Context: an optimization exercise on an open-source flow, tuned for small area and a short achievable clock period. The choices shown serve that exercise and are no tape-out recipe. At most, simulation tests tie the RTL to the original design; equivalence was not proved. Not every run is shown, and edits may drop behaviour that the tests do not exercise. No functional check of the RTL was part of runs 2 to 14. The flow treats the clock pin as an ideal source, which a real chip does not have.

===== config.mk =====
export PLATFORM = sky130hd
export DESIGN_NAME = rrc_filter
export DESIGN_NICKNAME = rrc_filter
export VERILOG_FILES = /design/flow/design.v
export SDC_FILE = /design/flow/constraint.sdc
export NUM_CORES = 4
export LEC_CHECK = 0
export CAP_MARGIN = 20
export CORE_MARGIN = 2
export CORE_UTILIZATION = 40
export SLEW_MARGIN = 20

===== constraint.sdc =====
create_clock -name core_clock -period 10.5 [get_ports {clk}]
set_input_delay 2.1000 -clock core_clock [delete_from_list [all_inputs] [get_ports {clk}]]
set_output_delay 2.1000 -clock core_clock [all_outputs]
set_load 0.01 [all_outputs]

===== design.v =====
`timescale 1ns / 1ps
module rrc_filter #(
	parameter WIDTH = 9
)(
	input logic clk,
	input logic rst,
	input logic signed [WIDTH-1:0] filter_in,
	output logic signed [WIDTH-1:0] filter_out
);
	logic signed [WIDTH-1:0] shift_reg_out [0:31];
	logic signed [2*WIDTH-1:0] mul_sum [0:32];
	logic signed [23:0] acc_sum;
	integer i;
	always @(posedge clk or posedge rst) begin
		if(rst) begin
			for(i = 0; i < 32; i=i+1) begin
				shift_reg_out[i] <= 9'b0;
			end
		end
		else begin
			shift_reg_out[0] <= filter_in;
			for(i = 0; i < 31; i=i+1) begin
				shift_reg_out[i+1] <= shift_reg_out[i];
			end
		end
	end
	multiplier_9b #(.WIDTH(9)) MUL0(.mul_in(filter_in), .coefficient(9'd0), .mul_out(mul_sum[0]));
	multiplier_9b #(.WIDTH(9)) MUL1(.mul_in(shift_reg_out[0]), .coefficient(-9'd1), .mul_out(mul_sum[1]));
	multiplier_9b #(.WIDTH(9)) MUL2(.mul_in(shift_reg_out[1]), .coefficient(9'd1),.mul_out(mul_sum[2]));
	multiplier_9b #(.WIDTH(9)) MUL3(.mul_in(shift_reg_out[2]), .coefficient(9'd0),.mul_out(mul_sum[3]));
	multiplier_9b #(.WIDTH(9)) MUL4(.mul_in(shift_reg_out[3]), .coefficient(-9'd1),.mul_out(mul_sum[4]));
	multiplier_9b #(.WIDTH(9)) MUL5(.mul_in(shift_reg_out[4]), .coefficient(9'd2),.mul_out(mul_sum[5]));
	multiplier_9b #(.WIDTH(9)) MUL6(.mul_in(shift_reg_out[5]), .coefficient(9'd0),.mul_out(mul_sum[6]));
	multiplier_9b #(.WIDTH(9)) MUL7(.mul_in(shift_reg_out[6]), .coefficient(-9'd2),.mul_out(mul_sum[7]));
	multiplier_9b #(.WIDTH(9)) MUL8(.mul_in(shift_reg_out[7]), .coefficient(9'd2),.mul_out(mul_sum[8]));
	multiplier_9b #(.WIDTH(9)) MUL9(.mul_in(shift_reg_out[8]), .coefficient(9'd0),.mul_out(mul_sum[9]));
	multiplier_9b #(.WIDTH(9)) MUL10(.mul_in(shift_reg_out[9]), .coefficient(-9'd6),.mul_out(mul_sum[10]));
	multiplier_9b #(.WIDTH(9)) MUL11(.mul_in(shift_reg_out[10]), .coefficient(9'd8),.mul_out(mul_sum[11]));
	multiplier_9b #(.WIDTH(9)) MUL12(.mul_in(shift_reg_out[11]), .coefficient(9'd10),.mul_out(mul_sum[12]));
	multiplier_9b #(.WIDTH(9)) MUL13(.mul_in(shift_reg_out[12]), .coefficient(-9'd28),.mul_out(mul_sum[13]));
	multiplier_9b #(.WIDTH(9)) MUL14(.mul_in(shift_reg_out[13]), .coefficient(-9'd14),.mul_out(mul_sum[14]));
	multiplier_9b #(.WIDTH(9)) MUL15(.mul_in(shift_reg_out[14]), .coefficient(9'd111),.mul_out(mul_sum[15]));
	multiplier_9b #(.WIDTH(9)) MUL16(.mul_in(shift_reg_out[15]), .coefficient(9'd196),.mul_out(mul_sum[16]));
	multiplier_9b #(.WIDTH(9)) MUL17(.mul_in(shift_reg_out[16]), .coefficient(9'd111),.mul_out(mul_sum[17]));
	multiplier_9b #(.WIDTH(9)) MUL18(.mul_in(shift_reg_out[17]), .coefficient(-9'd14),.mul_out(mul_sum[18]));
	multiplier_9b #(.WIDTH(9)) MUL19(.mul_in(shift_reg_out[18]), .coefficient(-9'd28),.mul_out(mul_sum[19]));
	multiplier_9b #(.WIDTH(9)) MUL20(.mul_in(shift_reg_out[19]), .coefficient(9'd10),.mul_out(mul_sum[20]));
	multiplier_9b #(.WIDTH(9)) MUL21(.mul_in(shift_reg_out[20]), .coefficient(9'd8),.mul_out(mul_sum[21]));
	multiplier_9b #(.WIDTH(9)) MUL22(.mul_in(shift_reg_out[21]), .coefficient(-9'd6),.mul_out(mul_sum[22]));
	multiplier_9b #(.WIDTH(9)) MUL23(.mul_in(shift_reg_out[22]), .coefficient(9'd0),.mul_out(mul_sum[23]));
	multiplier_9b #(.WIDTH(9)) MUL24(.mul_in(shift_reg_out[23]), .coefficient(9'd2),.mul_out(mul_sum[24]));
	multiplier_9b #(.WIDTH(9)) MUL25(.mul_in(shift_reg_out[24]), .coefficient(-9'd2),.mul_out(mul_sum[25]));
	multiplier_9b #(.WIDTH(9)) MUL26(.mul_in(shift_reg_out[25]), .coefficient(9'd0),.mul_out(mul_sum[26]));
	multiplier_9b #(.WIDTH(9)) MUL27(.mul_in(shift_reg_out[26]), .coefficient(9'd2),.mul_out(mul_sum[27]));
	multiplier_9b #(.WIDTH(9)) MUL28(.mul_in(shift_reg_out[27]), .coefficient(-9'd1),.mul_out(mul_sum[28]));
	multiplier_9b #(.WIDTH(9)) MUL29(.mul_in(shift_reg_out[28]), .coefficient(9'd0),.mul_out(mul_sum[29]));
	multiplier_9b #(.WIDTH(9)) MUL30(.mul_in(shift_reg_out[29]), .coefficient(9'd1),.mul_out(mul_sum[30]));
	multiplier_9b #(.WIDTH(9)) MUL31(.mul_in(shift_reg_out[30]), .coefficient(-9'd1),.mul_out(mul_sum[31]));
	multiplier_9b #(.WIDTH(9)) MUL32(.mul_in(shift_reg_out[31]), .coefficient(9'd0),.mul_out(mul_sum[32]));
	always_comb begin : accumulate_sum
		acc_sum = mul_sum[0] + mul_sum[1] + mul_sum[2] + mul_sum[3] + mul_sum[4] + 
		mul_sum[5] + mul_sum[6] + mul_sum[7] + mul_sum[8] + mul_sum[9] + 
		mul_sum[10] + mul_sum[11] + mul_sum[12] + mul_sum[13] + mul_sum[14] + 
		mul_sum[15] + mul_sum[16] + mul_sum[17] + mul_sum[18] + mul_sum[19] + 
		mul_sum[20] + mul_sum[21] + mul_sum[22] + mul_sum[23] + mul_sum[24] + 
		mul_sum[25] + mul_sum[26] + mul_sum[27] + mul_sum[28] + mul_sum[29] + 
		mul_sum[30] + mul_sum[31] + mul_sum[32];  
	end
	logic signed [15:0] trunc_frac_sum;
	assign trunc_frac_sum = acc_sum[23:8];
	always_ff @( posedge clk or posedge rst ) begin : blockName
		if(rst) begin
			filter_out <= 0;
		end
		else if(trunc_frac_sum > 255) begin
			filter_out <= 255;
		end
		else if(trunc_frac_sum < -256) begin
			filter_out <= -256;
		end
		else begin
			filter_out <= trunc_frac_sum;
		end
	end
endmodule
module multiplier_9b #(
	parameter WIDTH = 9
)(
	input logic signed [WIDTH-1:0] mul_in,
	input logic signed [WIDTH-1:0] coefficient,
	output logic signed [2*WIDTH-1:0] mul_out
);
	assign mul_out = mul_in * coefficient;
endmodule

===== run.sh =====
#!/bin/bash
# synth_recipe.tcl (not shown) runs the flow's synth.tcl, then flattens the netlist and writes it again
# the make line also repeats each setting of config.mk as NAME=value (left out here)
make -C /OpenROAD-flow-scripts/flow DESIGN_CONFIG=/design/flow/config.mk WORK_HOME=/design/flow/orfs CLKGATE_MAP_FILE= SYNTH_SCRIPT=/design/flow/synth_recipe.tcl finish

**Run 1: power grid**

Bar = 100 µm. Pins as bars on the die edge. Tap cells in gray.
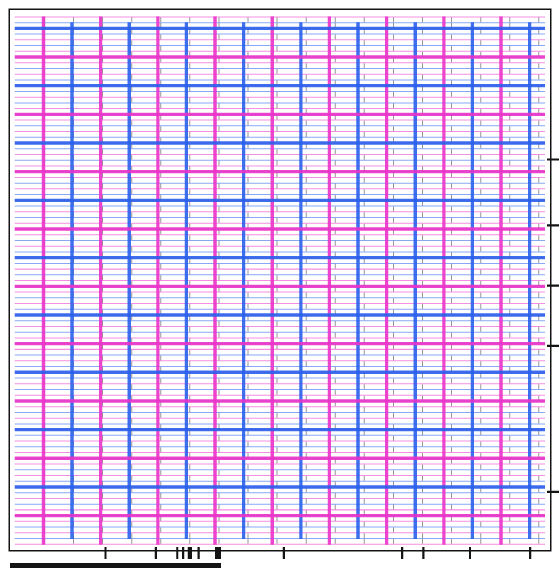
net	color
VDD	blue
VSS	magenta
met1 rails	93
signal pins	20

**Run 1: placed cells, one color a class**

Fill, decap, tap and diode cells in gray.
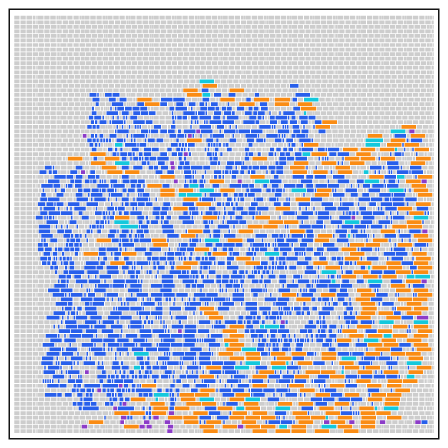
class	color	cells
clock drivers and dummy loads	cyan	64
remaining logic cells	blue	1,887
remaining buffers and delay cells	purple	38
registers	orange	288

==> out/metrics.cfg, run 1 <==
[logic_synthesis]
synth-seq-cells=288
synth_area_leaders=fa_1 32%, dfrtp_1 28%, ha_1 16%
synth_cells=2181
synth-async-reset-ratio=1.00
syn_avg_cell_area_um2=11.7
synth_nets=2931
synthMuxAreaShare=0.000393
synth-compound-area-share=0.0599

[die]
dieWidth_um=256
io-pin-count=20
core_area_mm2=0.0630
initial_utilization=0.404
die_h_um=256

[cells_and_area]
multi_input_area_mm2=0.0161
multi_input_cells=1280
clk_share=0.0425
nFillCells=5829
instances_no_fill=3123
largest_register=shift_reg_out

[grt]
grt_max_degree=157
grtUsageMet3=0.0202
grt_overflow=0
met2_usage=0.289

[placed_design]
gp_congestion=0.846
post-place-ws_ns=0.0919
io_buffer_count=19

[critical_path]
max_stage_delay_ns=0.54
crit_start=shift_reg_out[16][4]$_DFF_PP0_
rr_worst_depth=34
crit_type=reg2reg

[route]
drtPass1Iterations=5
drcViolationCount=0
drt-met1-wl_um=24700

[timing]
worst_clock_skew_ns=0.0227
period_needed_ns=10.08
max_slew_margin=0.387

[cts]
numCtsBuffers=35
ctsHoldBuffers=0
clk_pin_slew_ns=0.06

[outcome]
status=finished clean

**Run 1: clock distribution**

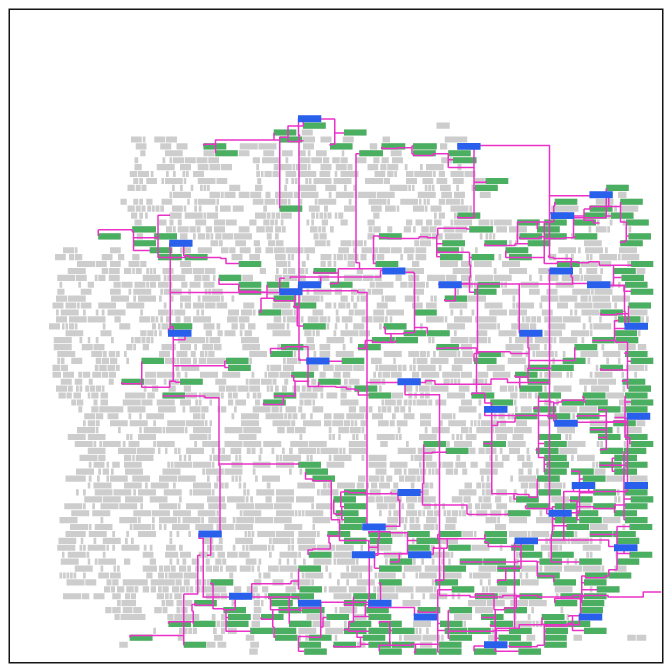
[clock-net drivers] blue | count: 35
[flip-flops] green | count: 288
[clock wires] magenta | length: 4,450 µm
routed clock nets	36

--- run 2 (changed files replaced; the others as in run 1) ---
removed: run.sh
==> design.v <==
module rrc_filter #(
	parameter WIDTH = 9
)(
	input logic clk,
	input logic rst,
	input logic signed [WIDTH-1:0] filter_in,
	output logic signed [WIDTH-1:0] filter_out
);
  logic [8:0] sr0, sr1, sr2, sr3, sr4, sr5, sr6, sr7, sr8, sr9, sr10, sr11, sr12, sr13, sr14, sr15, sr16, sr17, sr18, sr19, sr20, sr21, sr22, sr23, sr24, sr25, sr26, sr27;
  always_ff @(posedge clk or posedge rst) begin
    if (rst) begin
      sr0 <= 9'h000;
      sr1 <= 9'h000;
      sr2 <= 9'h000;
      sr3 <= 9'h000;
      sr4 <= 9'h000;
      sr5 <= 9'h000;
      sr6 <= 9'h000;
      sr7 <= 9'h000;
      sr8 <= 9'h000;
      sr9 <= 9'h000;
      sr10 <= 9'h000;
      sr11 <= 9'h000;
      sr12 <= 9'h000;
      sr13 <= 9'h000;
      sr14 <= 9'h000;
      sr15 <= 9'h000;
      sr16 <= 9'h000;
      sr17 <= 9'h000;
      sr18 <= 9'h000;
      sr19 <= 9'h000;
      sr20 <= 9'h000;
      sr21 <= 9'h000;
      sr22 <= 9'h000;
      sr23 <= 9'h000;
      sr24 <= 9'h000;
      sr25 <= 9'h000;
      sr26 <= 9'h000;
      sr27 <= 9'h000;
    end else begin
      sr0 <= filter_in;
      sr1 <= sr0;
      sr2 <= sr1;
      sr3 <= sr2;
      sr4 <= sr3;
      sr5 <= sr4;
      sr6 <= sr5;
      sr7 <= sr6;
      sr8 <= sr7;
      sr9 <= sr8;
      sr10 <= sr9;
      sr11 <= sr10;
      sr12 <= sr11;
      sr13 <= sr12;
      sr14 <= sr13;
      sr15 <= sr14;
      sr16 <= sr15;
      sr17 <= sr16;
      sr18 <= sr17;
      sr19 <= sr18;
      sr20 <= sr19;
      sr21 <= sr20;
      sr22 <= sr21;
      sr23 <= sr22;
      sr24 <= sr23;
      sr25 <= sr24;
      sr26 <= sr25;
      sr27 <= sr26;
    end
  end
  logic [9:0] t0;
  always_ff @(posedge clk or posedge rst) begin
    if (rst) t0 <= 10'd392;
    else t0 <= 10'd392 - {{1{filter_in[8]}}, filter_in};
  end
  logic [9:0] pv0;
  always_ff @(posedge clk or posedge rst) begin
    if (rst) pv0 <= 10'd0;
    else pv0 <= {sr11[8], sr11} + {sr13[8], sr13};
  end
  logic [27:0] cs3;
  logic [33:0] cs2;
  logic [34:0] cs1;
  wire n1 = ~sr26[0];
  wire s2, c3;
  rrc_fa u3 (.a(sr24[0]), .b(sr27[0]), .ci(n1), .s(s2), .co(c3));
  wire s4, c5;
  rrc_fa u5 (.a(sr16[0]), .b(sr18[0]), .ci(sr20[0]), .s(s4), .co(c5));
  wire s6, c7;
  rrc_fa u7 (.a(sr21[0]), .b(sr24[1]), .ci(sr27[1]), .s(s6), .co(c7));
  wire s8, c9;
  rrc_fa u9 (.a(sr23[0]), .b(sr26[1]), .ci(s4), .s(s8), .co(c9));
  wire n10 = ~s8;
  wire s11, c12;
  rrc_fa u12 (.a(c3), .b(s6), .ci(n10), .s(s11), .co(c12));
  wire s13, c14;
  rrc_fa u14 (.a(sr15[0]), .b(sr16[1]), .ci(sr18[1]), .s(s13), .co(c14));
  wire s15, c16;
  rrc_fa u16 (.a(sr20[1]), .b(sr23[1]), .ci(sr26[2]), .s(s15), .co(c16));
  wire s17, c18;
  rrc_fa u18 (.a(sr21[1]), .b(sr24[2]), .ci(sr27[2]), .s(s17), .co(c18));
  wire s19, c20;
  rrc_fa u20 (.a(c5), .b(s13), .ci(s15), .s(s19), .co(c20));
  wire n21 = ~c9;
  wire s22, c23;
  rrc_fa u23 (.a(c7), .b(s17), .ci(n21), .s(s22), .co(c23));
  wire n24 = ~s19;
  wire s25, c26;
  rrc_fa u26 (.a(n24), .b(c12), .ci(s22), .s(s25), .co(c26));
  wire s27, c28;
  rrc_fa u28 (.a(sr15[1]), .b(sr16[0]), .ci(sr16[2]), .s(s27), .co(c28));
  wire s29, c30;
  rrc_fa u30 (.a(sr17[0]), .b(sr18[2]), .ci(sr20[2]), .s(s29), .co(c30));
  wire s31, c32;
  rrc_fa u32 (.a(sr18[0]), .b(sr21[2]), .ci(sr24[3]), .s(s31), .co(c32));
  wire n33 = ~sr27[3];
  wire s34, c35;
  rrc_fa u35 (.a(sr23[2]), .b(sr26[3]), .ci(n33), .s(s34), .co(c35));
  wire s36, c37;
  rrc_fa u37 (.a(c14), .b(c16), .ci(s27), .s(s36), .co(c37));
  wire n38 = ~s29;
  wire s39, c40;
  rrc_fa u40 (.a(c18), .b(s31), .ci(n38), .s(s39), .co(c40));
  wire s41, c42;
  rrc_fa u42 (.a(s34), .b(c20), .ci(s36), .s(s41), .co(c42));
  wire n43 = ~s41;
  wire s44, c45;
  rrc_fa u45 (.a(s39), .b(c23), .ci(n43), .s(s44), .co(c45));
  wire s46, c47;
  rrc_fa u47 (.a(sr15[2]), .b(sr16[1]), .ci(sr16[3]), .s(s46), .co(c47));
  wire s48, c49;
  rrc_fa u49 (.a(sr17[1]), .b(sr18[3]), .ci(sr20[3]), .s(s48), .co(c49));
  wire s50, c51;
  rrc_fa u51 (.a(sr18[1]), .b(sr21[3]), .ci(sr24[4]), .s(s50), .co(c51));
  wire n52 = ~sr27[4];
  wire s53, c54;
  rrc_fa u54 (.a(sr23[3]), .b(sr26[4]), .ci(n52), .s(s53), .co(c54));
  wire s55, c56;
  rrc_fa u56 (.a(c28), .b(c30), .ci(c35), .s(s55), .co(c56));
  wire s57, c58;
  rrc_fa u58 (.a(s46), .b(s48), .ci(s53), .s(s57), .co(c58));
  wire s59, c60;
  rrc_fa u60 (.a(c32), .b(s50), .ci(c40), .s(s59), .co(c60));
  wire s61, c62;
  rrc_fa u62 (.a(c37), .b(s55), .ci(s57), .s(s61), .co(c62));
  wire n63 = ~s59;
  wire s64, c65;
  rrc_fa u65 (.a(c42), .b(n63), .ci(s61), .s(s64), .co(c65));
  wire s66, c67;
  rrc_fa u67 (.a(sr15[3]), .b(sr16[2]), .ci(sr16[4]), .s(s66), .co(c67));
  wire s68, c69;
  rrc_fa u69 (.a(sr17[2]), .b(sr18[4]), .ci(sr20[4]), .s(s68), .co(c69));
  wire s70, c71;
  rrc_fa u71 (.a(sr15[0]), .b(sr18[2]), .ci(sr21[4]), .s(s70), .co(c71));
  wire n72 = ~sr24[5];
  wire s73, c74;
  rrc_fa u74 (.a(sr23[4]), .b(sr26[5]), .ci(n72), .s(s73), .co(c74));
  wire s75, c76;
  rrc_fa u76 (.a(c47), .b(c49), .ci(c54), .s(s75), .co(c76));
  wire s77, c78;
  rrc_fa u78 (.a(sr27[5]), .b(c51), .ci(s70), .s(s77), .co(c78));
  wire s79, c80;
  rrc_fa u80 (.a(s66), .b(s68), .ci(s73), .s(s79), .co(c80));
  wire s81, c82;
  rrc_fa u82 (.a(c56), .b(c58), .ci(s75), .s(s81), .co(c82));
  wire n83 = ~s79;
  wire s84, c85;
  rrc_fa u85 (.a(s77), .b(n83), .ci(c60), .s(s84), .co(c85));
  wire s86, c87;
  rrc_fa u87 (.a(c62), .b(s81), .ci(c65), .s(s86), .co(c87));
  wire s88, c89;
  rrc_fa u89 (.a(sr15[4]), .b(sr16[3]), .ci(sr16[5]), .s(s88), .co(c89));
  wire s90, c91;
  rrc_fa u91 (.a(sr17[3]), .b(sr18[5]), .ci(sr20[5]), .s(s90), .co(c91));
  wire s92, c93;
  rrc_fa u93 (.a(sr15[1]), .b(sr18[3]), .ci(sr21[5]), .s(s92), .co(c93));
  wire n94 = ~sr24[6];
  wire s95, c96;
  rrc_fa u96 (.a(sr23[5]), .b(sr26[6]), .ci(n94), .s(s95), .co(c96));
  wire s97, c98;
  rrc_fa u98 (.a(c67), .b(c69), .ci(c74), .s(s97), .co(c98));
  wire s99, c100;
  rrc_fa u100 (.a(sr27[6]), .b(c71), .ci(s92), .s(s99), .co(c100));
  wire s101, c102;
  rrc_fa u102 (.a(s88), .b(s90), .ci(s95), .s(s101), .co(c102));
  wire s103, c104;
  rrc_fa u104 (.a(c76), .b(c80), .ci(s97), .s(s103), .co(c104));
  wire n105 = ~s101;
  wire s106, c107;
  rrc_fa u107 (.a(c78), .b(s99), .ci(n105), .s(s106), .co(c107));
  wire n108 = ~s106;
  wire s109, c110;
  rrc_fa u110 (.a(c82), .b(s103), .ci(n108), .s(s109), .co(c110));
  wire s111, c112;
  rrc_fa u112 (.a(sr15[5]), .b(sr16[4]), .ci(sr16[6]), .s(s111), .co(c112));
  wire s113, c114;
  rrc_fa u114 (.a(sr17[4]), .b(sr18[6]), .ci(sr20[6]), .s(s113), .co(c114));
  wire s115, c116;
  rrc_fa u116 (.a(sr15[2]), .b(sr18[4]), .ci(sr21[6]), .s(s115), .co(c116));
  wire n117 = ~sr24[7];
  wire s118, c119;
  rrc_fa u119 (.a(sr23[6]), .b(sr26[7]), .ci(n117), .s(s118), .co(c119));
  wire s120, c121;
  rrc_fa u121 (.a(c89), .b(c91), .ci(c96), .s(s120), .co(c121));
  wire s122, c123;
  rrc_fa u123 (.a(sr27[7]), .b(c93), .ci(s115), .s(s122), .co(c123));
  wire s124, c125;
  rrc_fa u125 (.a(s111), .b(s113), .ci(s118), .s(s124), .co(c125));
  wire s126, c127;
  rrc_fa u127 (.a(c98), .b(c102), .ci(s120), .s(s126), .co(c127));
  wire n128 = ~s124;
  wire s129, c130;
  rrc_fa u130 (.a(c100), .b(s122), .ci(n128), .s(s129), .co(c130));
  wire n131 = ~c107;
  wire s132, c133;
  rrc_fa u133 (.a(c104), .b(s126), .ci(n131), .s(s132), .co(c133));
  wire s134, c135;
  rrc_fa u135 (.a(sr15[6]), .b(sr16[5]), .ci(sr16[7]), .s(s134), .co(c135));
  wire s136, c137;
  rrc_fa u137 (.a(sr17[5]), .b(sr18[7]), .ci(sr20[7]), .s(s136), .co(c137));
  wire s138, c139;
  rrc_fa u139 (.a(sr23[7]), .b(sr24[8]), .ci(sr27[8]), .s(s138), .co(c139));
  wire s140, c141;
  rrc_fa u141 (.a(sr15[3]), .b(sr18[5]), .ci(sr21[7]), .s(s140), .co(c141));
  wire s142, c143;
  rrc_fa u143 (.a(c112), .b(c114), .ci(c119), .s(s142), .co(c143));
  wire s144, c145;
  rrc_fa u145 (.a(sr26[8]), .b(c116), .ci(s140), .s(s144), .co(c145));
  wire s146, c147;
  rrc_fa u147 (.a(s134), .b(s136), .ci(s138), .s(s146), .co(c147));
  wire s148, c149;
  rrc_fa u149 (.a(c121), .b(c125), .ci(s142), .s(s148), .co(c149));
  wire n150 = ~s146;
  wire s151, c152;
  rrc_fa u152 (.a(c123), .b(s144), .ci(n150), .s(s151), .co(c152));
  wire n153 = ~c130;
  wire s154, c155;
  rrc_fa u155 (.a(c127), .b(s148), .ci(n153), .s(s154), .co(c155));
  wire n156 = ~s151;
  wire s157, c158;
  rrc_fa u158 (.a(n156), .b(c133), .ci(s154), .s(s157), .co(c158));
  wire s159, c160;
  rrc_fa u160 (.a(sr15[7]), .b(sr16[6]), .ci(sr17[6]), .s(s159), .co(c160));
  wire s161, c162;
  rrc_fa u162 (.a(sr15[4]), .b(sr16[8]), .ci(sr18[6]), .s(s161), .co(c162));
  wire s163, c164;
  rrc_fa u164 (.a(sr18[8]), .b(sr20[8]), .ci(sr23[8]), .s(s163), .co(c164));
  wire s165, c166;
  rrc_fa u166 (.a(sr21[8]), .b(c135), .ci(c137), .s(s165), .co(c166));
  wire s167, c168;
  rrc_fa u168 (.a(c141), .b(s161), .ci(s163), .s(s167), .co(c168));
  wire s169, c170;
  rrc_fa u170 (.a(c139), .b(s159), .ci(c143), .s(s169), .co(c170));
  wire n171 = ~c145;
  wire s172, c173;
  rrc_fa u173 (.a(c147), .b(s165), .ci(n171), .s(s172), .co(c173));
  wire n174 = ~s167;
  wire s175, c176;
  rrc_fa u176 (.a(n174), .b(s169), .ci(c149), .s(s175), .co(c176));
  wire n177 = ~c152;
  wire s178, c179;
  rrc_fa u179 (.a(s172), .b(n177), .ci(s175), .s(s178), .co(c179));
  wire s180, c181;
  rrc_fa u181 (.a(sr15[5]), .b(sr15[8]), .ci(sr18[7]), .s(s180), .co(c181));
  wire s182, c183;
  rrc_fa u183 (.a(sr16[7]), .b(sr17[7]), .ci(c160), .s(s182), .co(c183));
  wire s184, c185;
  rrc_fa u185 (.a(c162), .b(c164), .ci(s180), .s(s184), .co(c185));
  wire n186 = ~c168;
  wire s187, c188;
  rrc_fa u188 (.a(c166), .b(s182), .ci(n186), .s(s187), .co(c188));
  wire n189 = ~s184;
  wire s190, c191;
  rrc_fa u191 (.a(n189), .b(c170), .ci(c173), .s(s190), .co(c191));
  wire s192, c193;
  rrc_fa u193 (.a(s187), .b(c176), .ci(s190), .s(s192), .co(c193));
  wire s194, c195;
  rrc_fa u195 (.a(sr15[6]), .b(sr16[8]), .ci(sr17[8]), .s(s194), .co(c195));
  wire n196 = ~sr18[8];
  wire s197, c198;
  rrc_fa u198 (.a(n196), .b(c181), .ci(s194), .s(s197), .co(c198));
  wire n199 = ~c183;
  wire s200, c201;
  rrc_fa u201 (.a(n199), .b(c185), .ci(s197), .s(s200), .co(c201));
  wire n202 = ~s200;
  wire s203, c204;
  rrc_fa u204 (.a(c188), .b(n202), .ci(c191), .s(s203), .co(c204));
  wire s205, c206;
  rrc_fa u206 (.a(sr15[7]), .b(c195), .ci(c198), .s(s205), .co(c206));
  wire n207 = ~cs3[1];
  wire s208, c209;
  rrc_fa u209 (.a(sr11[0]), .b(sr15[0]), .ci(n207), .s(s208), .co(c209));
  wire s210, c211;
  rrc_fa u211 (.a(sr11[1]), .b(sr13[0]), .ci(sr15[1]), .s(s210), .co(c211));
  wire n212 = ~c209;
  wire s213, c214;
  rrc_fa u214 (.a(cs3[2]), .b(pv0[2]), .ci(n212), .s(s213), .co(c214));
  wire s215, c216;
  rrc_fa u216 (.a(sr8[0]), .b(sr11[2]), .ci(sr13[1]), .s(s215), .co(c216));
  wire s217, c218;
  rrc_fa u218 (.a(cs3[3]), .b(cs3[4]), .ci(pv0[3]), .s(s217), .co(c218));
  wire s219, c220;
  rrc_fa u220 (.a(sr15[2]), .b(c211), .ci(s215), .s(s219), .co(c220));
  wire n221 = ~s219;
  wire s222, c223;
  rrc_fa u223 (.a(s217), .b(c214), .ci(n221), .s(s222), .co(c223));
  wire s224, c225;
  rrc_fa u225 (.a(cs3[6]), .b(sr8[1]), .ci(sr11[3]), .s(s224), .co(c225));
  wire s226, c227;
  rrc_fa u227 (.a(cs3[5]), .b(sr11[0]), .ci(sr15[0]), .s(s226), .co(c227));
  wire n228 = ~pv0[0];
  wire s229, c230;
  rrc_fa u230 (.a(sr13[2]), .b(sr15[3]), .ci(n228), .s(s229), .co(c230));
  wire s231, c232;
  rrc_fa u232 (.a(pv0[4]), .b(c218), .ci(s226), .s(s231), .co(c232));
  wire s233, c234;
  rrc_fa u234 (.a(c216), .b(s224), .ci(s229), .s(s233), .co(c234));
  wire n235 = ~s231;
  wire s236, c237;
  rrc_fa u237 (.a(c220), .b(s233), .ci(n235), .s(s236), .co(c237));
  wire s238, c239;
  rrc_fa u239 (.a(cs3[8]), .b(sr8[2]), .ci(sr11[4]), .s(s238), .co(c239));
  wire s240, c241;
  rrc_fa u241 (.a(cs3[7]), .b(sr11[1]), .ci(sr15[1]), .s(s240), .co(c241));
  wire n242 = ~pv0[1];
  wire s243, c244;
  rrc_fa u244 (.a(sr13[3]), .b(sr15[4]), .ci(n242), .s(s243), .co(c244));
  wire s245, c246;
  rrc_fa u246 (.a(c225), .b(c230), .ci(s238), .s(s245), .co(c246));
  wire s247, c248;
  rrc_fa u248 (.a(pv0[5]), .b(c227), .ci(s240), .s(s247), .co(c248));
  wire s249, c250;
  rrc_fa u250 (.a(s243), .b(c234), .ci(s245), .s(s249), .co(c250));
  wire n251 = ~c237;
  wire s252, c253;
  rrc_fa u253 (.a(c232), .b(s247), .ci(n251), .s(s252), .co(c253));
  wire s254, c255;
  rrc_fa u255 (.a(cs3[10]), .b(cs3[11]), .ci(sr8[3]), .s(s254), .co(c255));
  wire s256, c257;
  rrc_fa u257 (.a(sr11[5]), .b(sr13[0]), .ci(sr13[4]), .s(s256), .co(c257));
  wire s258, c259;
  rrc_fa u259 (.a(cs3[9]), .b(sr11[2]), .ci(sr15[2]), .s(s258), .co(c259));
  wire n260 = ~sr15[5];
  wire s261, c262;
  rrc_fa u262 (.a(pv0[2]), .b(pv0[6]), .ci(n260), .s(s261), .co(c262));
  wire s263, c264;
  rrc_fa u264 (.a(c239), .b(c244), .ci(s254), .s(s263), .co(c264));
  wire s265, c266;
  rrc_fa u266 (.a(c241), .b(s258), .ci(s261), .s(s265), .co(c266));
  wire s267, c268;
  rrc_fa u268 (.a(s256), .b(c246), .ci(s263), .s(s267), .co(c268));
  wire n269 = ~c250;
  wire s270, c271;
  rrc_fa u271 (.a(c248), .b(s265), .ci(n269), .s(s270), .co(c271));
  wire n272 = ~s267;
  wire s273, c274;
  rrc_fa u274 (.a(n272), .b(c253), .ci(s270), .s(s273), .co(c274));
  wire s275, c276;
  rrc_fa u276 (.a(cs3[13]), .b(cs3[14]), .ci(sr8[4]), .s(s275), .co(c276));
  wire s277, c278;
  rrc_fa u278 (.a(sr11[6]), .b(sr13[0]), .ci(sr13[1]), .s(s277), .co(c278));
  wire s279, c280;
  rrc_fa u280 (.a(sr13[5]), .b(sr15[6]), .ci(pv0[0]), .s(s279), .co(c280));
  wire s281, c282;
  rrc_fa u282 (.a(cs3[12]), .b(sr11[3]), .ci(sr15[3]), .s(s281), .co(c282));
  wire s283, c284;
  rrc_fa u284 (.a(pv0[3]), .b(pv0[7]), .ci(c259), .s(s283), .co(c284));
  wire s285, c286;
  rrc_fa u286 (.a(c255), .b(c257), .ci(s275), .s(s285), .co(c286));
  wire n287 = ~c262;
  wire s288, c289;
  rrc_fa u289 (.a(n287), .b(s277), .ci(s279), .s(s288), .co(c289));
  wire s290, c291;
  rrc_fa u291 (.a(s281), .b(s283), .ci(c266), .s(s290), .co(c291));
  wire s292, c293;
  rrc_fa u293 (.a(c264), .b(s285), .ci(s288), .s(s292), .co(c293));
  wire n294 = ~s290;
  wire s295, c296;
  rrc_fa u296 (.a(c268), .b(n294), .ci(s292), .s(s295), .co(c296));
  wire s297, c298;
  rrc_fa u298 (.a(cs3[15]), .b(sr8[5]), .ci(sr11[7]), .s(s297), .co(c298));
  wire s299, c300;
  rrc_fa u300 (.a(sr13[1]), .b(sr13[2]), .ci(sr13[6]), .s(s299), .co(c300));
  wire s301, c302;
  rrc_fa u302 (.a(sr11[4]), .b(sr15[4]), .ci(pv0[4]), .s(s301), .co(c302));
  wire n303 = ~pv0[8];
  wire s304, c305;
  rrc_fa u305 (.a(sr15[7]), .b(pv0[1]), .ci(n303), .s(s304), .co(c305));
  wire s306, c307;
  rrc_fa u307 (.a(c276), .b(c278), .ci(c280), .s(s306), .co(c307));
  wire s308, c309;
  rrc_fa u309 (.a(s297), .b(s299), .ci(s304), .s(s308), .co(c309));
  wire s310, c311;
  rrc_fa u311 (.a(c282), .b(s301), .ci(c284), .s(s310), .co(c311));
  wire s312, c313;
  rrc_fa u313 (.a(c286), .b(c289), .ci(s306), .s(s312), .co(c313));
  wire n314 = ~s308;
  wire s315, c316;
  rrc_fa u316 (.a(n314), .b(s310), .ci(c291), .s(s315), .co(c316));
  wire s317, c318;
  rrc_fa u318 (.a(c293), .b(s312), .ci(c296), .s(s317), .co(c318));
  wire s319, c320;
  rrc_fa u320 (.a(cs3[16]), .b(cs3[17]), .ci(cs3[18]), .s(s319), .co(c320));
  wire s321, c322;
  rrc_fa u322 (.a(sr8[6]), .b(sr13[2]), .ci(sr13[3]), .s(s321), .co(c322));
  wire s323, c324;
  rrc_fa u324 (.a(sr13[7]), .b(pv0[2]), .ci(pv0[9]), .s(s323), .co(c324));
  wire s325, c326;
  rrc_fa u326 (.a(sr11[5]), .b(sr11[8]), .ci(sr15[5]), .s(s325), .co(c326));
  wire s327, c328;
  rrc_fa u328 (.a(sr15[8]), .b(pv0[5]), .ci(c302), .s(s327), .co(c328));
  wire s329, c330;
  rrc_fa u330 (.a(c298), .b(c300), .ci(c305), .s(s329), .co(c330));
  wire s331, c332;
  rrc_fa u332 (.a(s319), .b(s321), .ci(s323), .s(s331), .co(c332));
  wire s333, c334;
  rrc_fa u334 (.a(c307), .b(c309), .ci(s329), .s(s333), .co(c334));
  wire n335 = ~s331;
  wire s336, c337;
  rrc_fa u337 (.a(s325), .b(s327), .ci(n335), .s(s336), .co(c337));
  wire n338 = ~c311;
  wire s339, c340;
  rrc_fa u340 (.a(n338), .b(c313), .ci(s333), .s(s339), .co(c340));
  wire n341 = ~s339;
  wire s342, c343;
  rrc_fa u343 (.a(s336), .b(c316), .ci(n341), .s(s342), .co(c343));
  wire s344, c345;
  rrc_fa u345 (.a(cs3[19]), .b(cs3[20]), .ci(sr8[7]), .s(s344), .co(c345));
  wire s346, c347;
  rrc_fa u347 (.a(sr13[3]), .b(sr13[4]), .ci(pv0[3]), .s(s346), .co(c347));
  wire s348, c349;
  rrc_fa u349 (.a(sr11[6]), .b(sr13[8]), .ci(sr15[6]), .s(s348), .co(c349));
  wire s350, c351;
  rrc_fa u351 (.a(c320), .b(c322), .ci(c324), .s(s350), .co(c351));
  wire s352, c353;
  rrc_fa u353 (.a(pv0[6]), .b(c326), .ci(s348), .s(s352), .co(c353));
  wire s354, c355;
  rrc_fa u355 (.a(s344), .b(s346), .ci(c330), .s(s354), .co(c355));
  wire n356 = ~c328;
  wire s357, c358;
  rrc_fa u358 (.a(n356), .b(c332), .ci(s350), .s(s357), .co(c358));
  wire n359 = ~s352;
  wire s360, c361;
  rrc_fa u361 (.a(n359), .b(s354), .ci(c334), .s(s360), .co(c361));
  wire s362, c363;
  rrc_fa u363 (.a(s357), .b(c340), .ci(s360), .s(s362), .co(c363));
  wire s364, c365;
  rrc_fa u365 (.a(cs3[21]), .b(cs3[22]), .ci(sr13[4]), .s(s364), .co(c365));
  wire s366, c367;
  rrc_fa u367 (.a(sr8[8]), .b(sr11[7]), .ci(sr15[7]), .s(s366), .co(c367));
  wire n368 = ~pv0[7];
  wire s369, c370;
  rrc_fa u370 (.a(sr13[5]), .b(pv0[4]), .ci(n368), .s(s369), .co(c370));
  wire s371, c372;
  rrc_fa u372 (.a(c345), .b(c347), .ci(s364), .s(s371), .co(c372));
  wire n373 = ~s369;
  wire s374, c375;
  rrc_fa u375 (.a(c349), .b(s366), .ci(n373), .s(s374), .co(c375));
  wire n376 = ~c353;
  wire s377, c378;
  rrc_fa u378 (.a(c351), .b(n376), .ci(s371), .s(s377), .co(c378));
  wire n379 = ~s374;
  wire s380, c381;
  rrc_fa u381 (.a(n379), .b(c355), .ci(c358), .s(s380), .co(c381));
  wire s382, c383;
  rrc_fa u383 (.a(s377), .b(c361), .ci(s380), .s(s382), .co(c383));
  wire s384, c385;
  rrc_fa u385 (.a(cs3[25]), .b(sr11[8]), .ci(sr13[5]), .s(s384), .co(c385));
  wire s386, c387;
  rrc_fa u387 (.a(sr13[6]), .b(sr15[8]), .ci(pv0[5]), .s(s386), .co(c387));
  wire s388, c389;
  rrc_fa u389 (.a(cs3[23]), .b(cs3[24]), .ci(pv0[8]), .s(s388), .co(c389));
  wire s390, c391;
  rrc_fa u391 (.a(c365), .b(c370), .ci(s384), .s(s390), .co(c391));
  wire n392 = ~s386;
  wire s393, c394;
  rrc_fa u394 (.a(c367), .b(s388), .ci(n392), .s(s393), .co(c394));
  wire n395 = ~c375;
  wire s396, c397;
  rrc_fa u397 (.a(c372), .b(s390), .ci(n395), .s(s396), .co(c397));
  wire n398 = ~s393;
  wire s399, c400;
  rrc_fa u400 (.a(n398), .b(c378), .ci(s396), .s(s399), .co(c400));
  wire s401, c402;
  rrc_fa u402 (.a(cs3[26]), .b(sr13[6]), .ci(sr13[7]), .s(s401), .co(c402));
  wire n403 = ~cs3[27];
  wire s404, c405;
  rrc_fa u405 (.a(pv0[6]), .b(pv0[9]), .ci(n403), .s(s404), .co(c405));
  wire s406, c407;
  rrc_fa u407 (.a(c385), .b(c387), .ci(s401), .s(s406), .co(c407));
  wire n408 = ~c389;
  wire s409, c410;
  rrc_fa u410 (.a(n408), .b(s404), .ci(c391), .s(s409), .co(c410));
  wire s411, c412;
  rrc_fa u412 (.a(s406), .b(s409), .ci(c397), .s(s411), .co(c412));
  wire n413 = ~c394;
  wire s414, c415;
  rrc_fa u415 (.a(n413), .b(c400), .ci(s411), .s(s414), .co(c415));
  wire n416 = ~sr13[8];
  wire s417, c418;
  rrc_fa u418 (.a(sr13[7]), .b(pv0[7]), .ci(n416), .s(s417), .co(c418));
  wire s419, c420;
  rrc_fa u420 (.a(c402), .b(c405), .ci(s417), .s(s419), .co(c420));
  wire s421, c422;
  rrc_fa u422 (.a(c407), .b(s419), .ci(c410), .s(s421), .co(c422));
  wire n423 = ~sr13[8];
  wire s424, c425;
  rrc_fa u425 (.a(pv0[8]), .b(n423), .ci(c418), .s(s424), .co(c425));
  wire s426, c427;
  rrc_fa u427 (.a(c420), .b(s424), .ci(c422), .s(s426), .co(c427));
  wire n428 = ~pv0[9];
  wire s429, c430;
  rrc_fa u430 (.a(n428), .b(c425), .ci(c427), .s(s429), .co(c430));
  wire s431, c432;
  rrc_fa u432 (.a(cs2[0]), .b(cs2[1]), .ci(sr2[0]), .s(s431), .co(c432));
  wire s433, c434;
  rrc_fa u434 (.a(cs2[3]), .b(sr0[1]), .ci(sr3[0]), .s(s433), .co(c434));
  wire s435, c436;
  rrc_fa u436 (.a(sr6[0]), .b(sr8[0]), .ci(sr10[0]), .s(s435), .co(c436));
  wire s437, c438;
  rrc_fa u438 (.a(cs2[2]), .b(sr2[1]), .ci(sr5[0]), .s(s437), .co(c438));
  wire n439 = ~c432;
  wire s440, c441;
  rrc_fa u441 (.a(n439), .b(s433), .ci(s435), .s(s440), .co(c441));
  wire s442, c443;
  rrc_fa u443 (.a(cs2[4]), .b(sr0[2]), .ci(sr3[1]), .s(s442), .co(c443));
  wire s444, c445;
  rrc_fa u445 (.a(sr6[1]), .b(sr8[1]), .ci(sr10[1]), .s(s444), .co(c445));
  wire s446, c447;
  rrc_fa u447 (.a(cs2[5]), .b(sr2[2]), .ci(sr5[1]), .s(s446), .co(c447));
  wire s448, c449;
  rrc_fa u449 (.a(sr11[0]), .b(c434), .ci(c436), .s(s448), .co(c449));
  wire n450 = ~c438;
  wire s451, c452;
  rrc_fa u452 (.a(n450), .b(s442), .ci(s444), .s(s451), .co(c452));
  wire n453 = ~s446;
  wire s454, c455;
  rrc_fa u455 (.a(n453), .b(c441), .ci(s448), .s(s454), .co(c455));
  wire s456, c457;
  rrc_fa u457 (.a(sr0[3]), .b(sr3[2]), .ci(sr6[2]), .s(s456), .co(c457));
  wire s458, c459;
  rrc_fa u459 (.a(sr8[2]), .b(sr10[0]), .ci(sr10[2]), .s(s458), .co(c459));
  wire s460, c461;
  rrc_fa u461 (.a(cs2[6]), .b(sr2[3]), .ci(sr5[2]), .s(s460), .co(c461));
  wire s462, c463;
  rrc_fa u463 (.a(sr11[1]), .b(c443), .ci(c445), .s(s462), .co(c463));
  wire s464, c465;
  rrc_fa u465 (.a(sr8[0]), .b(c447), .ci(s460), .s(s464), .co(c465));
  wire s466, c467;
  rrc_fa u467 (.a(s456), .b(s458), .ci(c449), .s(s466), .co(c467));
  wire n468 = ~s464;
  wire s469, c470;
  rrc_fa u470 (.a(c452), .b(s462), .ci(n468), .s(s469), .co(c470));
  wire s471, c472;
  rrc_fa u472 (.a(s466), .b(c455), .ci(s469), .s(s471), .co(c472));
  wire s473, c474;
  rrc_fa u474 (.a(cs2[8]), .b(sr0[4]), .ci(sr3[3]), .s(s473), .co(c474));
  wire s475, c476;
  rrc_fa u476 (.a(sr6[3]), .b(sr8[3]), .ci(sr10[1]), .s(s475), .co(c476));
  wire s477, c478;
  rrc_fa u478 (.a(cs2[7]), .b(sr2[4]), .ci(sr5[3]), .s(s477), .co(c478));
  wire n479 = ~sr8[1];
  wire s480, c481;
  rrc_fa u481 (.a(sr10[3]), .b(sr11[2]), .ci(n479), .s(s480), .co(c481));
  wire s482, c483;
  rrc_fa u483 (.a(c457), .b(c459), .ci(s473), .s(s482), .co(c483));
  wire n484 = ~s475;
  wire s485, c486;
  rrc_fa u486 (.a(c461), .b(s477), .ci(n484), .s(s485), .co(c486));
  wire s487, c488;
  rrc_fa u488 (.a(s480), .b(c463), .ci(s482), .s(s487), .co(c488));
  wire n489 = ~c467;
  wire s490, c491;
  rrc_fa u491 (.a(c465), .b(s485), .ci(n489), .s(s490), .co(c491));
  wire n492 = ~s490;
  wire s493, c494;
  rrc_fa u494 (.a(c470), .b(s487), .ci(n492), .s(s493), .co(c494));
  wire s495, c496;
  rrc_fa u496 (.a(cs2[9]), .b(sr0[5]), .ci(sr3[4]), .s(s495), .co(c496));
  wire s497, c498;
  rrc_fa u498 (.a(sr6[4]), .b(sr8[4]), .ci(sr10[2]), .s(s497), .co(c498));
  wire s499, c500;
  rrc_fa u500 (.a(cs2[10]), .b(sr2[5]), .ci(sr5[4]), .s(s499), .co(c500));
  wire n501 = ~sr10[4];
  wire s502, c503;
  rrc_fa u503 (.a(sr8[2]), .b(sr11[0]), .ci(n501), .s(s502), .co(c503));
  wire s504, c505;
  rrc_fa u505 (.a(sr11[3]), .b(c474), .ci(c476), .s(s504), .co(c505));
  wire s506, c507;
  rrc_fa u507 (.a(c481), .b(s495), .ci(s497), .s(s506), .co(c507));
  wire s508, c509;
  rrc_fa u509 (.a(c478), .b(s499), .ci(s502), .s(s508), .co(c509));
  wire s510, c511;
  rrc_fa u511 (.a(c483), .b(s504), .ci(s506), .s(s510), .co(c511));
  wire n512 = ~c488;
  wire s513, c514;
  rrc_fa u514 (.a(c486), .b(s508), .ci(n512), .s(s513), .co(c514));
  wire n515 = ~s510;
  wire s516, c517;
  rrc_fa u517 (.a(n515), .b(c491), .ci(s513), .s(s516), .co(c517));
  wire s518, c519;
  rrc_fa u519 (.a(sr0[6]), .b(sr3[5]), .ci(sr6[5]), .s(s518), .co(c519));
  wire s520, c521;
  rrc_fa u521 (.a(sr8[5]), .b(sr10[3]), .ci(sr10[5]), .s(s520), .co(c521));
  wire s522, c523;
  rrc_fa u523 (.a(cs2[11]), .b(sr2[6]), .ci(sr5[5]), .s(s522), .co(c523));
  wire n524 = ~sr11[4];
  wire s525, c526;
  rrc_fa u526 (.a(sr8[3]), .b(sr11[1]), .ci(n524), .s(s525), .co(c526));
  wire s527, c528;
  rrc_fa u528 (.a(c496), .b(c498), .ci(s518), .s(s527), .co(c528));
  wire s529, c530;
  rrc_fa u530 (.a(c500), .b(c503), .ci(s522), .s(s529), .co(c530));
  wire n531 = ~s525;
  wire s532, c533;
  rrc_fa u533 (.a(s520), .b(n531), .ci(c505), .s(s532), .co(c533));
  wire n534 = ~c509;
  wire s535, c536;
  rrc_fa u536 (.a(c507), .b(n534), .ci(s527), .s(s535), .co(c536));
  wire n537 = ~s529;
  wire s538, c539;
  rrc_fa u539 (.a(n537), .b(s532), .ci(c511), .s(s538), .co(c539));
  wire n540 = ~c514;
  wire s541, c542;
  rrc_fa u542 (.a(s535), .b(n540), .ci(s538), .s(s541), .co(c542));
  wire s543, c544;
  rrc_fa u544 (.a(cs2[13]), .b(sr0[7]), .ci(sr3[6]), .s(s543), .co(c544));
  wire s545, c546;
  rrc_fa u546 (.a(sr6[6]), .b(sr8[6]), .ci(sr10[4]), .s(s545), .co(c546));
  wire s547, c548;
  rrc_fa u548 (.a(cs2[12]), .b(cs2[14]), .ci(sr2[7]), .s(s547), .co(c548));
  wire s549, c550;
  rrc_fa u550 (.a(sr5[6]), .b(sr8[4]), .ci(sr11[2]), .s(s549), .co(c550));
  wire s551, c552;
  rrc_fa u552 (.a(sr10[6]), .b(sr11[5]), .ci(c519), .s(s551), .co(c552));
  wire s553, c554;
  rrc_fa u554 (.a(c523), .b(c526), .ci(s547), .s(s553), .co(c554));
  wire s555, c556;
  rrc_fa u556 (.a(c521), .b(s543), .ci(s545), .s(s555), .co(c556));
  wire s557, c558;
  rrc_fa u558 (.a(s549), .b(c530), .ci(s553), .s(s557), .co(c558));
  wire s559, c560;
  rrc_fa u560 (.a(c528), .b(s551), .ci(s555), .s(s559), .co(c560));
  wire s561, c562;
  rrc_fa u562 (.a(c533), .b(c536), .ci(s559), .s(s561), .co(c562));
  wire n563 = ~s557;
  wire s564, c565;
  rrc_fa u565 (.a(n563), .b(c539), .ci(s561), .s(s564), .co(c565));
  wire s566, c567;
  rrc_fa u567 (.a(cs2[16]), .b(sr2[8]), .ci(sr3[7]), .s(s566), .co(c567));
  wire s568, c569;
  rrc_fa u569 (.a(sr6[7]), .b(sr8[7]), .ci(sr10[5]), .s(s568), .co(c569));
  wire s570, c571;
  rrc_fa u571 (.a(cs2[15]), .b(sr0[8]), .ci(sr5[7]), .s(s570), .co(c571));
  wire n572 = ~sr10[7];
  wire s573, c574;
  rrc_fa u574 (.a(sr8[5]), .b(sr11[3]), .ci(n572), .s(s573), .co(c574));
  wire s575, c576;
  rrc_fa u576 (.a(sr11[6]), .b(c544), .ci(c546), .s(s575), .co(c576));
  wire s577, c578;
  rrc_fa u578 (.a(c548), .b(c550), .ci(s570), .s(s577), .co(c578));
  wire n579 = ~s573;
  wire s580, c581;
  rrc_fa u581 (.a(s566), .b(s568), .ci(n579), .s(s580), .co(c581));
  wire s582, c583;
  rrc_fa u583 (.a(c552), .b(c556), .ci(s575), .s(s582), .co(c583));
  wire n584 = ~s580;
  wire s585, c586;
  rrc_fa u586 (.a(c554), .b(s577), .ci(n584), .s(s585), .co(c586));
  wire n587 = ~c558;
  wire s588, c589;
  rrc_fa u589 (.a(c560), .b(n587), .ci(s582), .s(s588), .co(c589));
  wire n590 = ~s585;
  wire s591, c592;
  rrc_fa u592 (.a(n590), .b(c562), .ci(s588), .s(s591), .co(c592));
  wire s593, c594;
  rrc_fa u594 (.a(cs2[17]), .b(sr5[8]), .ci(sr10[6]), .s(s593), .co(c594));
  wire s595, c596;
  rrc_fa u596 (.a(cs2[18]), .b(sr3[8]), .ci(sr6[8]), .s(s595), .co(c596));
  wire s597, c598;
  rrc_fa u598 (.a(sr8[6]), .b(sr8[8]), .ci(sr10[8]), .s(s597), .co(c598));
  wire s599, c600;
  rrc_fa u600 (.a(sr11[7]), .b(c567), .ci(c569), .s(s599), .co(c600));
  wire s601, c602;
  rrc_fa u602 (.a(sr11[4]), .b(c571), .ci(c574), .s(s601), .co(c602));
  wire n603 = ~s593;
  wire s604, c605;
  rrc_fa u605 (.a(s595), .b(s597), .ci(n603), .s(s604), .co(c605));
  wire s606, c607;
  rrc_fa u607 (.a(c576), .b(s599), .ci(c581), .s(s606), .co(c607));
  wire s608, c609;
  rrc_fa u609 (.a(c578), .b(s601), .ci(s604), .s(s608), .co(c609));
  wire n610 = ~c586;
  wire s611, c612;
  rrc_fa u612 (.a(c583), .b(s606), .ci(n610), .s(s611), .co(c612));
  wire s613, c614;
  rrc_fa u614 (.a(cs2[19]), .b(cs2[21]), .ci(sr8[7]), .s(s613), .co(c614));
  wire n615 = ~sr11[5];
  wire s616, c617;
  rrc_fa u617 (.a(cs2[20]), .b(sr10[7]), .ci(n615), .s(s616), .co(c617));
  wire s618, c619;
  rrc_fa u619 (.a(sr11[8]), .b(c596), .ci(c598), .s(s618), .co(c619));
  wire n620 = ~s613;
  wire s621, c622;
  rrc_fa u622 (.a(c594), .b(s616), .ci(n620), .s(s621), .co(c622));
  wire s623, c624;
  rrc_fa u624 (.a(c602), .b(s618), .ci(c605), .s(s623), .co(c624));
  wire s625, c626;
  rrc_fa u626 (.a(c600), .b(s621), .ci(c607), .s(s625), .co(c626));
  wire n627 = ~s625;
  wire s628, c629;
  rrc_fa u629 (.a(c609), .b(s623), .ci(n627), .s(s628), .co(c629));
  wire s630, c631;
  rrc_fa u631 (.a(cs2[22]), .b(cs2[23]), .ci(sr8[8]), .s(s630), .co(c631));
  wire s632, c633;
  rrc_fa u633 (.a(sr10[8]), .b(sr11[6]), .ci(c614), .s(s632), .co(c633));
  wire n634 = ~c619;
  wire s635, c636;
  rrc_fa u636 (.a(c617), .b(s630), .ci(n634), .s(s635), .co(c636));
  wire n637 = ~c622;
  wire s638, c639;
  rrc_fa u639 (.a(s632), .b(n637), .ci(c624), .s(s638), .co(c639));
  wire n640 = ~s638;
  wire s641, c642;
  rrc_fa u642 (.a(s635), .b(c626), .ci(n640), .s(s641), .co(c642));
  wire s643, c644;
  rrc_fa u644 (.a(cs2[24]), .b(cs2[25]), .ci(cs2[26]), .s(s643), .co(c644));
  wire n645 = ~sr11[7];
  wire s646, c647;
  rrc_fa u647 (.a(n645), .b(c631), .ci(s643), .s(s646), .co(c647));
  wire n648 = ~c633;
  wire s649, c650;
  rrc_fa u650 (.a(n648), .b(s646), .ci(c636), .s(s649), .co(c650));
  wire s651, c652;
  rrc_fa u652 (.a(cs2[27]), .b(sr11[8]), .ci(c644), .s(s651), .co(c652));
  wire s653, c654;
  rrc_fa u654 (.a(c647), .b(s651), .ci(c650), .s(s653), .co(c654));
  wire s655, c656;
  rrc_fa u656 (.a(cs2[28]), .b(cs2[29]), .ci(cs2[30]), .s(s655), .co(c656));
  wire s657, c658;
  rrc_fa u658 (.a(s655), .b(c652), .ci(c654), .s(s657), .co(c658));
  wire n659 = ~cs1[1];
  wire n660 = ~cs1[2];
  wire n661 = ~cs1[10];
  wire n662 = ~cs1[11];
  wire n663 = ~cs1[17];
  wire n664 = ~cs1[22];
  wire n665 = ~cs1[23];
  wire n666 = ~cs1[25];
  wire s667, c668;
  rrc_ha u668 (.a(cs1[18]), .b(cs1[19]), .s(s667), .co(c668));
  wire s669, c670;
  rrc_ha u670 (.a(cs1[20]), .b(t0[9]), .s(s669), .co(c670));
  wire s671, c672;
  rrc_fa1 u672 (.a(cs1[21]), .b(n664), .s(s671), .co(c672));
  wire s673, c674;
  rrc_ha u674 (.a(cs1[0]), .b(t0[0]), .s(s673), .co(c674));
  wire s675, c676;
  rrc_fa u676 (.a(cs1[3]), .b(t0[1]), .ci(n660), .s(s675), .co(c676));
  wire s677, c678;
  rrc_fa u678 (.a(cs1[4]), .b(cs1[5]), .ci(t0[2]), .s(s677), .co(c678));
  wire s679, c680;
  rrc_ha u680 (.a(cs1[6]), .b(t0[3]), .s(s679), .co(c680));
  wire s681, c682;
  rrc_fa u682 (.a(cs1[7]), .b(cs1[8]), .ci(t0[4]), .s(s681), .co(c682));
  wire s683, c684;
  rrc_fa u684 (.a(cs1[9]), .b(t0[5]), .ci(n661), .s(s683), .co(c684));
  wire s685, c686;
  rrc_fa u686 (.a(cs1[12]), .b(t0[6]), .ci(n662), .s(s685), .co(c686));
  wire s687, c688;
  rrc_fa u688 (.a(cs1[13]), .b(cs1[14]), .ci(t0[7]), .s(s687), .co(c688));
  wire s689, c690;
  rrc_fa u690 (.a(cs1[15]), .b(cs1[16]), .ci(t0[8]), .s(s689), .co(c690));
  wire s691, c692;
  rrc_fa u692 (.a(n663), .b(s667), .ci(s669), .s(s691), .co(c692));
  wire s693, c694;
  rrc_fa u694 (.a(c668), .b(c670), .ci(s671), .s(s693), .co(c694));
  wire s695, c696;
  rrc_fa u696 (.a(cs1[24]), .b(n665), .ci(c672), .s(s695), .co(c696));
  wire s697, c698;
  rrc_fa u698 (.a(cs1[26]), .b(cs1[27]), .ci(n666), .s(s697), .co(c698));
  wire n699 = ~cs1[28];
  wire n700 = ~cs1[29];
  wire s701, c702;
  rrc_fa u702 (.a(cs1[30]), .b(cs1[31]), .ci(cs1[32]), .s(s701), .co(c702));
  wire n703 = ~cs1[33];
  always_ff @(posedge clk or posedge rst) begin
    if (rst) cs3 <= 28'b0000111010101100010100011011;
    else cs3 <= {c206, sr15[8], c204, s205, c201, s203, c193, s192, c179, c158, s178, c155, s157, s132, c110, s129, c87, s109, c85, s86, s84, s64, c45, s44, c26, s25, s11, s2};
  end
  always_ff @(posedge clk or posedge rst) begin
    if (rst) cs2 <= 34'b1000001110110001011010110101100001;
    else cs2 <= {c430, s429, s426, c415, c412, s421, s414, c383, s399, c381, s382, c363, c343, s362, c337, s342, c318, s317, s315, c274, s295, c271, s273, s252, s249, s236, c223, s222, s213, s210, s208, pv0[1], pv0[0], cs3[0]};
  end
  always_ff @(posedge clk or posedge rst) begin
    if (rst) cs1 <= 35'b10000111100100010011001100100011010;
    else cs1 <= {cs2[33], cs2[32], c658, c656, cs2[31], s657, s653, c642, s649, c639, s641, c629, s628, c612, c592, s611, c589, s608, s591, c565, s564, c542, s541, c517, s516, c494, s493, c472, s471, s454, s451, s440, s437, s431, sr0[0]};
  end
  wire [18:0] fa_ = {1'b1, cs1[34], n703, s701, n700, n699, s697, s695, s693, s691, s689, s687, s685, s683, s681, s679, s677, s675, n659};
  wire [18:0] fb_ = {1'b0, cs1[33], c702, cs1[29], cs1[28], c698, c696, c694, c692, c690, c688, c686, c684, c682, c680, c678, c676, c674, s673};
  wire [18:0] sum_ = fa_ + fb_;
  wire ovf_ = (sum_[18] != sum_[16]) || (sum_[17] != sum_[16]);
  wire [8:0] y_ = ovf_ ? (sum_[18] ? 9'h100 : 9'h0ff) : sum_[16:8];
  always_ff @(posedge clk or posedge rst) begin
    if (rst) filter_out <= 9'd0;
    else filter_out <= y_;
  end
endmodule
module rrc_fa (input logic a, input logic b, input logic ci, output logic s, output logic co);
  assign s = a ^ b ^ ci;
  assign co = (a & b) | (a & ci) | (b & ci);
endmodule
module rrc_carry8 (input logic [7:0] a, input logic [7:0] b, output logic co);
  wire [8:0] t = {1'b0, a} + {1'b0, b};
  assign co = t[8];
endmodule
module rrc_hsat (input logic [10:0] a, input logic [10:0] b, input logic ci, output logic [8:0] y);
  wire [11:0] t2 = {a, ci} + {b, ci};
  wire [10:0] t = t2[11:1];
  wire ovf = (t[10] != t[8]) || (t[9] != t[8]);
  assign y = ovf ? (t[10] ? 9'h100 : 9'h0ff) : t[8:0];
endmodule
module rrc_fa1 (input logic a, input logic b, output logic s, output logic co);
  assign s = ~(a ^ b);
  assign co = a | b;
endmodule
module rrc_ha (input logic a, input logic b, output logic s, output logic co);
  assign s = a ^ b;
  assign co = a & b;
endmodule
==> flow/run.sh <==
#!/bin/bash
# Own layout flow: the standard ORFS flow (standard.sh, unchanged synthesis), with
#  - timing repair aimed below the design's period (SETUP_SLACK_MARGIN; the SDC is unchanged),
#  - port buffers of a normal buffer cell rather than the smallest one.
# Each step's full log is kept by ORFS under orfs/logs/; make's own output goes to flow.log.
set -uo pipefail
bash standard.sh SETUP_SLACK_MARGIN=7.3 "BUFFER_PORTS_ARGS=-buffer_cell sky130_fd_sc_hd__buf_4" finish > flow.log 2>&1
==> standard.sh <==
#!/bin/bash
# synth_recipe.tcl (not shown) runs the flow's synth.tcl, then flattens the netlist and writes it again
# the make line also repeats each setting of config.mk as NAME=value (left out here)
make -C /OpenROAD-flow-scripts/flow DESIGN_CONFIG=/design/flow/config.mk WORK_HOME=/design/flow/orfs CLKGATE_MAP_FILE= SYNTH_SCRIPT=/design/flow/synth_recipe.tcl "${@:-finish}"
==> config.mk <==
export PLATFORM = sky130hd
export DESIGN_NAME = rrc_filter
export DESIGN_NICKNAME = rrc_filter
export VERILOG_FILES = /design/flow/design.v
export SDC_FILE = /design/flow/constraint.sdc
export NUM_CORES = 4
export LEC_CHECK = 0
export ABC_CLOCK_PERIOD_IN_PS = 800
export CAP_MARGIN = 20
export CORE_MARGIN = 2
export CORE_UTILIZATION = 70
export CTS_BUF_LIST = sky130_fd_sc_hd__clkbuf_16
export CTS_CLUSTER_DIAMETER = 80
export CTS_CLUSTER_SIZE = 30
export PLACE_DENSITY = 0.75
export SLEW_MARGIN = 20
export SYNTH_HIERARCHICAL = 1
**Run 2: clock distribution**

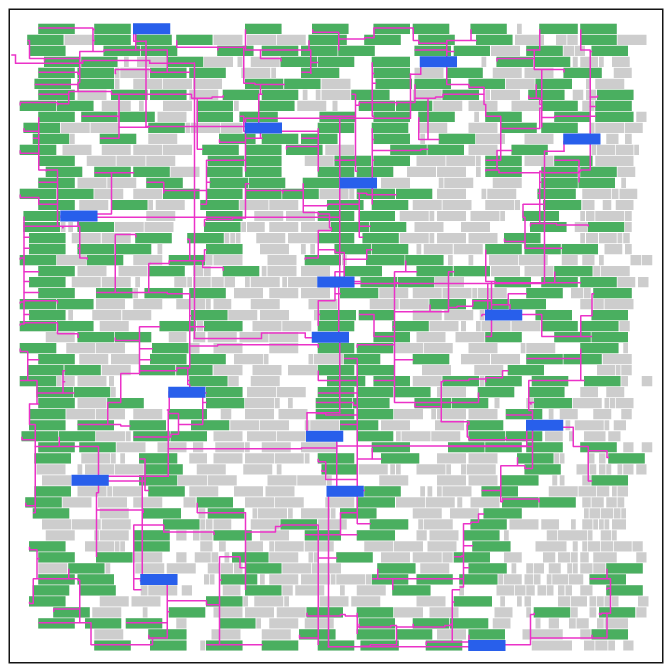
[clock-net drivers] blue | count: 16
[flip-flops] green | count: 375
[clock wires] magenta | length: 3,580 µm
routed clock nets	17
flops lie	spread over the die

**Run 2: metal layers overlaid**

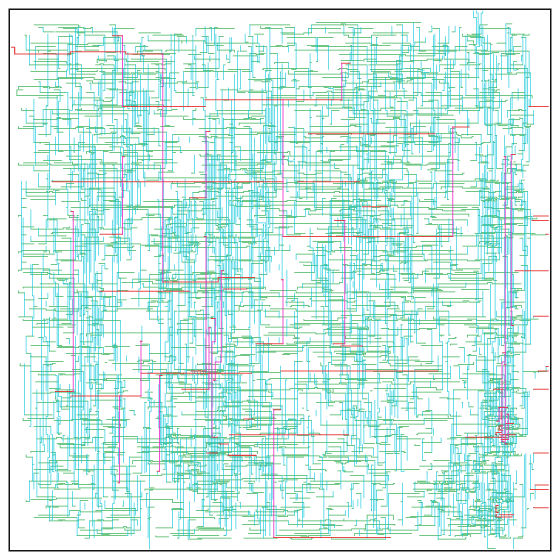
layer	color	wire length
M4	magenta	736 µm
M3	red	727 µm
M2	cyan	14,700 µm
M1	green	12,700 µm
routed vias: 7,392
Post-Route WL: 28,900 µm

==> run 2 against run 1 <==
Critical endpoint is now filter_out[2]. Area after synthesis down 32%. Via count down 49%. Highest routed layer unchanged. Worst setup slack better by 6.9 ns. Sequential share of layout area up 26 points. Clock skew about the same. Register-to-register slack better by 7.0 ns. Sequential cell count up 87.
==> out/metrics.cfg, run 2 <==
[outcome]
status=finished clean

[logic_synthesis]
synth_area_leaders=dfrtp_1 48%, fa_1 34%, dfstp_2 7.2%
synth_nets=1308
synth_cells=969
synthMuxAreaShare=0.000580
syn_avg_cell_area_um2=17.8

[route]
drt-met1-wl_um=12700
drtPass1Iterations=4
drcViolationCount=0

[die]
dieWidth_um=161
initial_utilization=0.712
die_h_um=161
io-pin-count=20
core_area_mm2=0.0242

[cts]
numCtsBuffers=16
ctsHoldBuffers=0

[cells_and_area]
clk_share=0.0255
multi_input_area_mm2=0.00740
instances_no_fill=1351
multi_input_cells=474

[critical_path]
crit_start=filter_out[2]$_DFF_PP0_
crit_type=reg2out
rr_worst_depth=5

[placed_design]
post-place-ws_ns=6.47
io_buffer_count=19

[grt]
grt_max_degree=90
grt_overflow=0
met2_usage=0.408

[timing]
period_needed_ns=3.13

==> run 3: changes to the inputs <==
--- a/flow/run.sh
+++ b/flow/run.sh
@@ -6,2 +6,2 @@
 set -uo pipefail
-bash standard.sh SETUP_SLACK_MARGIN=7.3 "BUFFER_PORTS_ARGS=-buffer_cell sky130_fd_sc_hd__buf_4" finish > flow.log 2>&1
+bash standard.sh SETUP_SLACK_MARGIN=7.55 "BUFFER_PORTS_ARGS=-buffer_cell sky130_fd_sc_hd__buf_4" finish > flow.log 2>&1
**Run 3: metal layers overlaid**

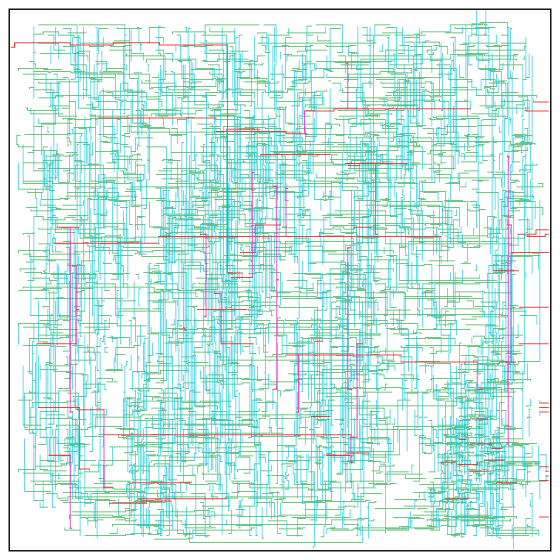
layer	color	wire length
M4	magenta	635 µm
M3	red	821 µm
M2	cyan	16,200 µm
M1	green	12,600 µm
All-Layer GR Usage: 0.258
Post-Route WL: 30,300 µm
routed len/inst: 21.6 µm
routed vias: 7,634

**Run 3: placed cells, one color a class**

Fill, decap, tap and diode cells in gray.
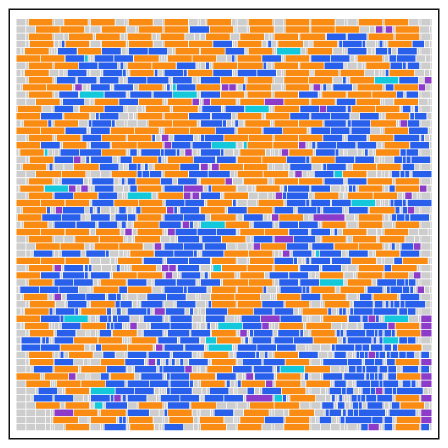
class	color	cells
remaining buffers and delay cells	purple	79
clock drivers and dummy loads	cyan	28
remaining logic cells	blue	594
registers	orange	375
Finished Cell Area: 0.0194 mm²
Core Area: 0.0242 mm²
Final Util: 0.799
Seq area share: 0.490
# rows: 57

==> run 3 against run 2 <==
Design area increased by 5.1%. Count of clock-buffer cells in the layout did not move. Sequential share of layout area fell by 2.3 points. Critical path depth unchanged. Sequential cell count did not move. Worst setup slack better by 0.024 ns. Routed wire length is 4.8% higher. First-iteration DRC count down 26%. Via count up 3.3%.
==> out/metrics.cfg, run 3 <==
[timing]
worst_clock_skew_ns=0.0233
max_slew_margin=0.637
period_needed_ns=3.11

[cts]
ctsHoldBuffers=0
cts_buffer_depth=3
clk_pin_slew_ns=0.11
numCtsBuffers=17
cts.sinks=375

[placed_design]
post-place-ws_ns=6.29
gp_congestion=0.851
io_buffer_count=19
dp.cells=1313

[cells_and_area]
instances_no_fill=1400
buf_share=0.0383
multi_input_area_mm2=0.00777
dominant_cells=sequential cells
diodes=0
multi_input_cells=475
nFillCells=1258

[die]
die_h_um=161
io-pin-count=20
dieWidth_um=161

[job]
cap_viol_max_count=0

[route]
drcViolationCount=0
antenna_left=0
drt-met1-wl_um=12600
drtPass1Iterations=4
drt-initial-drc-count=357

[critical_path]
crit_start=filter_out[1]$_DFF_PP0_
cp.depth=1
rr_worst_depth=7
crit_type=reg2out
path_buf_inv=1
max_stage_delay_ns=0.39

[hold_path]
min_from=sr25[8]$_DFF_PP0_

[outcome]
status=finished clean

[logic_synthesis]
synth_top_area_frac=0.475
synthMuxAreaShare=0.000580
ys.flop_type=dfrtp_1
synth-seq-cells=375
synth_cells=969
synth-async-reset-ratio=1.00
synth_area_leaders=dfrtp_1 48%, fa_1 34%, dfstp_2 7.2%
synth_nets=1308
syn_avg_cell_area_um2=17.8

[grt]
grtUsageMet3=0.0267
grt_pass1_wl_um=50300
grt_overflow=0
grt_max_degree=102

==> run 4: changes to the inputs <==
--- a/flow/run.sh
+++ b/flow/run.sh
@@ -6,2 +6,2 @@
 set -uo pipefail
-bash standard.sh SETUP_SLACK_MARGIN=7.55 "BUFFER_PORTS_ARGS=-buffer_cell sky130_fd_sc_hd__buf_4" finish > flow.log 2>&1
+bash standard.sh SETUP_SLACK_MARGIN=6.9 "BUFFER_PORTS_ARGS=-buffer_cell sky130_fd_sc_hd__buf_4" finish > flow.log 2>&1
**Run 4: power grid**

Bar = 50 µm. Pins as bars on the die edge. Tap cells in gray.
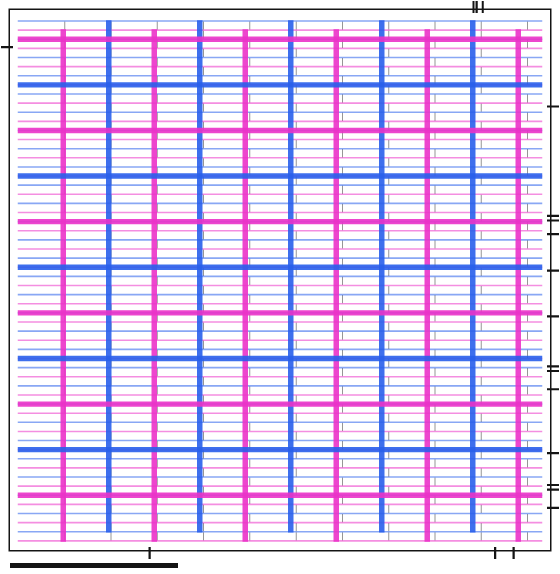
net	color
VSS	magenta
VDD	blue
met5 straps	11
signal pins	20
met1 rails	58
tap cells	324
rows	57
die height: 161 µm
Die Wd: 161 µm

**Run 4: clock distribution**

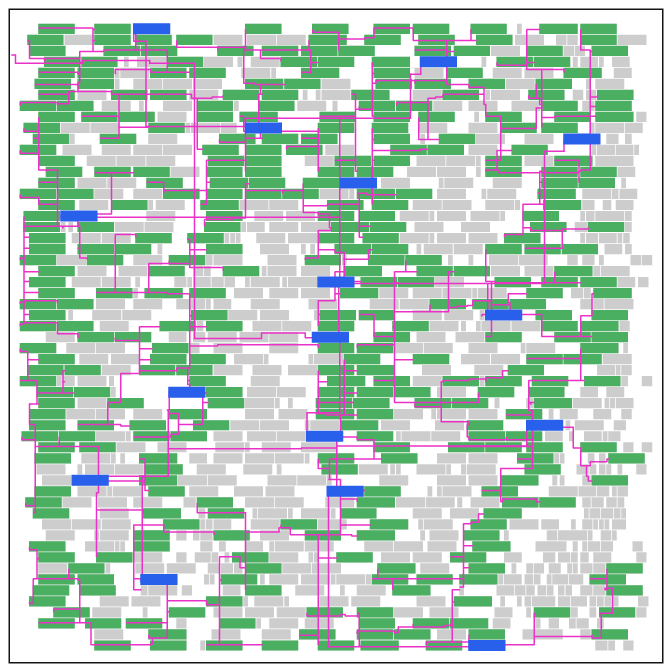
[clock wires] magenta | length: 3,570 µm
[clock-net drivers] blue | count: 16
[flip-flops] green | count: 375
routed clock nets	17
flops lie	spread over the die

==> run 4 against run 3 <==
Design area decreased by 5.4%. Count of clock-buffer cells in the layout unchanged. First-iteration DRC count increased by 43%. Global-route usage decreased by 0.98 points. Fmax decreased by 5.0%. Hold slack got worse by 0.0032 ns. Die area unchanged. Critical endpoint is now cs2[32]$_DFF_PP0_. Largest cell class unchanged. Highest routed layer unchanged.
==> out/metrics.cfg, run 4 <==
[grt]
grt_max_degree=90
grtUsageMet3=0.0280
track_usage=0.248
grt_overflow=0
met2_usage=0.408
grt_pass1_wl_um=48300

[route]
antenna_left=0
drtPass1Iterations=4
drt-initial-drc-count=510
wl_per_cell_um=21.3
vias=7308
wirelength_um=28500
drcViolationCount=0
drt-met1-wl_um=12400

[critical_path]
path_buf_inv=0
rr_worst_depth=6
cp.depth=6
crit_type=reg2reg
max_stage_delay_ns=0.62

[cells_and_area]
instances_no_fill=1342
multi_input_cells=473
dominant_cells=sequential cells
buf_share=0.0102
multi_input_area_mm2=0.00736
fin_util=0.756
nFillCells=1403
clk_share=0.0257

[hold_path]
min_from=sr4[7]$_DFF_PP0_

[die]
io-pin-count=20
core_area_mm2=0.0242
num_rows=57

[placed_design]
post-place-ws_ns=6.47
dp.cells=1315
gp_congestion=0.859

[timing]
period_needed_ns=3.27
max_slew_margin=0.389
worst_clock_skew_ns=0.0237

[outcome]
status=finished clean

[logic_synthesis]
syn_avg_cell_area_um2=17.8
synth-compound-area-share=0.0319
synth-seq-cells=375
synth_cells=969
ys.flop_type=dfrtp_1
synth_top_area_frac=0.475
synth-async-reset-ratio=1.00

[job]
cap_viol_max_count=0

==> run 5: changes to the inputs <==
--- a/flow/run.sh
+++ b/flow/run.sh
@@ -6,2 +6,2 @@
 set -uo pipefail
-bash standard.sh SETUP_SLACK_MARGIN=6.9 "BUFFER_PORTS_ARGS=-buffer_cell sky130_fd_sc_hd__buf_4" finish > flow.log 2>&1
+bash standard.sh SETUP_SLACK_MARGIN=7.1 "BUFFER_PORTS_ARGS=-buffer_cell sky130_fd_sc_hd__buf_4" finish > flow.log 2>&1
**Run 5: congestion heat map**

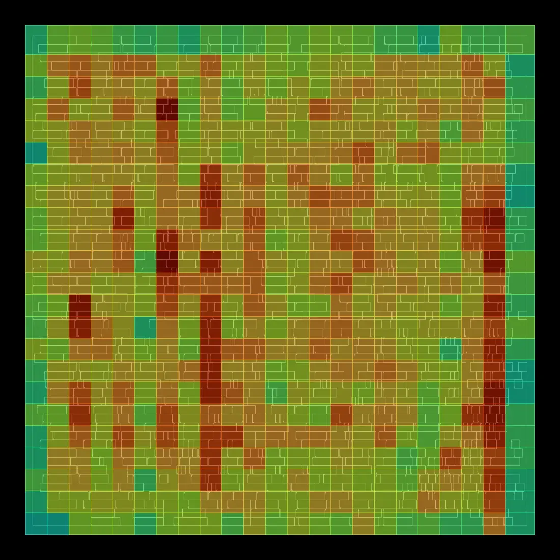
routed len/inst: 21.3 µm
GR Layer Usage met1: 0.374

**Run 5: placed cells, one color a class**

Fill, decap, tap and diode cells in gray.
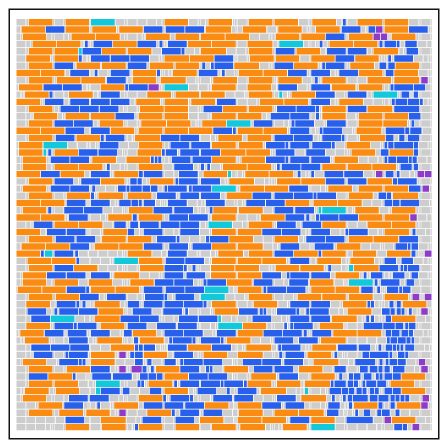
class	color	cells
clock drivers and dummy loads	cyan	27
registers	orange	375
remaining logic cells	blue	592
remaining buffers and delay cells	purple	24
Seq area share: 0.515
Final Util: 0.756

==> run 5 against run 4 <==
Still clean. Critical path depth did not move. Final cell count did not move. Register-to-register slack barely moved. Count of clock-buffer cells in the layout did not move. Routed wire length barely moved. Global-route usage barely moved. Clock skew rose by 0.0013 ns. Hold slack improved by 0.00051 ns. Largest cell class unchanged.
==> out/metrics.cfg, run 5 <==
[grt]
grt_overflow=0
track_usage=0.248
met2_usage=0.408
grt_max_degree=90
grt_pass1_wl_um=48300

[route]
drcViolationCount=0
drtPass1Iterations=4
vias=7314
antenna_left=0
wirelength_um=28500
drt-met1-wl_um=12300

[cells_and_area]
clk_share=0.0257
multi_input_area_mm2=0.00736
reg_top3=cs1 x34, cs2 x34, cs3 x28
postLayoutCellArea_mm2=0.0183
multi_input_area_share=0.402
nFillCells=1403
dominant_cells=sequential cells
diodes=0
buf_share=0.0102
instances_no_fill=1342

[die]
core_area_mm2=0.0242
num_rows=57
io-pin-count=20
initial_utilization=0.712
die_h_um=161

[logic_synthesis]
synth_cells=969
syn_avg_cell_area_um2=17.8
synth_top_area_frac=0.475
synthMuxAreaShare=0.000580
synth-async-reset-ratio=1.00
synth-compound-area-share=0.0319
synth_nets=1308
synth_area_leaders=dfrtp_1 48%, fa_1 34%, dfstp_2 7.2%
ys.flop_type=dfrtp_1

[critical_path]
cp.depth=6
path_buf_inv=0
crit_type=reg2reg
rr_worst_depth=6
max_stage_delay_ns=0.61

[hold_path]
min_from=sr4[7]$_DFF_PP0_

[placed_design]
post-place-ws_ns=6.47
dp.cells=1315
gp_congestion=0.859
io_buffer_count=19

[cts]
numCtsBuffers=16
clk_pin_slew_ns=0.11
ctsHoldBuffers=0
cts.sinks=375
cts_buffer_depth=3

[outcome]
status=finished clean

[timing]
max_slew_margin=0.389
worst_clock_skew_ns=0.0250
period_needed_ns=3.26

==> run 6: changes to the inputs <==
==> flow/run.sh (replaced) <==
#!/bin/bash
# Own layout flow: the standard ORFS flow (standard.sh, unchanged synthesis), with
#  - timing repair aimed below the design's period (SETUP_SLACK_MARGIN; the SDC is unchanged),
#  - port buffers of a normal buffer cell rather than the smallest one,
#  - after CTS, the clock port drives the tree's second level directly (flow/flatten_clock_root.tcl).
# Each step's full log is kept by ORFS under orfs/logs/; make's own output goes to flow.log.
set -uo pipefail
here=$(pwd)
bash standard.sh SETUP_SLACK_MARGIN=7.3 "BUFFER_PORTS_ARGS=-buffer_cell sky130_fd_sc_hd__buf_4" \
  "POST_CTS_TCL=$here/flow/flatten_clock_root.tcl" finish > flow.log 2>&1
==> flow/flatten_clock_root.tcl (new file) <==
set block [ord::get_db_block]
set clknet [$block findNet clk]
set roots {}
foreach it [$clknet getITerms] {
  if {[$it isInputSignal]} { lappend roots [$it getInst] }
}
puts "flatten_clock_root: clock port feeds [llength $roots] cell(s)"
if {[llength $roots] == 1} {
  set root [lindex $roots 0]
  set master [[$root getMaster] getName]
  set out {}
  foreach it [$root getITerms] {
    if {[$it isOutputSignal]} { set out [$it getNet] }
  }
  set loads {}
  foreach it [$out getITerms] {
    if {[$it isInputSignal]} { lappend loads $it }
  }
  puts "flatten_clock_root: root [$root getName] ($master) drives [llength $loads] cell(s)"
  if {[llength $loads] <= 4 && [llength $loads] > 0} {
    foreach it $loads {
      set inst [$it getInst]
      set pin [$it getMTerm]
      set pname "[$inst getName]/[$pin getName]"
      disconnect_pin [$out getName] $pname
      connect_pin clk $pname
    }
    set rname [$root getName]
    set oname [$out getName]
    delete_instance $rname
    delete_net $oname
    puts "flatten_clock_root: removed $rname"
    estimate_parasitics -placement
    report_clock_latency
  }
}
**Run 6: congestion heat map**

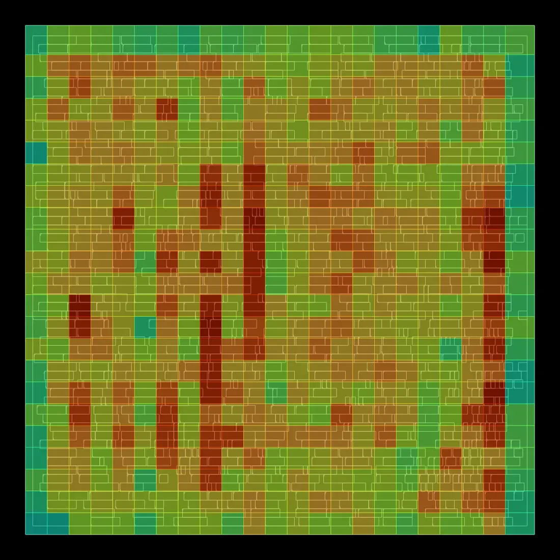
GR Layer Usage met1: 0.375
routed len/inst: 21.3 µm
layer with the highest usage: met2
grt met2 use: 0.408

**Run 6: clock distribution**

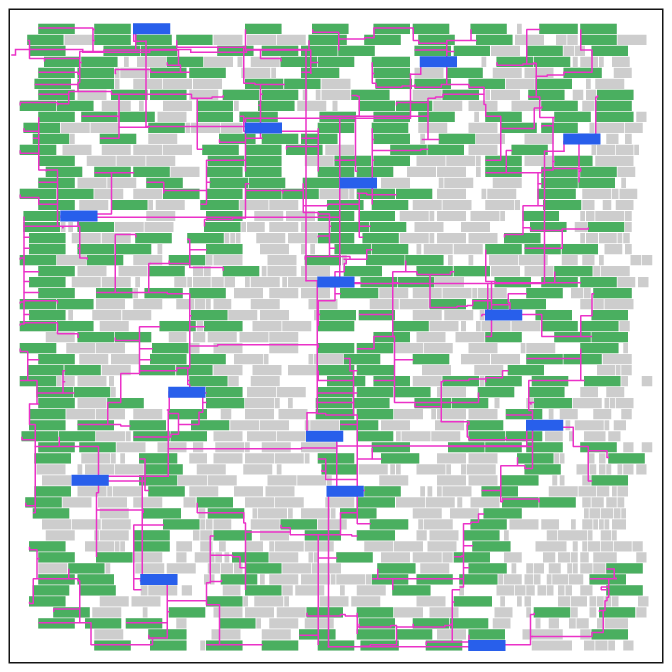
[clock-net drivers] blue | count: 15
[flip-flops] green | count: 375
[clock wires] magenta | length: 3,550 µm
flops lie	spread over the die
routed clock nets	16

==> run 6 against run 5 <==
Highest routed layer unchanged. Final cell count rose by 0.60%. Area after synthesis stayed put. Critical path depth is 1 lower. Global-route usage is essentially flat. Register-to-register slack gained 0.15 ns. Worst setup slack better by 0.15 ns. Die area is the same. Design area grew 0.55%. Synthesized cell count stayed put. Count of clock-buffer cells in the layout decreased by 1.
==> out/metrics.cfg, run 6 <==
[outcome]
status=finished clean

[logic_synthesis]
syn_avg_cell_area_um2=17.8
synth_cells=969
synth-seq-cells=375
synth-compound-area-share=0.0319
synth-async-reset-ratio=1.00
synth_area_leaders=dfrtp_1 48%, fa_1 34%, dfstp_2 7.2%
synth_top_area_frac=0.475

[hold_path]
min_from=sr4[7]$_DFF_PP0_

[cts]
cts.sinks=375

[critical_path]
path_buf_inv=0
cp.depth=5
rr_worst_depth=5

[placed_design]
post-place-ws_ns=6.47
gp_congestion=0.859
io_buffer_count=19
dp.cells=1315

[route]
drcViolationCount=0
drtPass1Iterations=4
vias=7386
antenna_left=0

[cells_and_area]
dominant_cells=sequential cells
buf_share=0.0142
multi_input_area_share=0.402
clk_share=0.0242
nFillCells=1396
diodes=0
reg_top3=cs1 x34, cs2 x34, cs3 x28
fin_util=0.760
multi_input_cells=474

[grt]
track_usage=0.248
grt_overflow=0
grtUsageMet3=0.0280
grt_max_degree=90
grt_pass1_wl_um=48300

[job]
cap_viol_max_count=0

[die]
io-pin-count=20
die_h_um=161
core_area_mm2=0.0242
num_rows=57
initial_utilization=0.712

[timing]
period_needed_ns=3.12
worst_clock_skew_ns=0.0236

==> run 7: changes to the inputs <==
--- a/flow/run.sh
+++ b/flow/run.sh
@@ -8,3 +8,3 @@
 here=$(pwd)
-bash standard.sh SETUP_SLACK_MARGIN=7.3 "BUFFER_PORTS_ARGS=-buffer_cell sky130_fd_sc_hd__buf_4" \
+bash standard.sh SETUP_SLACK_MARGIN=7.4 "BUFFER_PORTS_ARGS=-buffer_cell sky130_fd_sc_hd__buf_4" \
   "POST_CTS_TCL=$here/flow/flatten_clock_root.tcl" finish > flow.log 2>&1
**Run 7: metal layers overlaid**

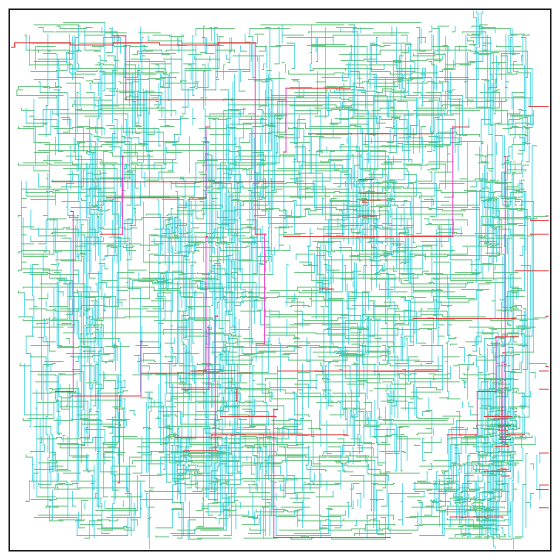
layer	color	wire length
M4	magenta	576 µm
M1	green	12,800 µm
M3	red	785 µm
M2	cyan	15,200 µm

**Run 7: placed cells, one color a class**

Fill, decap, tap and diode cells in gray.
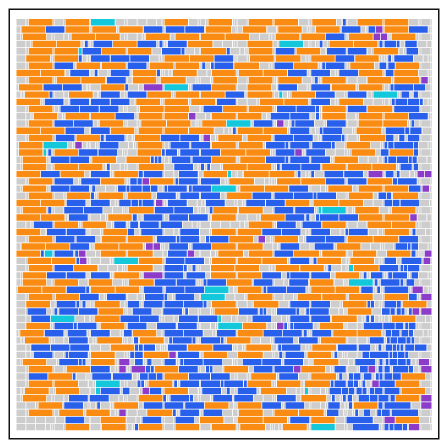
class	color	cells
remaining buffers and delay cells	purple	46
remaining logic cells	blue	594
registers	orange	375
clock drivers and dummy loads	cyan	26

==> run 7 against run 6 <==
Final cell count rose by 1.1%. Critical endpoint is now cs2[18]$_DFF_PP1_. Global-route usage rose by 0.15 points. Count of clock-buffer cells in the layout did not move. Critical path type unchanged. Critical path depth rose by 2. Synthesized cell count did not move.
==> out/metrics.cfg, run 7 <==
[critical_path]
crit_start=sr13[5]$_DFF_PP0_
max_stage_delay_ns=0.52
rr_worst_depth=7
cp.depth=7
path_buf_inv=2

[timing]
max_slew_margin=0.390
period_needed_ns=3.05

[route]
drt-met1-wl_um=12800
antenna_left=0
wirelength_um=29300
drtPass1Iterations=6
drt-initial-drc-count=489
drcViolationCount=0

[cells_and_area]
clk_share=0.0238
sh_seq_area=0.506
dominant_cells=sequential cells
diodes=0
nFillCells=1357
instances_no_fill=1365
fin_util=0.772
multi_input_area_share=0.401
postLayoutCellArea_mm2=0.0187
multi_input_cells=475

[hold_path]
min_from=sr4[7]$_DFF_PP0_

[grt]
grt_overflow=0
grt_pass1_wl_um=48500
met1_usage=0.377
grt_busiest_layer=met2
grtUsageMet3=0.0272
grt_max_degree=90

[logic_synthesis]
synth_area_leaders=dfrtp_1 48%, fa_1 34%, dfstp_2 7.2%
syn_avg_cell_area_um2=17.8
synth-async-reset-ratio=1.00
synth_nets=1308
synth_cells=969
ys.flop_type=dfrtp_1

[die]
dieWidth_um=161
io-pin-count=20
die_h_um=161
core_area_mm2=0.0242

[cts]
clk_pin_slew_ns=0.11
cts.sinks=375

[placed_design]
dp.cells=1315
gp_congestion=0.859
post-place-ws_ns=6.47
io_buffer_count=19

[outcome]
status=finished clean

[job]
cap_viol_max_count=0

==> run 8: changes to the inputs <==
--- a/flow/run.sh
+++ b/flow/run.sh
@@ -8,3 +8,3 @@
 here=$(pwd)
-bash standard.sh SETUP_SLACK_MARGIN=7.4 "BUFFER_PORTS_ARGS=-buffer_cell sky130_fd_sc_hd__buf_4" \
+bash standard.sh SETUP_SLACK_MARGIN=7.5 "BUFFER_PORTS_ARGS=-buffer_cell sky130_fd_sc_hd__buf_4" \
   "POST_CTS_TCL=$here/flow/flatten_clock_root.tcl" finish > flow.log 2>&1
**Run 8: clock distribution**

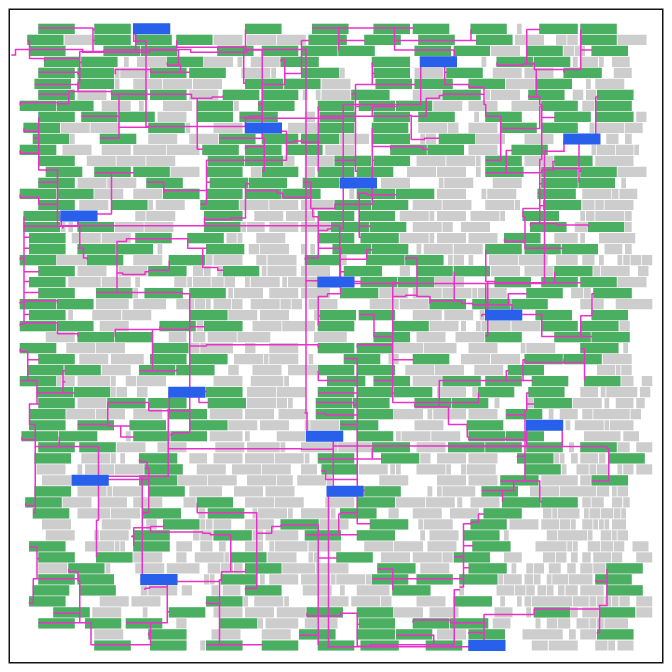
[clock wires] magenta | length: 3,570 µm
[flip-flops] green | count: 375
[clock-net drivers] blue | count: 15
routed clock nets	16
Worst-Skew Late Latency: 0.38 ns

**Run 8: placed cells, one color a class**

Fill, decap, tap and diode cells in gray.
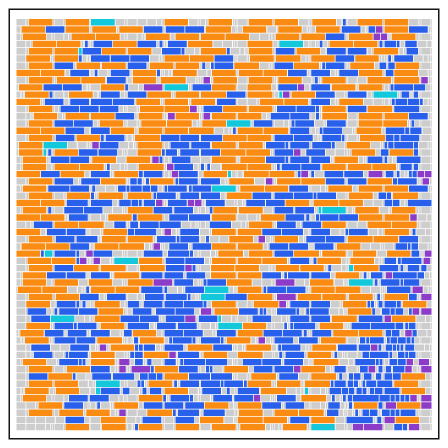
class	color	cells
remaining buffers and delay cells	purple	71
clock drivers and dummy loads	cyan	26
remaining logic cells	blue	592
registers	orange	375

==> run 8 against run 7 <==
Fmax grew 0.79%. Sequential share of layout area shrank 0.89 points. Synthesized cell count is the same.
==> out/metrics.cfg, run 8 <==
[outcome]
status=finished clean

[cells_and_area]
fin_util=0.787
multi_input_area_mm2=0.00762
postLayoutCellArea_mm2=0.0191
sh_seq_area=0.498
nFillCells=1309
buf_share=0.0350
dominant_cells=sequential cells
diodes=0
multi_input_area_share=0.399

[timing]
max_slew_margin=0.391
period_needed_ns=3.03

[critical_path]
crit_start=cs1[22]$_DFF_PP0_
path_buf_inv=5
max_stage_delay_ns=0.49
crit_type=reg2reg

[route]
drt-met1-wl_um=13100
vias=7533
drcViolationCount=0
drt-initial-drc-count=547
wirelength_um=29800
antenna_left=0
wl_per_cell_um=21.5

[grt]
met1_usage=0.383
grt_busiest_layer=met2
grt_pass1_wl_um=48900
met2_usage=0.417
track_usage=0.252
grtUsageMet3=0.0280

[die]
dieWidth_um=161
initial_utilization=0.712
die_h_um=161

[placed_design]
dp.cells=1315
io_buffer_count=19

[logic_synthesis]
synth_area_leaders=dfrtp_1 48%, fa_1 34%, dfstp_2 7.2%
synth-compound-area-share=0.0319
synth_nets=1308
synth-async-reset-ratio=1.00
synthMuxAreaShare=0.000580
syn_avg_cell_area_um2=17.8
synth-seq-cells=375

[cts]
clk_pin_slew_ns=0.11

[hold_path]
min_from=sr4[7]$_DFF_PP0_

--- run 9: outline of the changes from run 8 ---
design.v: 830 -> 877 lines; modules unchanged: 5
  rrc_filter: edited, 808 -> 855 lines
==> flow/run.sh (replaced) <==
#!/bin/bash
# Own layout flow: the standard ORFS flow (standard.sh, unchanged synthesis), with
#  - timing repair aimed below the design's period (SETUP_SLACK_MARGIN; the SDC is unchanged),
#  - port buffers of a normal buffer cell rather than the smallest one.
# Each step's full log is kept by ORFS under orfs/logs/; make's own output goes to flow.log.
set -uo pipefail
bash standard.sh SETUP_SLACK_MARGIN=7.3 "BUFFER_PORTS_ARGS=-buffer_cell sky130_fd_sc_hd__buf_4" finish > flow.log 2>&1
removed: flow/flatten_clock_root.tcl
**Run 9: congestion heat map**

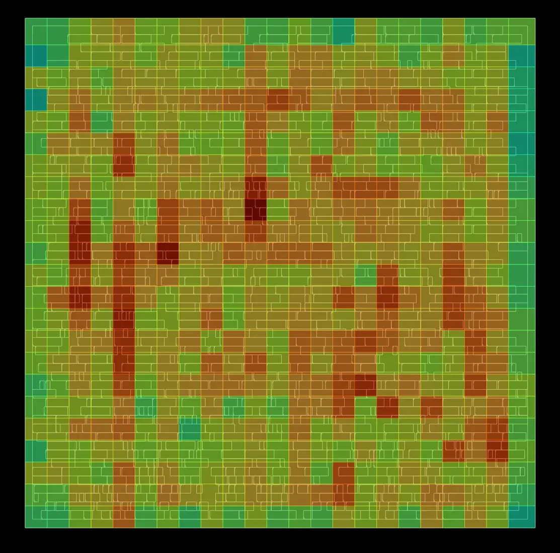
All-Layer GR Usage: 0.247
Final Util: 0.760
grt met2 use: 0.408
routed len/inst: 20.6 µm

**Run 9: metal layers overlaid**

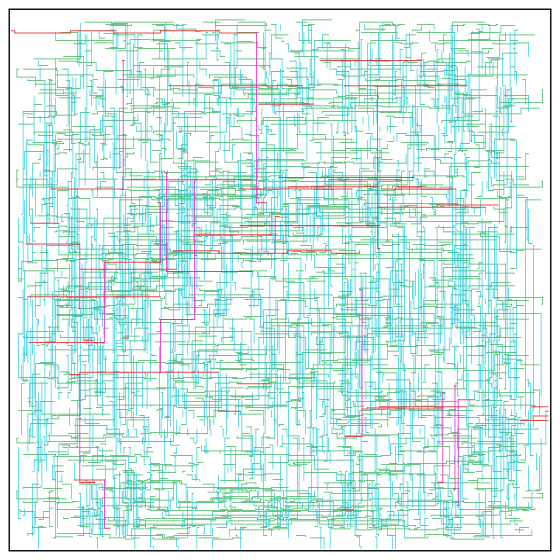
layer	color	wire length
M2	cyan	14,800 µm
M4	magenta	473 µm
M3	red	921 µm
M1	green	11,700 µm

==> run 9 against run 8 <==
Global-route usage decreased by 0.41 points. Design area down 4.0%. Critical path depth down 14. First-iteration DRC count fell by 36%. Non-clock buffer count decreased by 44.
==> out/metrics.cfg, run 9 <==
[outcome]
status=finished clean

[cts]
ctsHoldBuffers=0
clk_pin_slew_ns=0.11
numCtsBuffers=17
clk_latency_ns=0.52
cts_buffer_depth=3

[grt]
grt_pass1_wl_um=47000
grt_overflow=0
grtUsageMet3=0.0392
grt_busiest_layer=met2
grt_max_degree=95
met1_usage=0.373

[cells_and_area]
reg_top3=cs2 x35, cs1 x34, cs3 x28
clk_share=0.0263
nFillCells=1418
sh_seq_area=0.514
largest_register=cs2
diodes=0
multi_input_area_mm2=0.00713
multi_input_cells=440
postLayoutCellArea_mm2=0.0183
multi_input_area_share=0.389
dominant_cells=sequential cells

[die]
die_h_um=160
initial_utilization=0.708
dieWidth_um=160
io-pin-count=20
num_rows=57

[critical_path]
rr_worst_depth=7
cp.depth=1
crit_type=reg2out
path_buf_inv=1
max_stage_delay_ns=0.39

[route]
wirelength_um=27900
drt-met1-wl_um=11700
antenna_left=0
drcViolationCount=0
met2_length_um=14800

[logic_synthesis]
synth_top_area_frac=0.547
synth_nets=1316
synth-seq-cells=376
synth_cells=979
synthMuxAreaShare=0
ys.flop_type=dfrtp_1
syn_avg_cell_area_um2=17.4
synth-async-reset-ratio=1.00

[placed_design]
dp.cells=1326
io_buffer_count=19

[job]
cap_viol_max_count=0

[timing]
period_needed_ns=3.15
max_slew_margin=0.628

==> run 10: changes to the inputs <==
--- a/flow/run.sh
+++ b/flow/run.sh
@@ -6,2 +6,2 @@
 set -uo pipefail
-bash standard.sh SETUP_SLACK_MARGIN=7.3 "BUFFER_PORTS_ARGS=-buffer_cell sky130_fd_sc_hd__buf_4" finish > flow.log 2>&1
+bash standard.sh SETUP_SLACK_MARGIN=7.55 "BUFFER_PORTS_ARGS=-buffer_cell sky130_fd_sc_hd__buf_4" finish > flow.log 2>&1
**Run 10: metal layers overlaid**

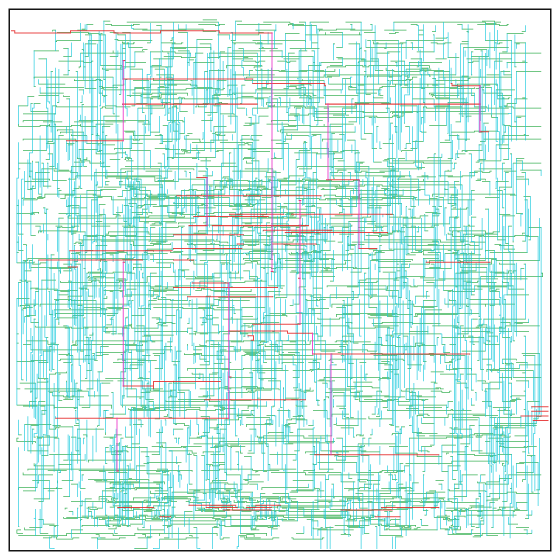
layer	color	wire length
M2	cyan	15,600 µm
M1	green	12,200 µm
M4	magenta	331 µm
M3	red	1,050 µm
routed vias: 7,425
All-Layer GR Usage: 0.255
Post-Route WL: 29,200 µm
routed len/inst: 20.7 µm

**Run 10: power grid**

Bar = 50 µm. Pins as bars on the die edge. Tap cells in gray.
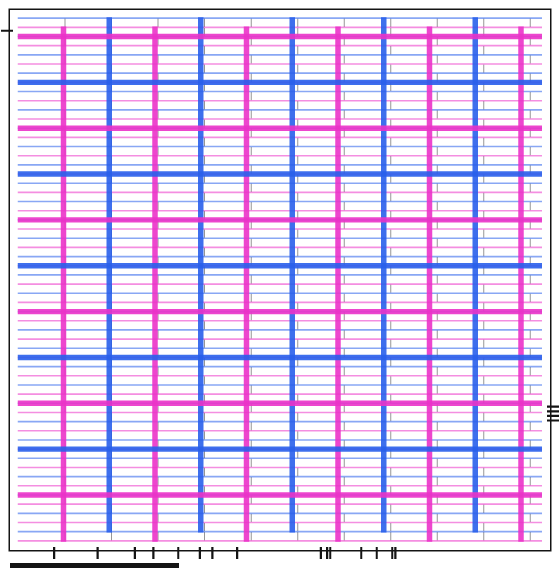
net	color
VDD	blue
VSS	magenta
tap cells	324
rows	57
met1 rails	58
met4 straps	11
signal pins	20

==> run 10 against run 9 <==
Sequential cell count unchanged. Fmax up 0.92%. Critical endpoint is now filter_out[2]. Highest routed layer unchanged. Register-to-register slack better by 0.03 ns. Synthesized cell count unchanged. Still clean on timing, DRC and antenna.
==> out/metrics.cfg, run 10 <==
[grt]
met1_usage=0.396
met2_usage=0.419
grt_pass1_wl_um=48300
grt_overflow=0
grtUsageMet3=0.0301

[route]
antenna_left=0
drtPass1Iterations=5
drt-met1-wl_um=12200
met2_length_um=15600
drt-initial-drc-count=457

[critical_path]
crit_start=filter_out[2]$_DFF_PP0_
rr_worst_depth=12
crit_type=reg2out
path_buf_inv=1

[cells_and_area]
dominant_cells=sequential cells
fin_util=0.791
nFillCells=1320
multi_input_cells=440
reg_top3=cs2 x35, cs1 x34, cs3 x28
diodes=0
largest_register=cs2
sh_seq_area=0.497

[placed_design]
dp.cells=1326
post-place-ws_ns=6.56
io_buffer_count=19

[die]
initial_utilization=0.708
core_area_mm2=0.0241
io-pin-count=20
num_rows=57
dieWidth_um=160

[logic_synthesis]
synth_top_area_frac=0.547
synth_nets=1316
synth-compound-area-share=0.0226
ys.flop_type=dfrtp_1
synth-async-reset-ratio=1.00
synth_area_leaders=dfrtp_1 55%, fa_1 35%, inv_1 3.6%

[timing]
max_slew_margin=0.536

[cts]
cts.sinks=376

[hold_path]
min_from=sr9[8]$_DFF_PP0_

[outcome]
status=finished clean

==> run 11: too many edits to list; what changed since run 10 <==
design.v: 877 -> 904 lines; modules unchanged: 5
  rrc_filter: edited, 855 -> 882 lines
==> flow/run.sh (replaced) <==
#!/bin/bash
# Own layout flow: the standard ORFS flow (standard.sh, unchanged synthesis), with
#  - timing repair aimed below the design's period (SETUP_SLACK_MARGIN; the SDC is unchanged),
#  - port buffers of a normal buffer cell rather than the smallest one,
#  - after CTS, the clock port drives the tree's second level directly (flow/flatten_clock_root.tcl).
# Each step's full log is kept by ORFS under orfs/logs/; make's own output goes to flow.log.
set -uo pipefail
here=$(pwd)
bash standard.sh SETUP_SLACK_MARGIN=7.45 "BUFFER_PORTS_ARGS=-buffer_cell sky130_fd_sc_hd__buf_4" \
  "POST_CTS_TCL=$here/flow/flatten_clock_root.tcl" finish > flow.log 2>&1
==> flow/flatten_clock_root.tcl (new file) <==
set block [ord::get_db_block]
set clknet [$block findNet clk]
set roots {}
foreach it [$clknet getITerms] {
  if {[$it isInputSignal]} { lappend roots [$it getInst] }
}
puts "flatten_clock_root: clock port feeds [llength $roots] cell(s)"
if {[llength $roots] == 1} {
  set root [lindex $roots 0]
  set master [[$root getMaster] getName]
  set out {}
  foreach it [$root getITerms] {
    if {[$it isOutputSignal]} { set out [$it getNet] }
  }
  set loads {}
  foreach it [$out getITerms] {
    if {[$it isInputSignal]} { lappend loads $it }
  }
  puts "flatten_clock_root: root [$root getName] ($master) drives [llength $loads] cell(s)"
  if {[llength $loads] <= 4 && [llength $loads] > 0} {
    foreach it $loads {
      set inst [$it getInst]
      set pin [$it getMTerm]
      set pname "[$inst getName]/[$pin getName]"
      disconnect_pin [$out getName] $pname
      connect_pin clk $pname
    }
    set rname [$root getName]
    set oname [$out getName]
    delete_instance $rname
    delete_net $oname
    puts "flatten_clock_root: removed $rname"
    estimate_parasitics -placement
    report_clock_latency
  }
}
**Run 11: top view of the die**

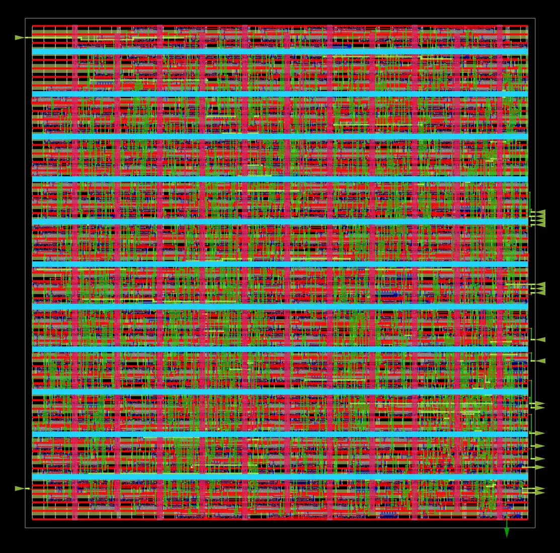
Finished Cell Area: 0.0193 mm²
Die Wd: 163 µm

**Run 11: congestion heat map**

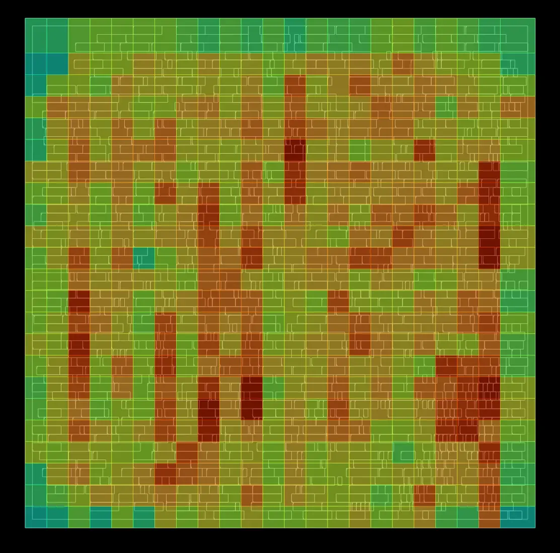
All-Layer GR Usage: 0.249
routed len/inst: 20.8 µm

==> run 11 against run 10 <==
Largest cell class unchanged. Count of clock-buffer cells in the layout is 1 lower. Routed wire length up 4.9%. Worst setup slack worse by 0.088 ns. Die area is 3.5% higher. Final cell count rose by 4.7%. Design area grew 1.0%. Fmax fell by 2.7%. Highest routed layer unchanged. Synthesized cell count rose by 8.6%. Critical path type is now reg2reg. Critical endpoint is now filter_out[4]$_DFF_PP0_.
==> out/metrics.cfg, run 11 <==
[grt]
grt_pass1_wl_um=49100
grt_max_degree=177
met1_usage=0.359
grt_busiest_layer=met2
grt_overflow=0

[die]
initial_utilization=0.708
io-pin-count=20
core_area_mm2=0.0250

[cts]
cts.sinks=379
clk_pin_slew_ns=0.10
clk_latency_ns=0.39

[cells_and_area]
buf_share=0.0301
multi_input_area_mm2=0.00753
diodes=0
multi_input_cells=487
sh_seq_area=0.494
instances_no_fill=1473

[logic_synthesis]
synth_area_leaders=dfrtp_1 53%, fa_1 34%, inv_1 4.1%
ys.flop_type=dfrtp_1
synth-async-reset-ratio=1.00
synth-compound-area-share=0.0330
synth_nets=1404
syn_avg_cell_area_um2=16.6
synth_cells=1063

[placed_design]
dp.cells=1409
post-place-ws_ns=6.81
gp_congestion=0.820

[outcome]
status=finished clean

[route]
wirelength_um=30600
drt-initial-drc-count=542
met2_length_um=15900
antenna_left=0

[job]
cap_viol_max_count=0

[critical_path]
path_buf_inv=0
crit_start=t0[9]$_DFF_PP0_

[timing]
max_slew_margin=0.472
worst_clock_skew_ns=0.0147

## Run 12: large edit since run 11, in outline
design.v: 904 -> 849 lines; modules unchanged: 5
  rrc_filter: edited, 882 -> 827 lines
--- a/flow/run.sh
+++ b/flow/run.sh
@@ -7,4 +7,4 @@
 set -uo pipefail
 here=$(pwd)
-bash standard.sh SETUP_SLACK_MARGIN=7.45 "BUFFER_PORTS_ARGS=-buffer_cell sky130_fd_sc_hd__buf_4" \
+bash standard.sh SETUP_SLACK_MARGIN=7.5 "BUFFER_PORTS_ARGS=-buffer_cell sky130_fd_sc_hd__buf_4" \
   "POST_CTS_TCL=$here/flow/flatten_clock_root.tcl" finish > flow.log 2>&1
**Run 12: congestion heat map**

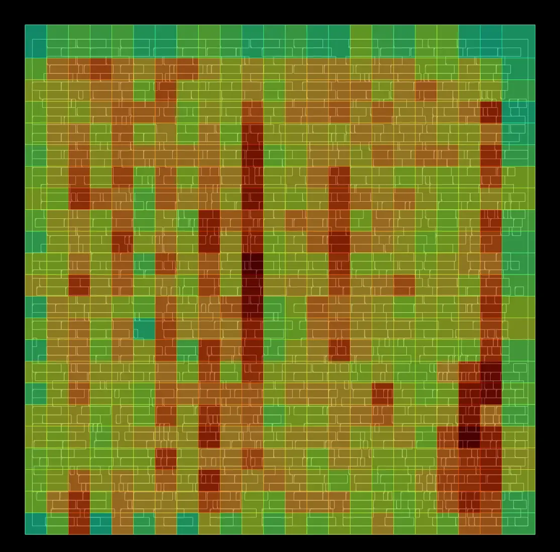
GR Util met3: 0.0275
Final Util: 0.785
grt met2 use: 0.426

**Run 12: top view of the die**

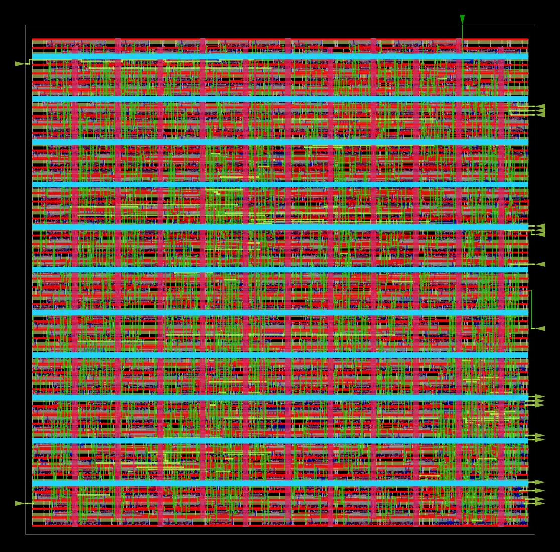
Final Non-Filler Cells: 1,387
number of placed I/O pins: 20
Finished Cell Area: 0.0192 mm²
Die Area: 0.0264 mm²

==> run 12 against run 11 <==
Final cell count is 5.8% lower. Still clean. Design area is 0.34% lower. Worst setup slack worse by 0.074 ns. Largest cell class unchanged. Hold slack worse by 0.010 ns. Critical endpoint unchanged. First-iteration DRC count is 7.6% lower.
==> out/metrics.cfg, run 12 <==
[route]
drcViolationCount=0
wl_per_cell_um=21.7
drtPass1Iterations=4
wirelength_um=30100
antenna_left=0

[cells_and_area]
buf_share=0.0284
multi_input_area_share=0.394
diodes=0
nFillCells=1287

[grt]
met1_usage=0.376
track_usage=0.252
grt_overflow=0
grt_busiest_layer=met2

[die]
core_area_mm2=0.0245
die_h_um=162

[cts]
cts.sinks=384
clk_pin_slew_ns=0.10

[outcome]
status=finished clean

[logic_synthesis]
syn_avg_cell_area_um2=17.9
ys.flop_type=dfrtp_1
synth_area_leaders=dfrtp_1 47%, fa_1 34%, dfstp_2 7.9%
synth-compound-area-share=0.0338

[job]
cap_viol_max_count=0

[placed_design]
io_buffer_count=19
gp_congestion=0.875

[critical_path]
path_buf_inv=1
rr_worst_depth=12
crit_type=reg2reg
crit_start=cs1[16]$_DFF_PP1_

[timing]
max_slew_margin=0.671

--- run 13: outline of the changes from run 12 ---
design.v: 849 -> 844 lines; modules unchanged: 5
  rrc_filter: edited, 827 -> 822 lines
--- a/flow/run.sh
+++ b/flow/run.sh
@@ -7,4 +7,4 @@
 set -uo pipefail
 here=$(pwd)
-bash standard.sh SETUP_SLACK_MARGIN=7.5 "BUFFER_PORTS_ARGS=-buffer_cell sky130_fd_sc_hd__buf_4" \
+bash standard.sh SETUP_SLACK_MARGIN=7.55 "BUFFER_PORTS_ARGS=-buffer_cell sky130_fd_sc_hd__buf_2" \
   "POST_CTS_TCL=$here/flow/flatten_clock_root.tcl" finish > flow.log 2>&1
**Run 13: metal layers overlaid**

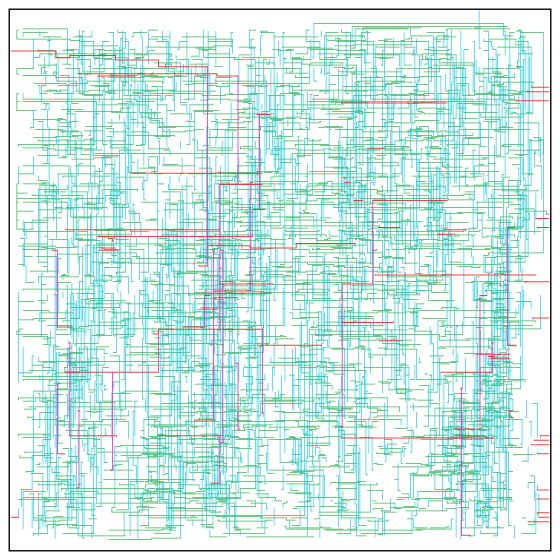
layer	color	wire length
M2	cyan	16,100 µm
M3	red	890 µm
M1	green	12,900 µm
M4	magenta	707 µm

**Run 13: top view of the die**

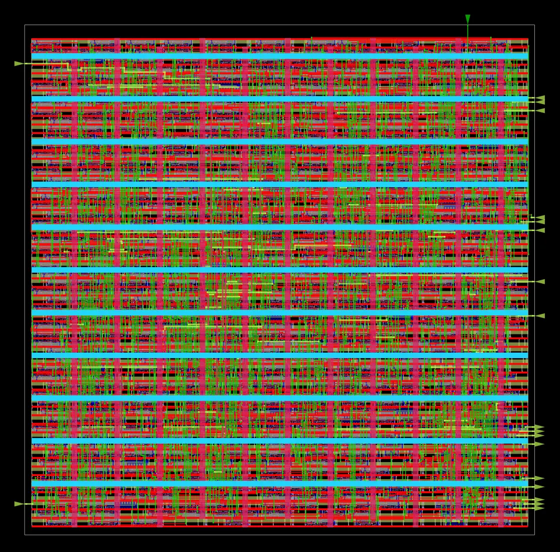
Die Area: 0.0263 mm²
Post-Route WL: 30,600 µm

==> run 13 against run 12 <==
Critical path type unchanged. Worst setup slack worse by 0.063 ns. Hold slack gained 0.0030 ns. Fmax down 1.9%. Die area down 0.11%. Global-route usage rose by 0.44 points. Area after synthesis fell by 0.11%. Critical path depth shrank 1.
==> out/metrics.cfg, run 13 <==
[cells_and_area]
multi_input_cells=455
fin_util=0.776
nFillCells=1296
multi_input_area_share=0.393
diodes=0
reg_top3=cs1 x39, cs2 x39, cs3 x31
clk_share=0.0249

[logic_synthesis]
synth-async-reset-ratio=1.00
synthMuxAreaShare=0
synth-seq-cells=388
syn_avg_cell_area_um2=18.0
synth_area_leaders=dfrtp_1 48%, fa_1 34%, dfstp_2 8.1%

[die]
initial_utilization=0.717
num_rows=57

[cts]
clk_latency_ns=0.40

[timing]
worst_clock_skew_ns=0.0280
max_slew_margin=0.645

[critical_path]
crit_type=reg2reg

[grt]
grt_pass1_wl_um=49800
grt_overflow=0

[placed_design]
post-place-ws_ns=5.98
dp.cells=1317

[route]
wl_per_cell_um=22.4
drt-met1-wl_um=12900

[outcome]
status=finished clean

--- run 14: outline of the changes from run 13 ---
design.v: 844 -> 842 lines; modules unchanged: 5
  rrc_filter: edited, 822 -> 820 lines
==> flow/run.sh (replaced) <==
#!/bin/bash
# Own layout flow: the standard ORFS flow (standard.sh, unchanged synthesis), with
#  - timing repair aimed below the design's period (SETUP_SLACK_MARGIN; the SDC is unchanged),
#  - port buffers of a normal buffer cell rather than the smallest one,
#  - after CTS, the clock port drives the tree's branch buffers directly, split in two (flow/flatten_clock_root.tcl).
# Each step's full log is kept by ORFS under orfs/logs/; make's own output goes to flow.log.
set -uo pipefail
here=$(pwd)
bash standard.sh SETUP_SLACK_MARGIN=7.5 "BUFFER_PORTS_ARGS=-buffer_cell sky130_fd_sc_hd__buf_2" \
  "POST_CTS_TCL=$here/flow/flatten_clock_root.tcl" finish > flow.log 2>&1
==> flow/flatten_clock_root.tcl (replaced) <==
# POST_CTS hook. CTS builds root buffer -> branch buffers -> leaf buffers -> registers.
# 1. Drop the root buffer: the clock port then feeds the branch buffers directly.
set block [ord::get_db_block]
set clknet [$block findNet clk]

proc loads_of {net} {
  set l {}
  foreach it [$net getITerms] { if {[$it isInputSignal]} { lappend l $it } }
  return $l
}
proc out_net {inst} {
  foreach it [$inst getITerms] { if {[$it isOutputSignal]} { return [$it getNet] } }
  return ""
}

set roots [loads_of $clknet]
puts "clock hook: clock port feeds [llength $roots] cell(s)"
if {[llength $roots] == 1} {
  set root [[lindex $roots 0] getInst]
  set out [out_net $root]
  set loads [loads_of $out]
  if {[llength $loads] <= 4 && [llength $loads] > 0} {
    foreach it $loads {
      set pname "[[$it getInst] getName]/[[$it getMTerm] getName]"
      disconnect_pin [$out getName] $pname
      connect_pin clk $pname
    }
    set rname [$root getName]
    set oname [$out getName]
    delete_instance $rname
    delete_net $oname
    puts "clock hook: removed root $rname"
  }
}

set branches [loads_of $clknet]
set nsplit [expr {4 / max(1, [llength $branches])}]
if {[llength $branches] <= 2} {
  set k 0
  foreach bit $branches {
    set b [$bit getInst]
    set bnet [out_net $b]
    set leaves [loads_of $bnet]
    if {[llength $leaves] < 4} continue
    # split the leaves in two halves along the wider spread of their positions
    set pts {}
    foreach it $leaves {
      set li [$it getInst]
      set loc [$li getLocation]
      lappend pts [list $it [lindex $loc 0] [lindex $loc 1]]
    }
    set xs [lmap p $pts {lindex $p 1}]
    set ys [lmap p $pts {lindex $p 2}]
    set dx [expr {[tcl::mathfunc::max {*}$xs] - [tcl::mathfunc::min {*}$xs]}]
    set dy [expr {[tcl::mathfunc::max {*}$ys] - [tcl::mathfunc::min {*}$ys]}]
    set idx [expr {$dx >= $dy ? 1 : 2}]
    set pts [lsort -integer -index $idx $pts]
    set half [expr {[llength $pts] / 2}]
    set moved [lrange $pts $half end]
    set master [[$b getMaster] getName]
    set nname "clkhook_split_${k}"
    set netname "clkhook_net_${k}"
    incr k
    set newnet [odb::dbNet_create $block $netname]
    $newnet setSigType CLOCK
    set inst [odb::dbInst_create $block [[ord::get_db] findMaster $master] $nname]
    set sx 0; set sy 0
    foreach p $moved { set sx [expr {$sx + [lindex $p 1]}]; set sy [expr {$sy + [lindex $p 2]}] }
    set n [llength $moved]
    $inst setLocation [expr {$sx / $n}] [expr {$sy / $n}]
    $inst setPlacementStatus PLACED
    [$inst findITerm A] connect $clknet
    [$inst findITerm X] connect $newnet
    foreach p $moved {
      set it [lindex $p 0]
      $it disconnect
      $it connect $newnet
    }
    # move the original branch buffer to the centroid of the leaves it keeps
    set sx 0; set sy 0
    set kept [lrange $pts 0 [expr {$half - 1}]]
    foreach p $kept { set sx [expr {$sx + [lindex $p 1]}]; set sy [expr {$sy + [lindex $p 2]}] }
    set n [llength $kept]
    $b setLocation [expr {$sx / $n}] [expr {$sy / $n}]
    puts "clock hook: split [$b getName] ([llength $leaves] leaves) into two"
  }
  detailed_placement
  check_placement -verbose
}
estimate_parasitics -placement
report_clock_latency
--- a/config.mk
+++ b/config.mk
@@ -11,6 +11,6 @@
 export CORE_UTILIZATION = 70
 export CTS_BUF_LIST = sky130_fd_sc_hd__clkbuf_16
-export CTS_CLUSTER_DIAMETER = 80
-export CTS_CLUSTER_SIZE = 30
+export CTS_CLUSTER_DIAMETER = 90
+export CTS_CLUSTER_SIZE = 32
 export PLACE_DENSITY = 0.75
 export SLEW_MARGIN = 20
**Run 14: clock distribution**

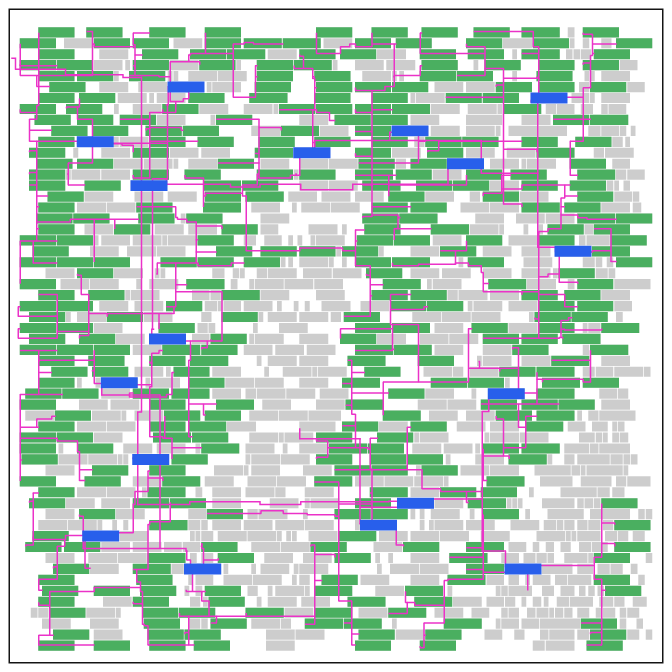
[clock-net drivers] blue | count: 17
[clock wires] magenta | length: 3,590 µm
[flip-flops] green | count: 384
routed clock nets	18
Clock Skew: 0.0321 ns
Worst-Skew Late Latency: 0.33 ns

**Run 14: metal layers overlaid**

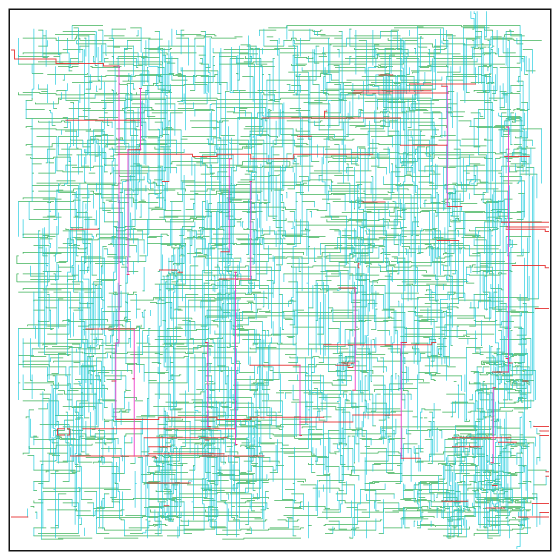
layer	color	wire length
M1	green	13,000 µm
M4	magenta	553 µm
M3	red	836 µm
M2	cyan	16,000 µm

==> run 14 against run 13 <==
Hold slack got worse by 0.0047 ns. Utilization increased by 0.39 points. Via count increased by 1.0%. Global-route usage decreased by 0.67 points. Die area decreased by 0.41%. Critical path depth unchanged. Register-to-register slack about the same. Clock skew increased by 0.0041 ns. Critical path type unchanged.
==> out/metrics.cfg, run 14 <==
[outcome]
status=finished clean

[grt]
grtUsageMet3=0.0314
grt_overflow=0
met2_usage=0.430
track_usage=0.250
grt_pass1_wl_um=48800
met1_usage=0.361

[logic_synthesis]
synth_nets=1320
synth-async-reset-ratio=1.00
synthMuxAreaShare=0
ys.flop_type=dfrtp_1
synth-compound-area-share=0.0301
synth_top_area_frac=0.467
synth_cells=979

[cells_and_area]
diodes=0
nFillCells=1348
multi_input_cells=465
instances_no_fill=1372
fin_util=0.780
multi_input_area_share=0.396
sh_seq_area=0.511
reg_top3=cs1 x37, cs2 x37, cs3 x31

[placed_design]
gp_congestion=0.865
post-place-ws_ns=6.44
dp.cells=1323

[die]
die_area_mm2=0.0262
io-pin-count=20
core_area_mm2=0.0244
num_rows=57
dieWidth_um=162

[route]
drt-initial-drc-count=482
met2_length_um=16000
wl_per_cell_um=22.2
vias=7523
drcViolationCount=0

[cts]
cts.sinks=384
clk_pin_slew_ns=0.12

[timing]
max_slew_margin=0.505

[critical_path]
max_stage_delay_ns=0.58

[job]
cap_viol_max_count=0

-- afterwards: timing with drivers on the ports --
How much do the figures lean on ideal ports? The routed layouts below were timed once more, with nothing changed but the port constraints. Step 1: set_driving_cell puts a clkbuf_16 on clk and a buf_2 on each other input, an assumption about the parent block. Step 2 moves the port delays by t, midway between the first and last clock arrival at a register: inputs arrive t later, outputs are due t later. That takes back most of the time a late clock gives input paths. Slacks: no drivers / after step 1 / after step 2; pairs: no drivers / after step 1.
| run | t, ns | slack for setup (ns) | worst hold slack (ns) | latest minus earliest clock arrival (ns) | cell pins on the clock port's net |
|---|---|---|---|---|---|
| run 1 | 0.595 | 0.424 / 0.424 / 0.424 | 0.335 / 0.335 / 0.335 | 0.026 / 0.027 | 1 |
| run 2 | 0.553 | 7.371 / 7.321 / 7.022 | 0.339 / 0.339 / 0.339 | 0.030 / 0.030 | 1 |
| run 3 | 0.563 | 7.395 / 7.346 / 7.200 | 0.342 / 0.342 / 0.342 | 0.026 / 0.026 | 1 |
| run 4 | 0.553 | 7.231 / 7.231 / 6.894 | 0.338 / 0.338 / 0.338 | 0.030 / 0.030 | 1 |
| run 5 | 0.552 | 7.237 / 7.237 / 6.884 | 0.339 / 0.339 / 0.339 | 0.032 / 0.032 | 1 |
| run 6 | 0.437 | 7.382 / 7.382 / 7.114 | 0.339 / 0.339 / 0.339 | 0.030 / 0.030 | 2 |
| run 7 | 0.436 | 7.450 / 7.450 / 7.138 | 0.342 / 0.342 / 0.342 | 0.028 / 0.029 | 2 |
| run 8 | 0.437 | 7.474 / 7.438 / 7.217 | 0.340 / 0.340 / 0.340 | 0.031 / 0.030 | 2 |
| run 9 | 0.553 | 7.351 / 7.306 / 7.039 | 0.341 / 0.341 / 0.341 | 0.021 / 0.021 | 1 |
| run 10 | 0.555 | 7.380 / 7.332 / 7.230 | 0.348 / 0.348 / 0.348 | 0.016 / 0.016 | 1 |
| run 11 | 0.442 | 7.292 / 7.292 / 7.205 | 0.357 / 0.357 / 0.357 | 0.016 / 0.016 | 2 |
| run 12 | 0.442 | 7.218 / 7.218 / 7.210 | 0.347 / 0.347 / 0.347 | 0.025 / 0.026 | 2 |
| run 13 | 0.448 | 7.155 / 7.155 / 7.155 | 0.350 / 0.350 / 0.350 | 0.035 / 0.034 | 2 |
| run 14 | 0.416 | 7.158 / 7.158 / 7.158 | 0.345 / 0.345 / 0.345 | 0.035 / 0.036 | 4 |
After both steps every run listed still meets setup and hold. The setup slack of run 5, which loses most, moves by 0.000 ns with the drivers and by -0.353 ns with both steps. Setup slack includes reset recovery checks.
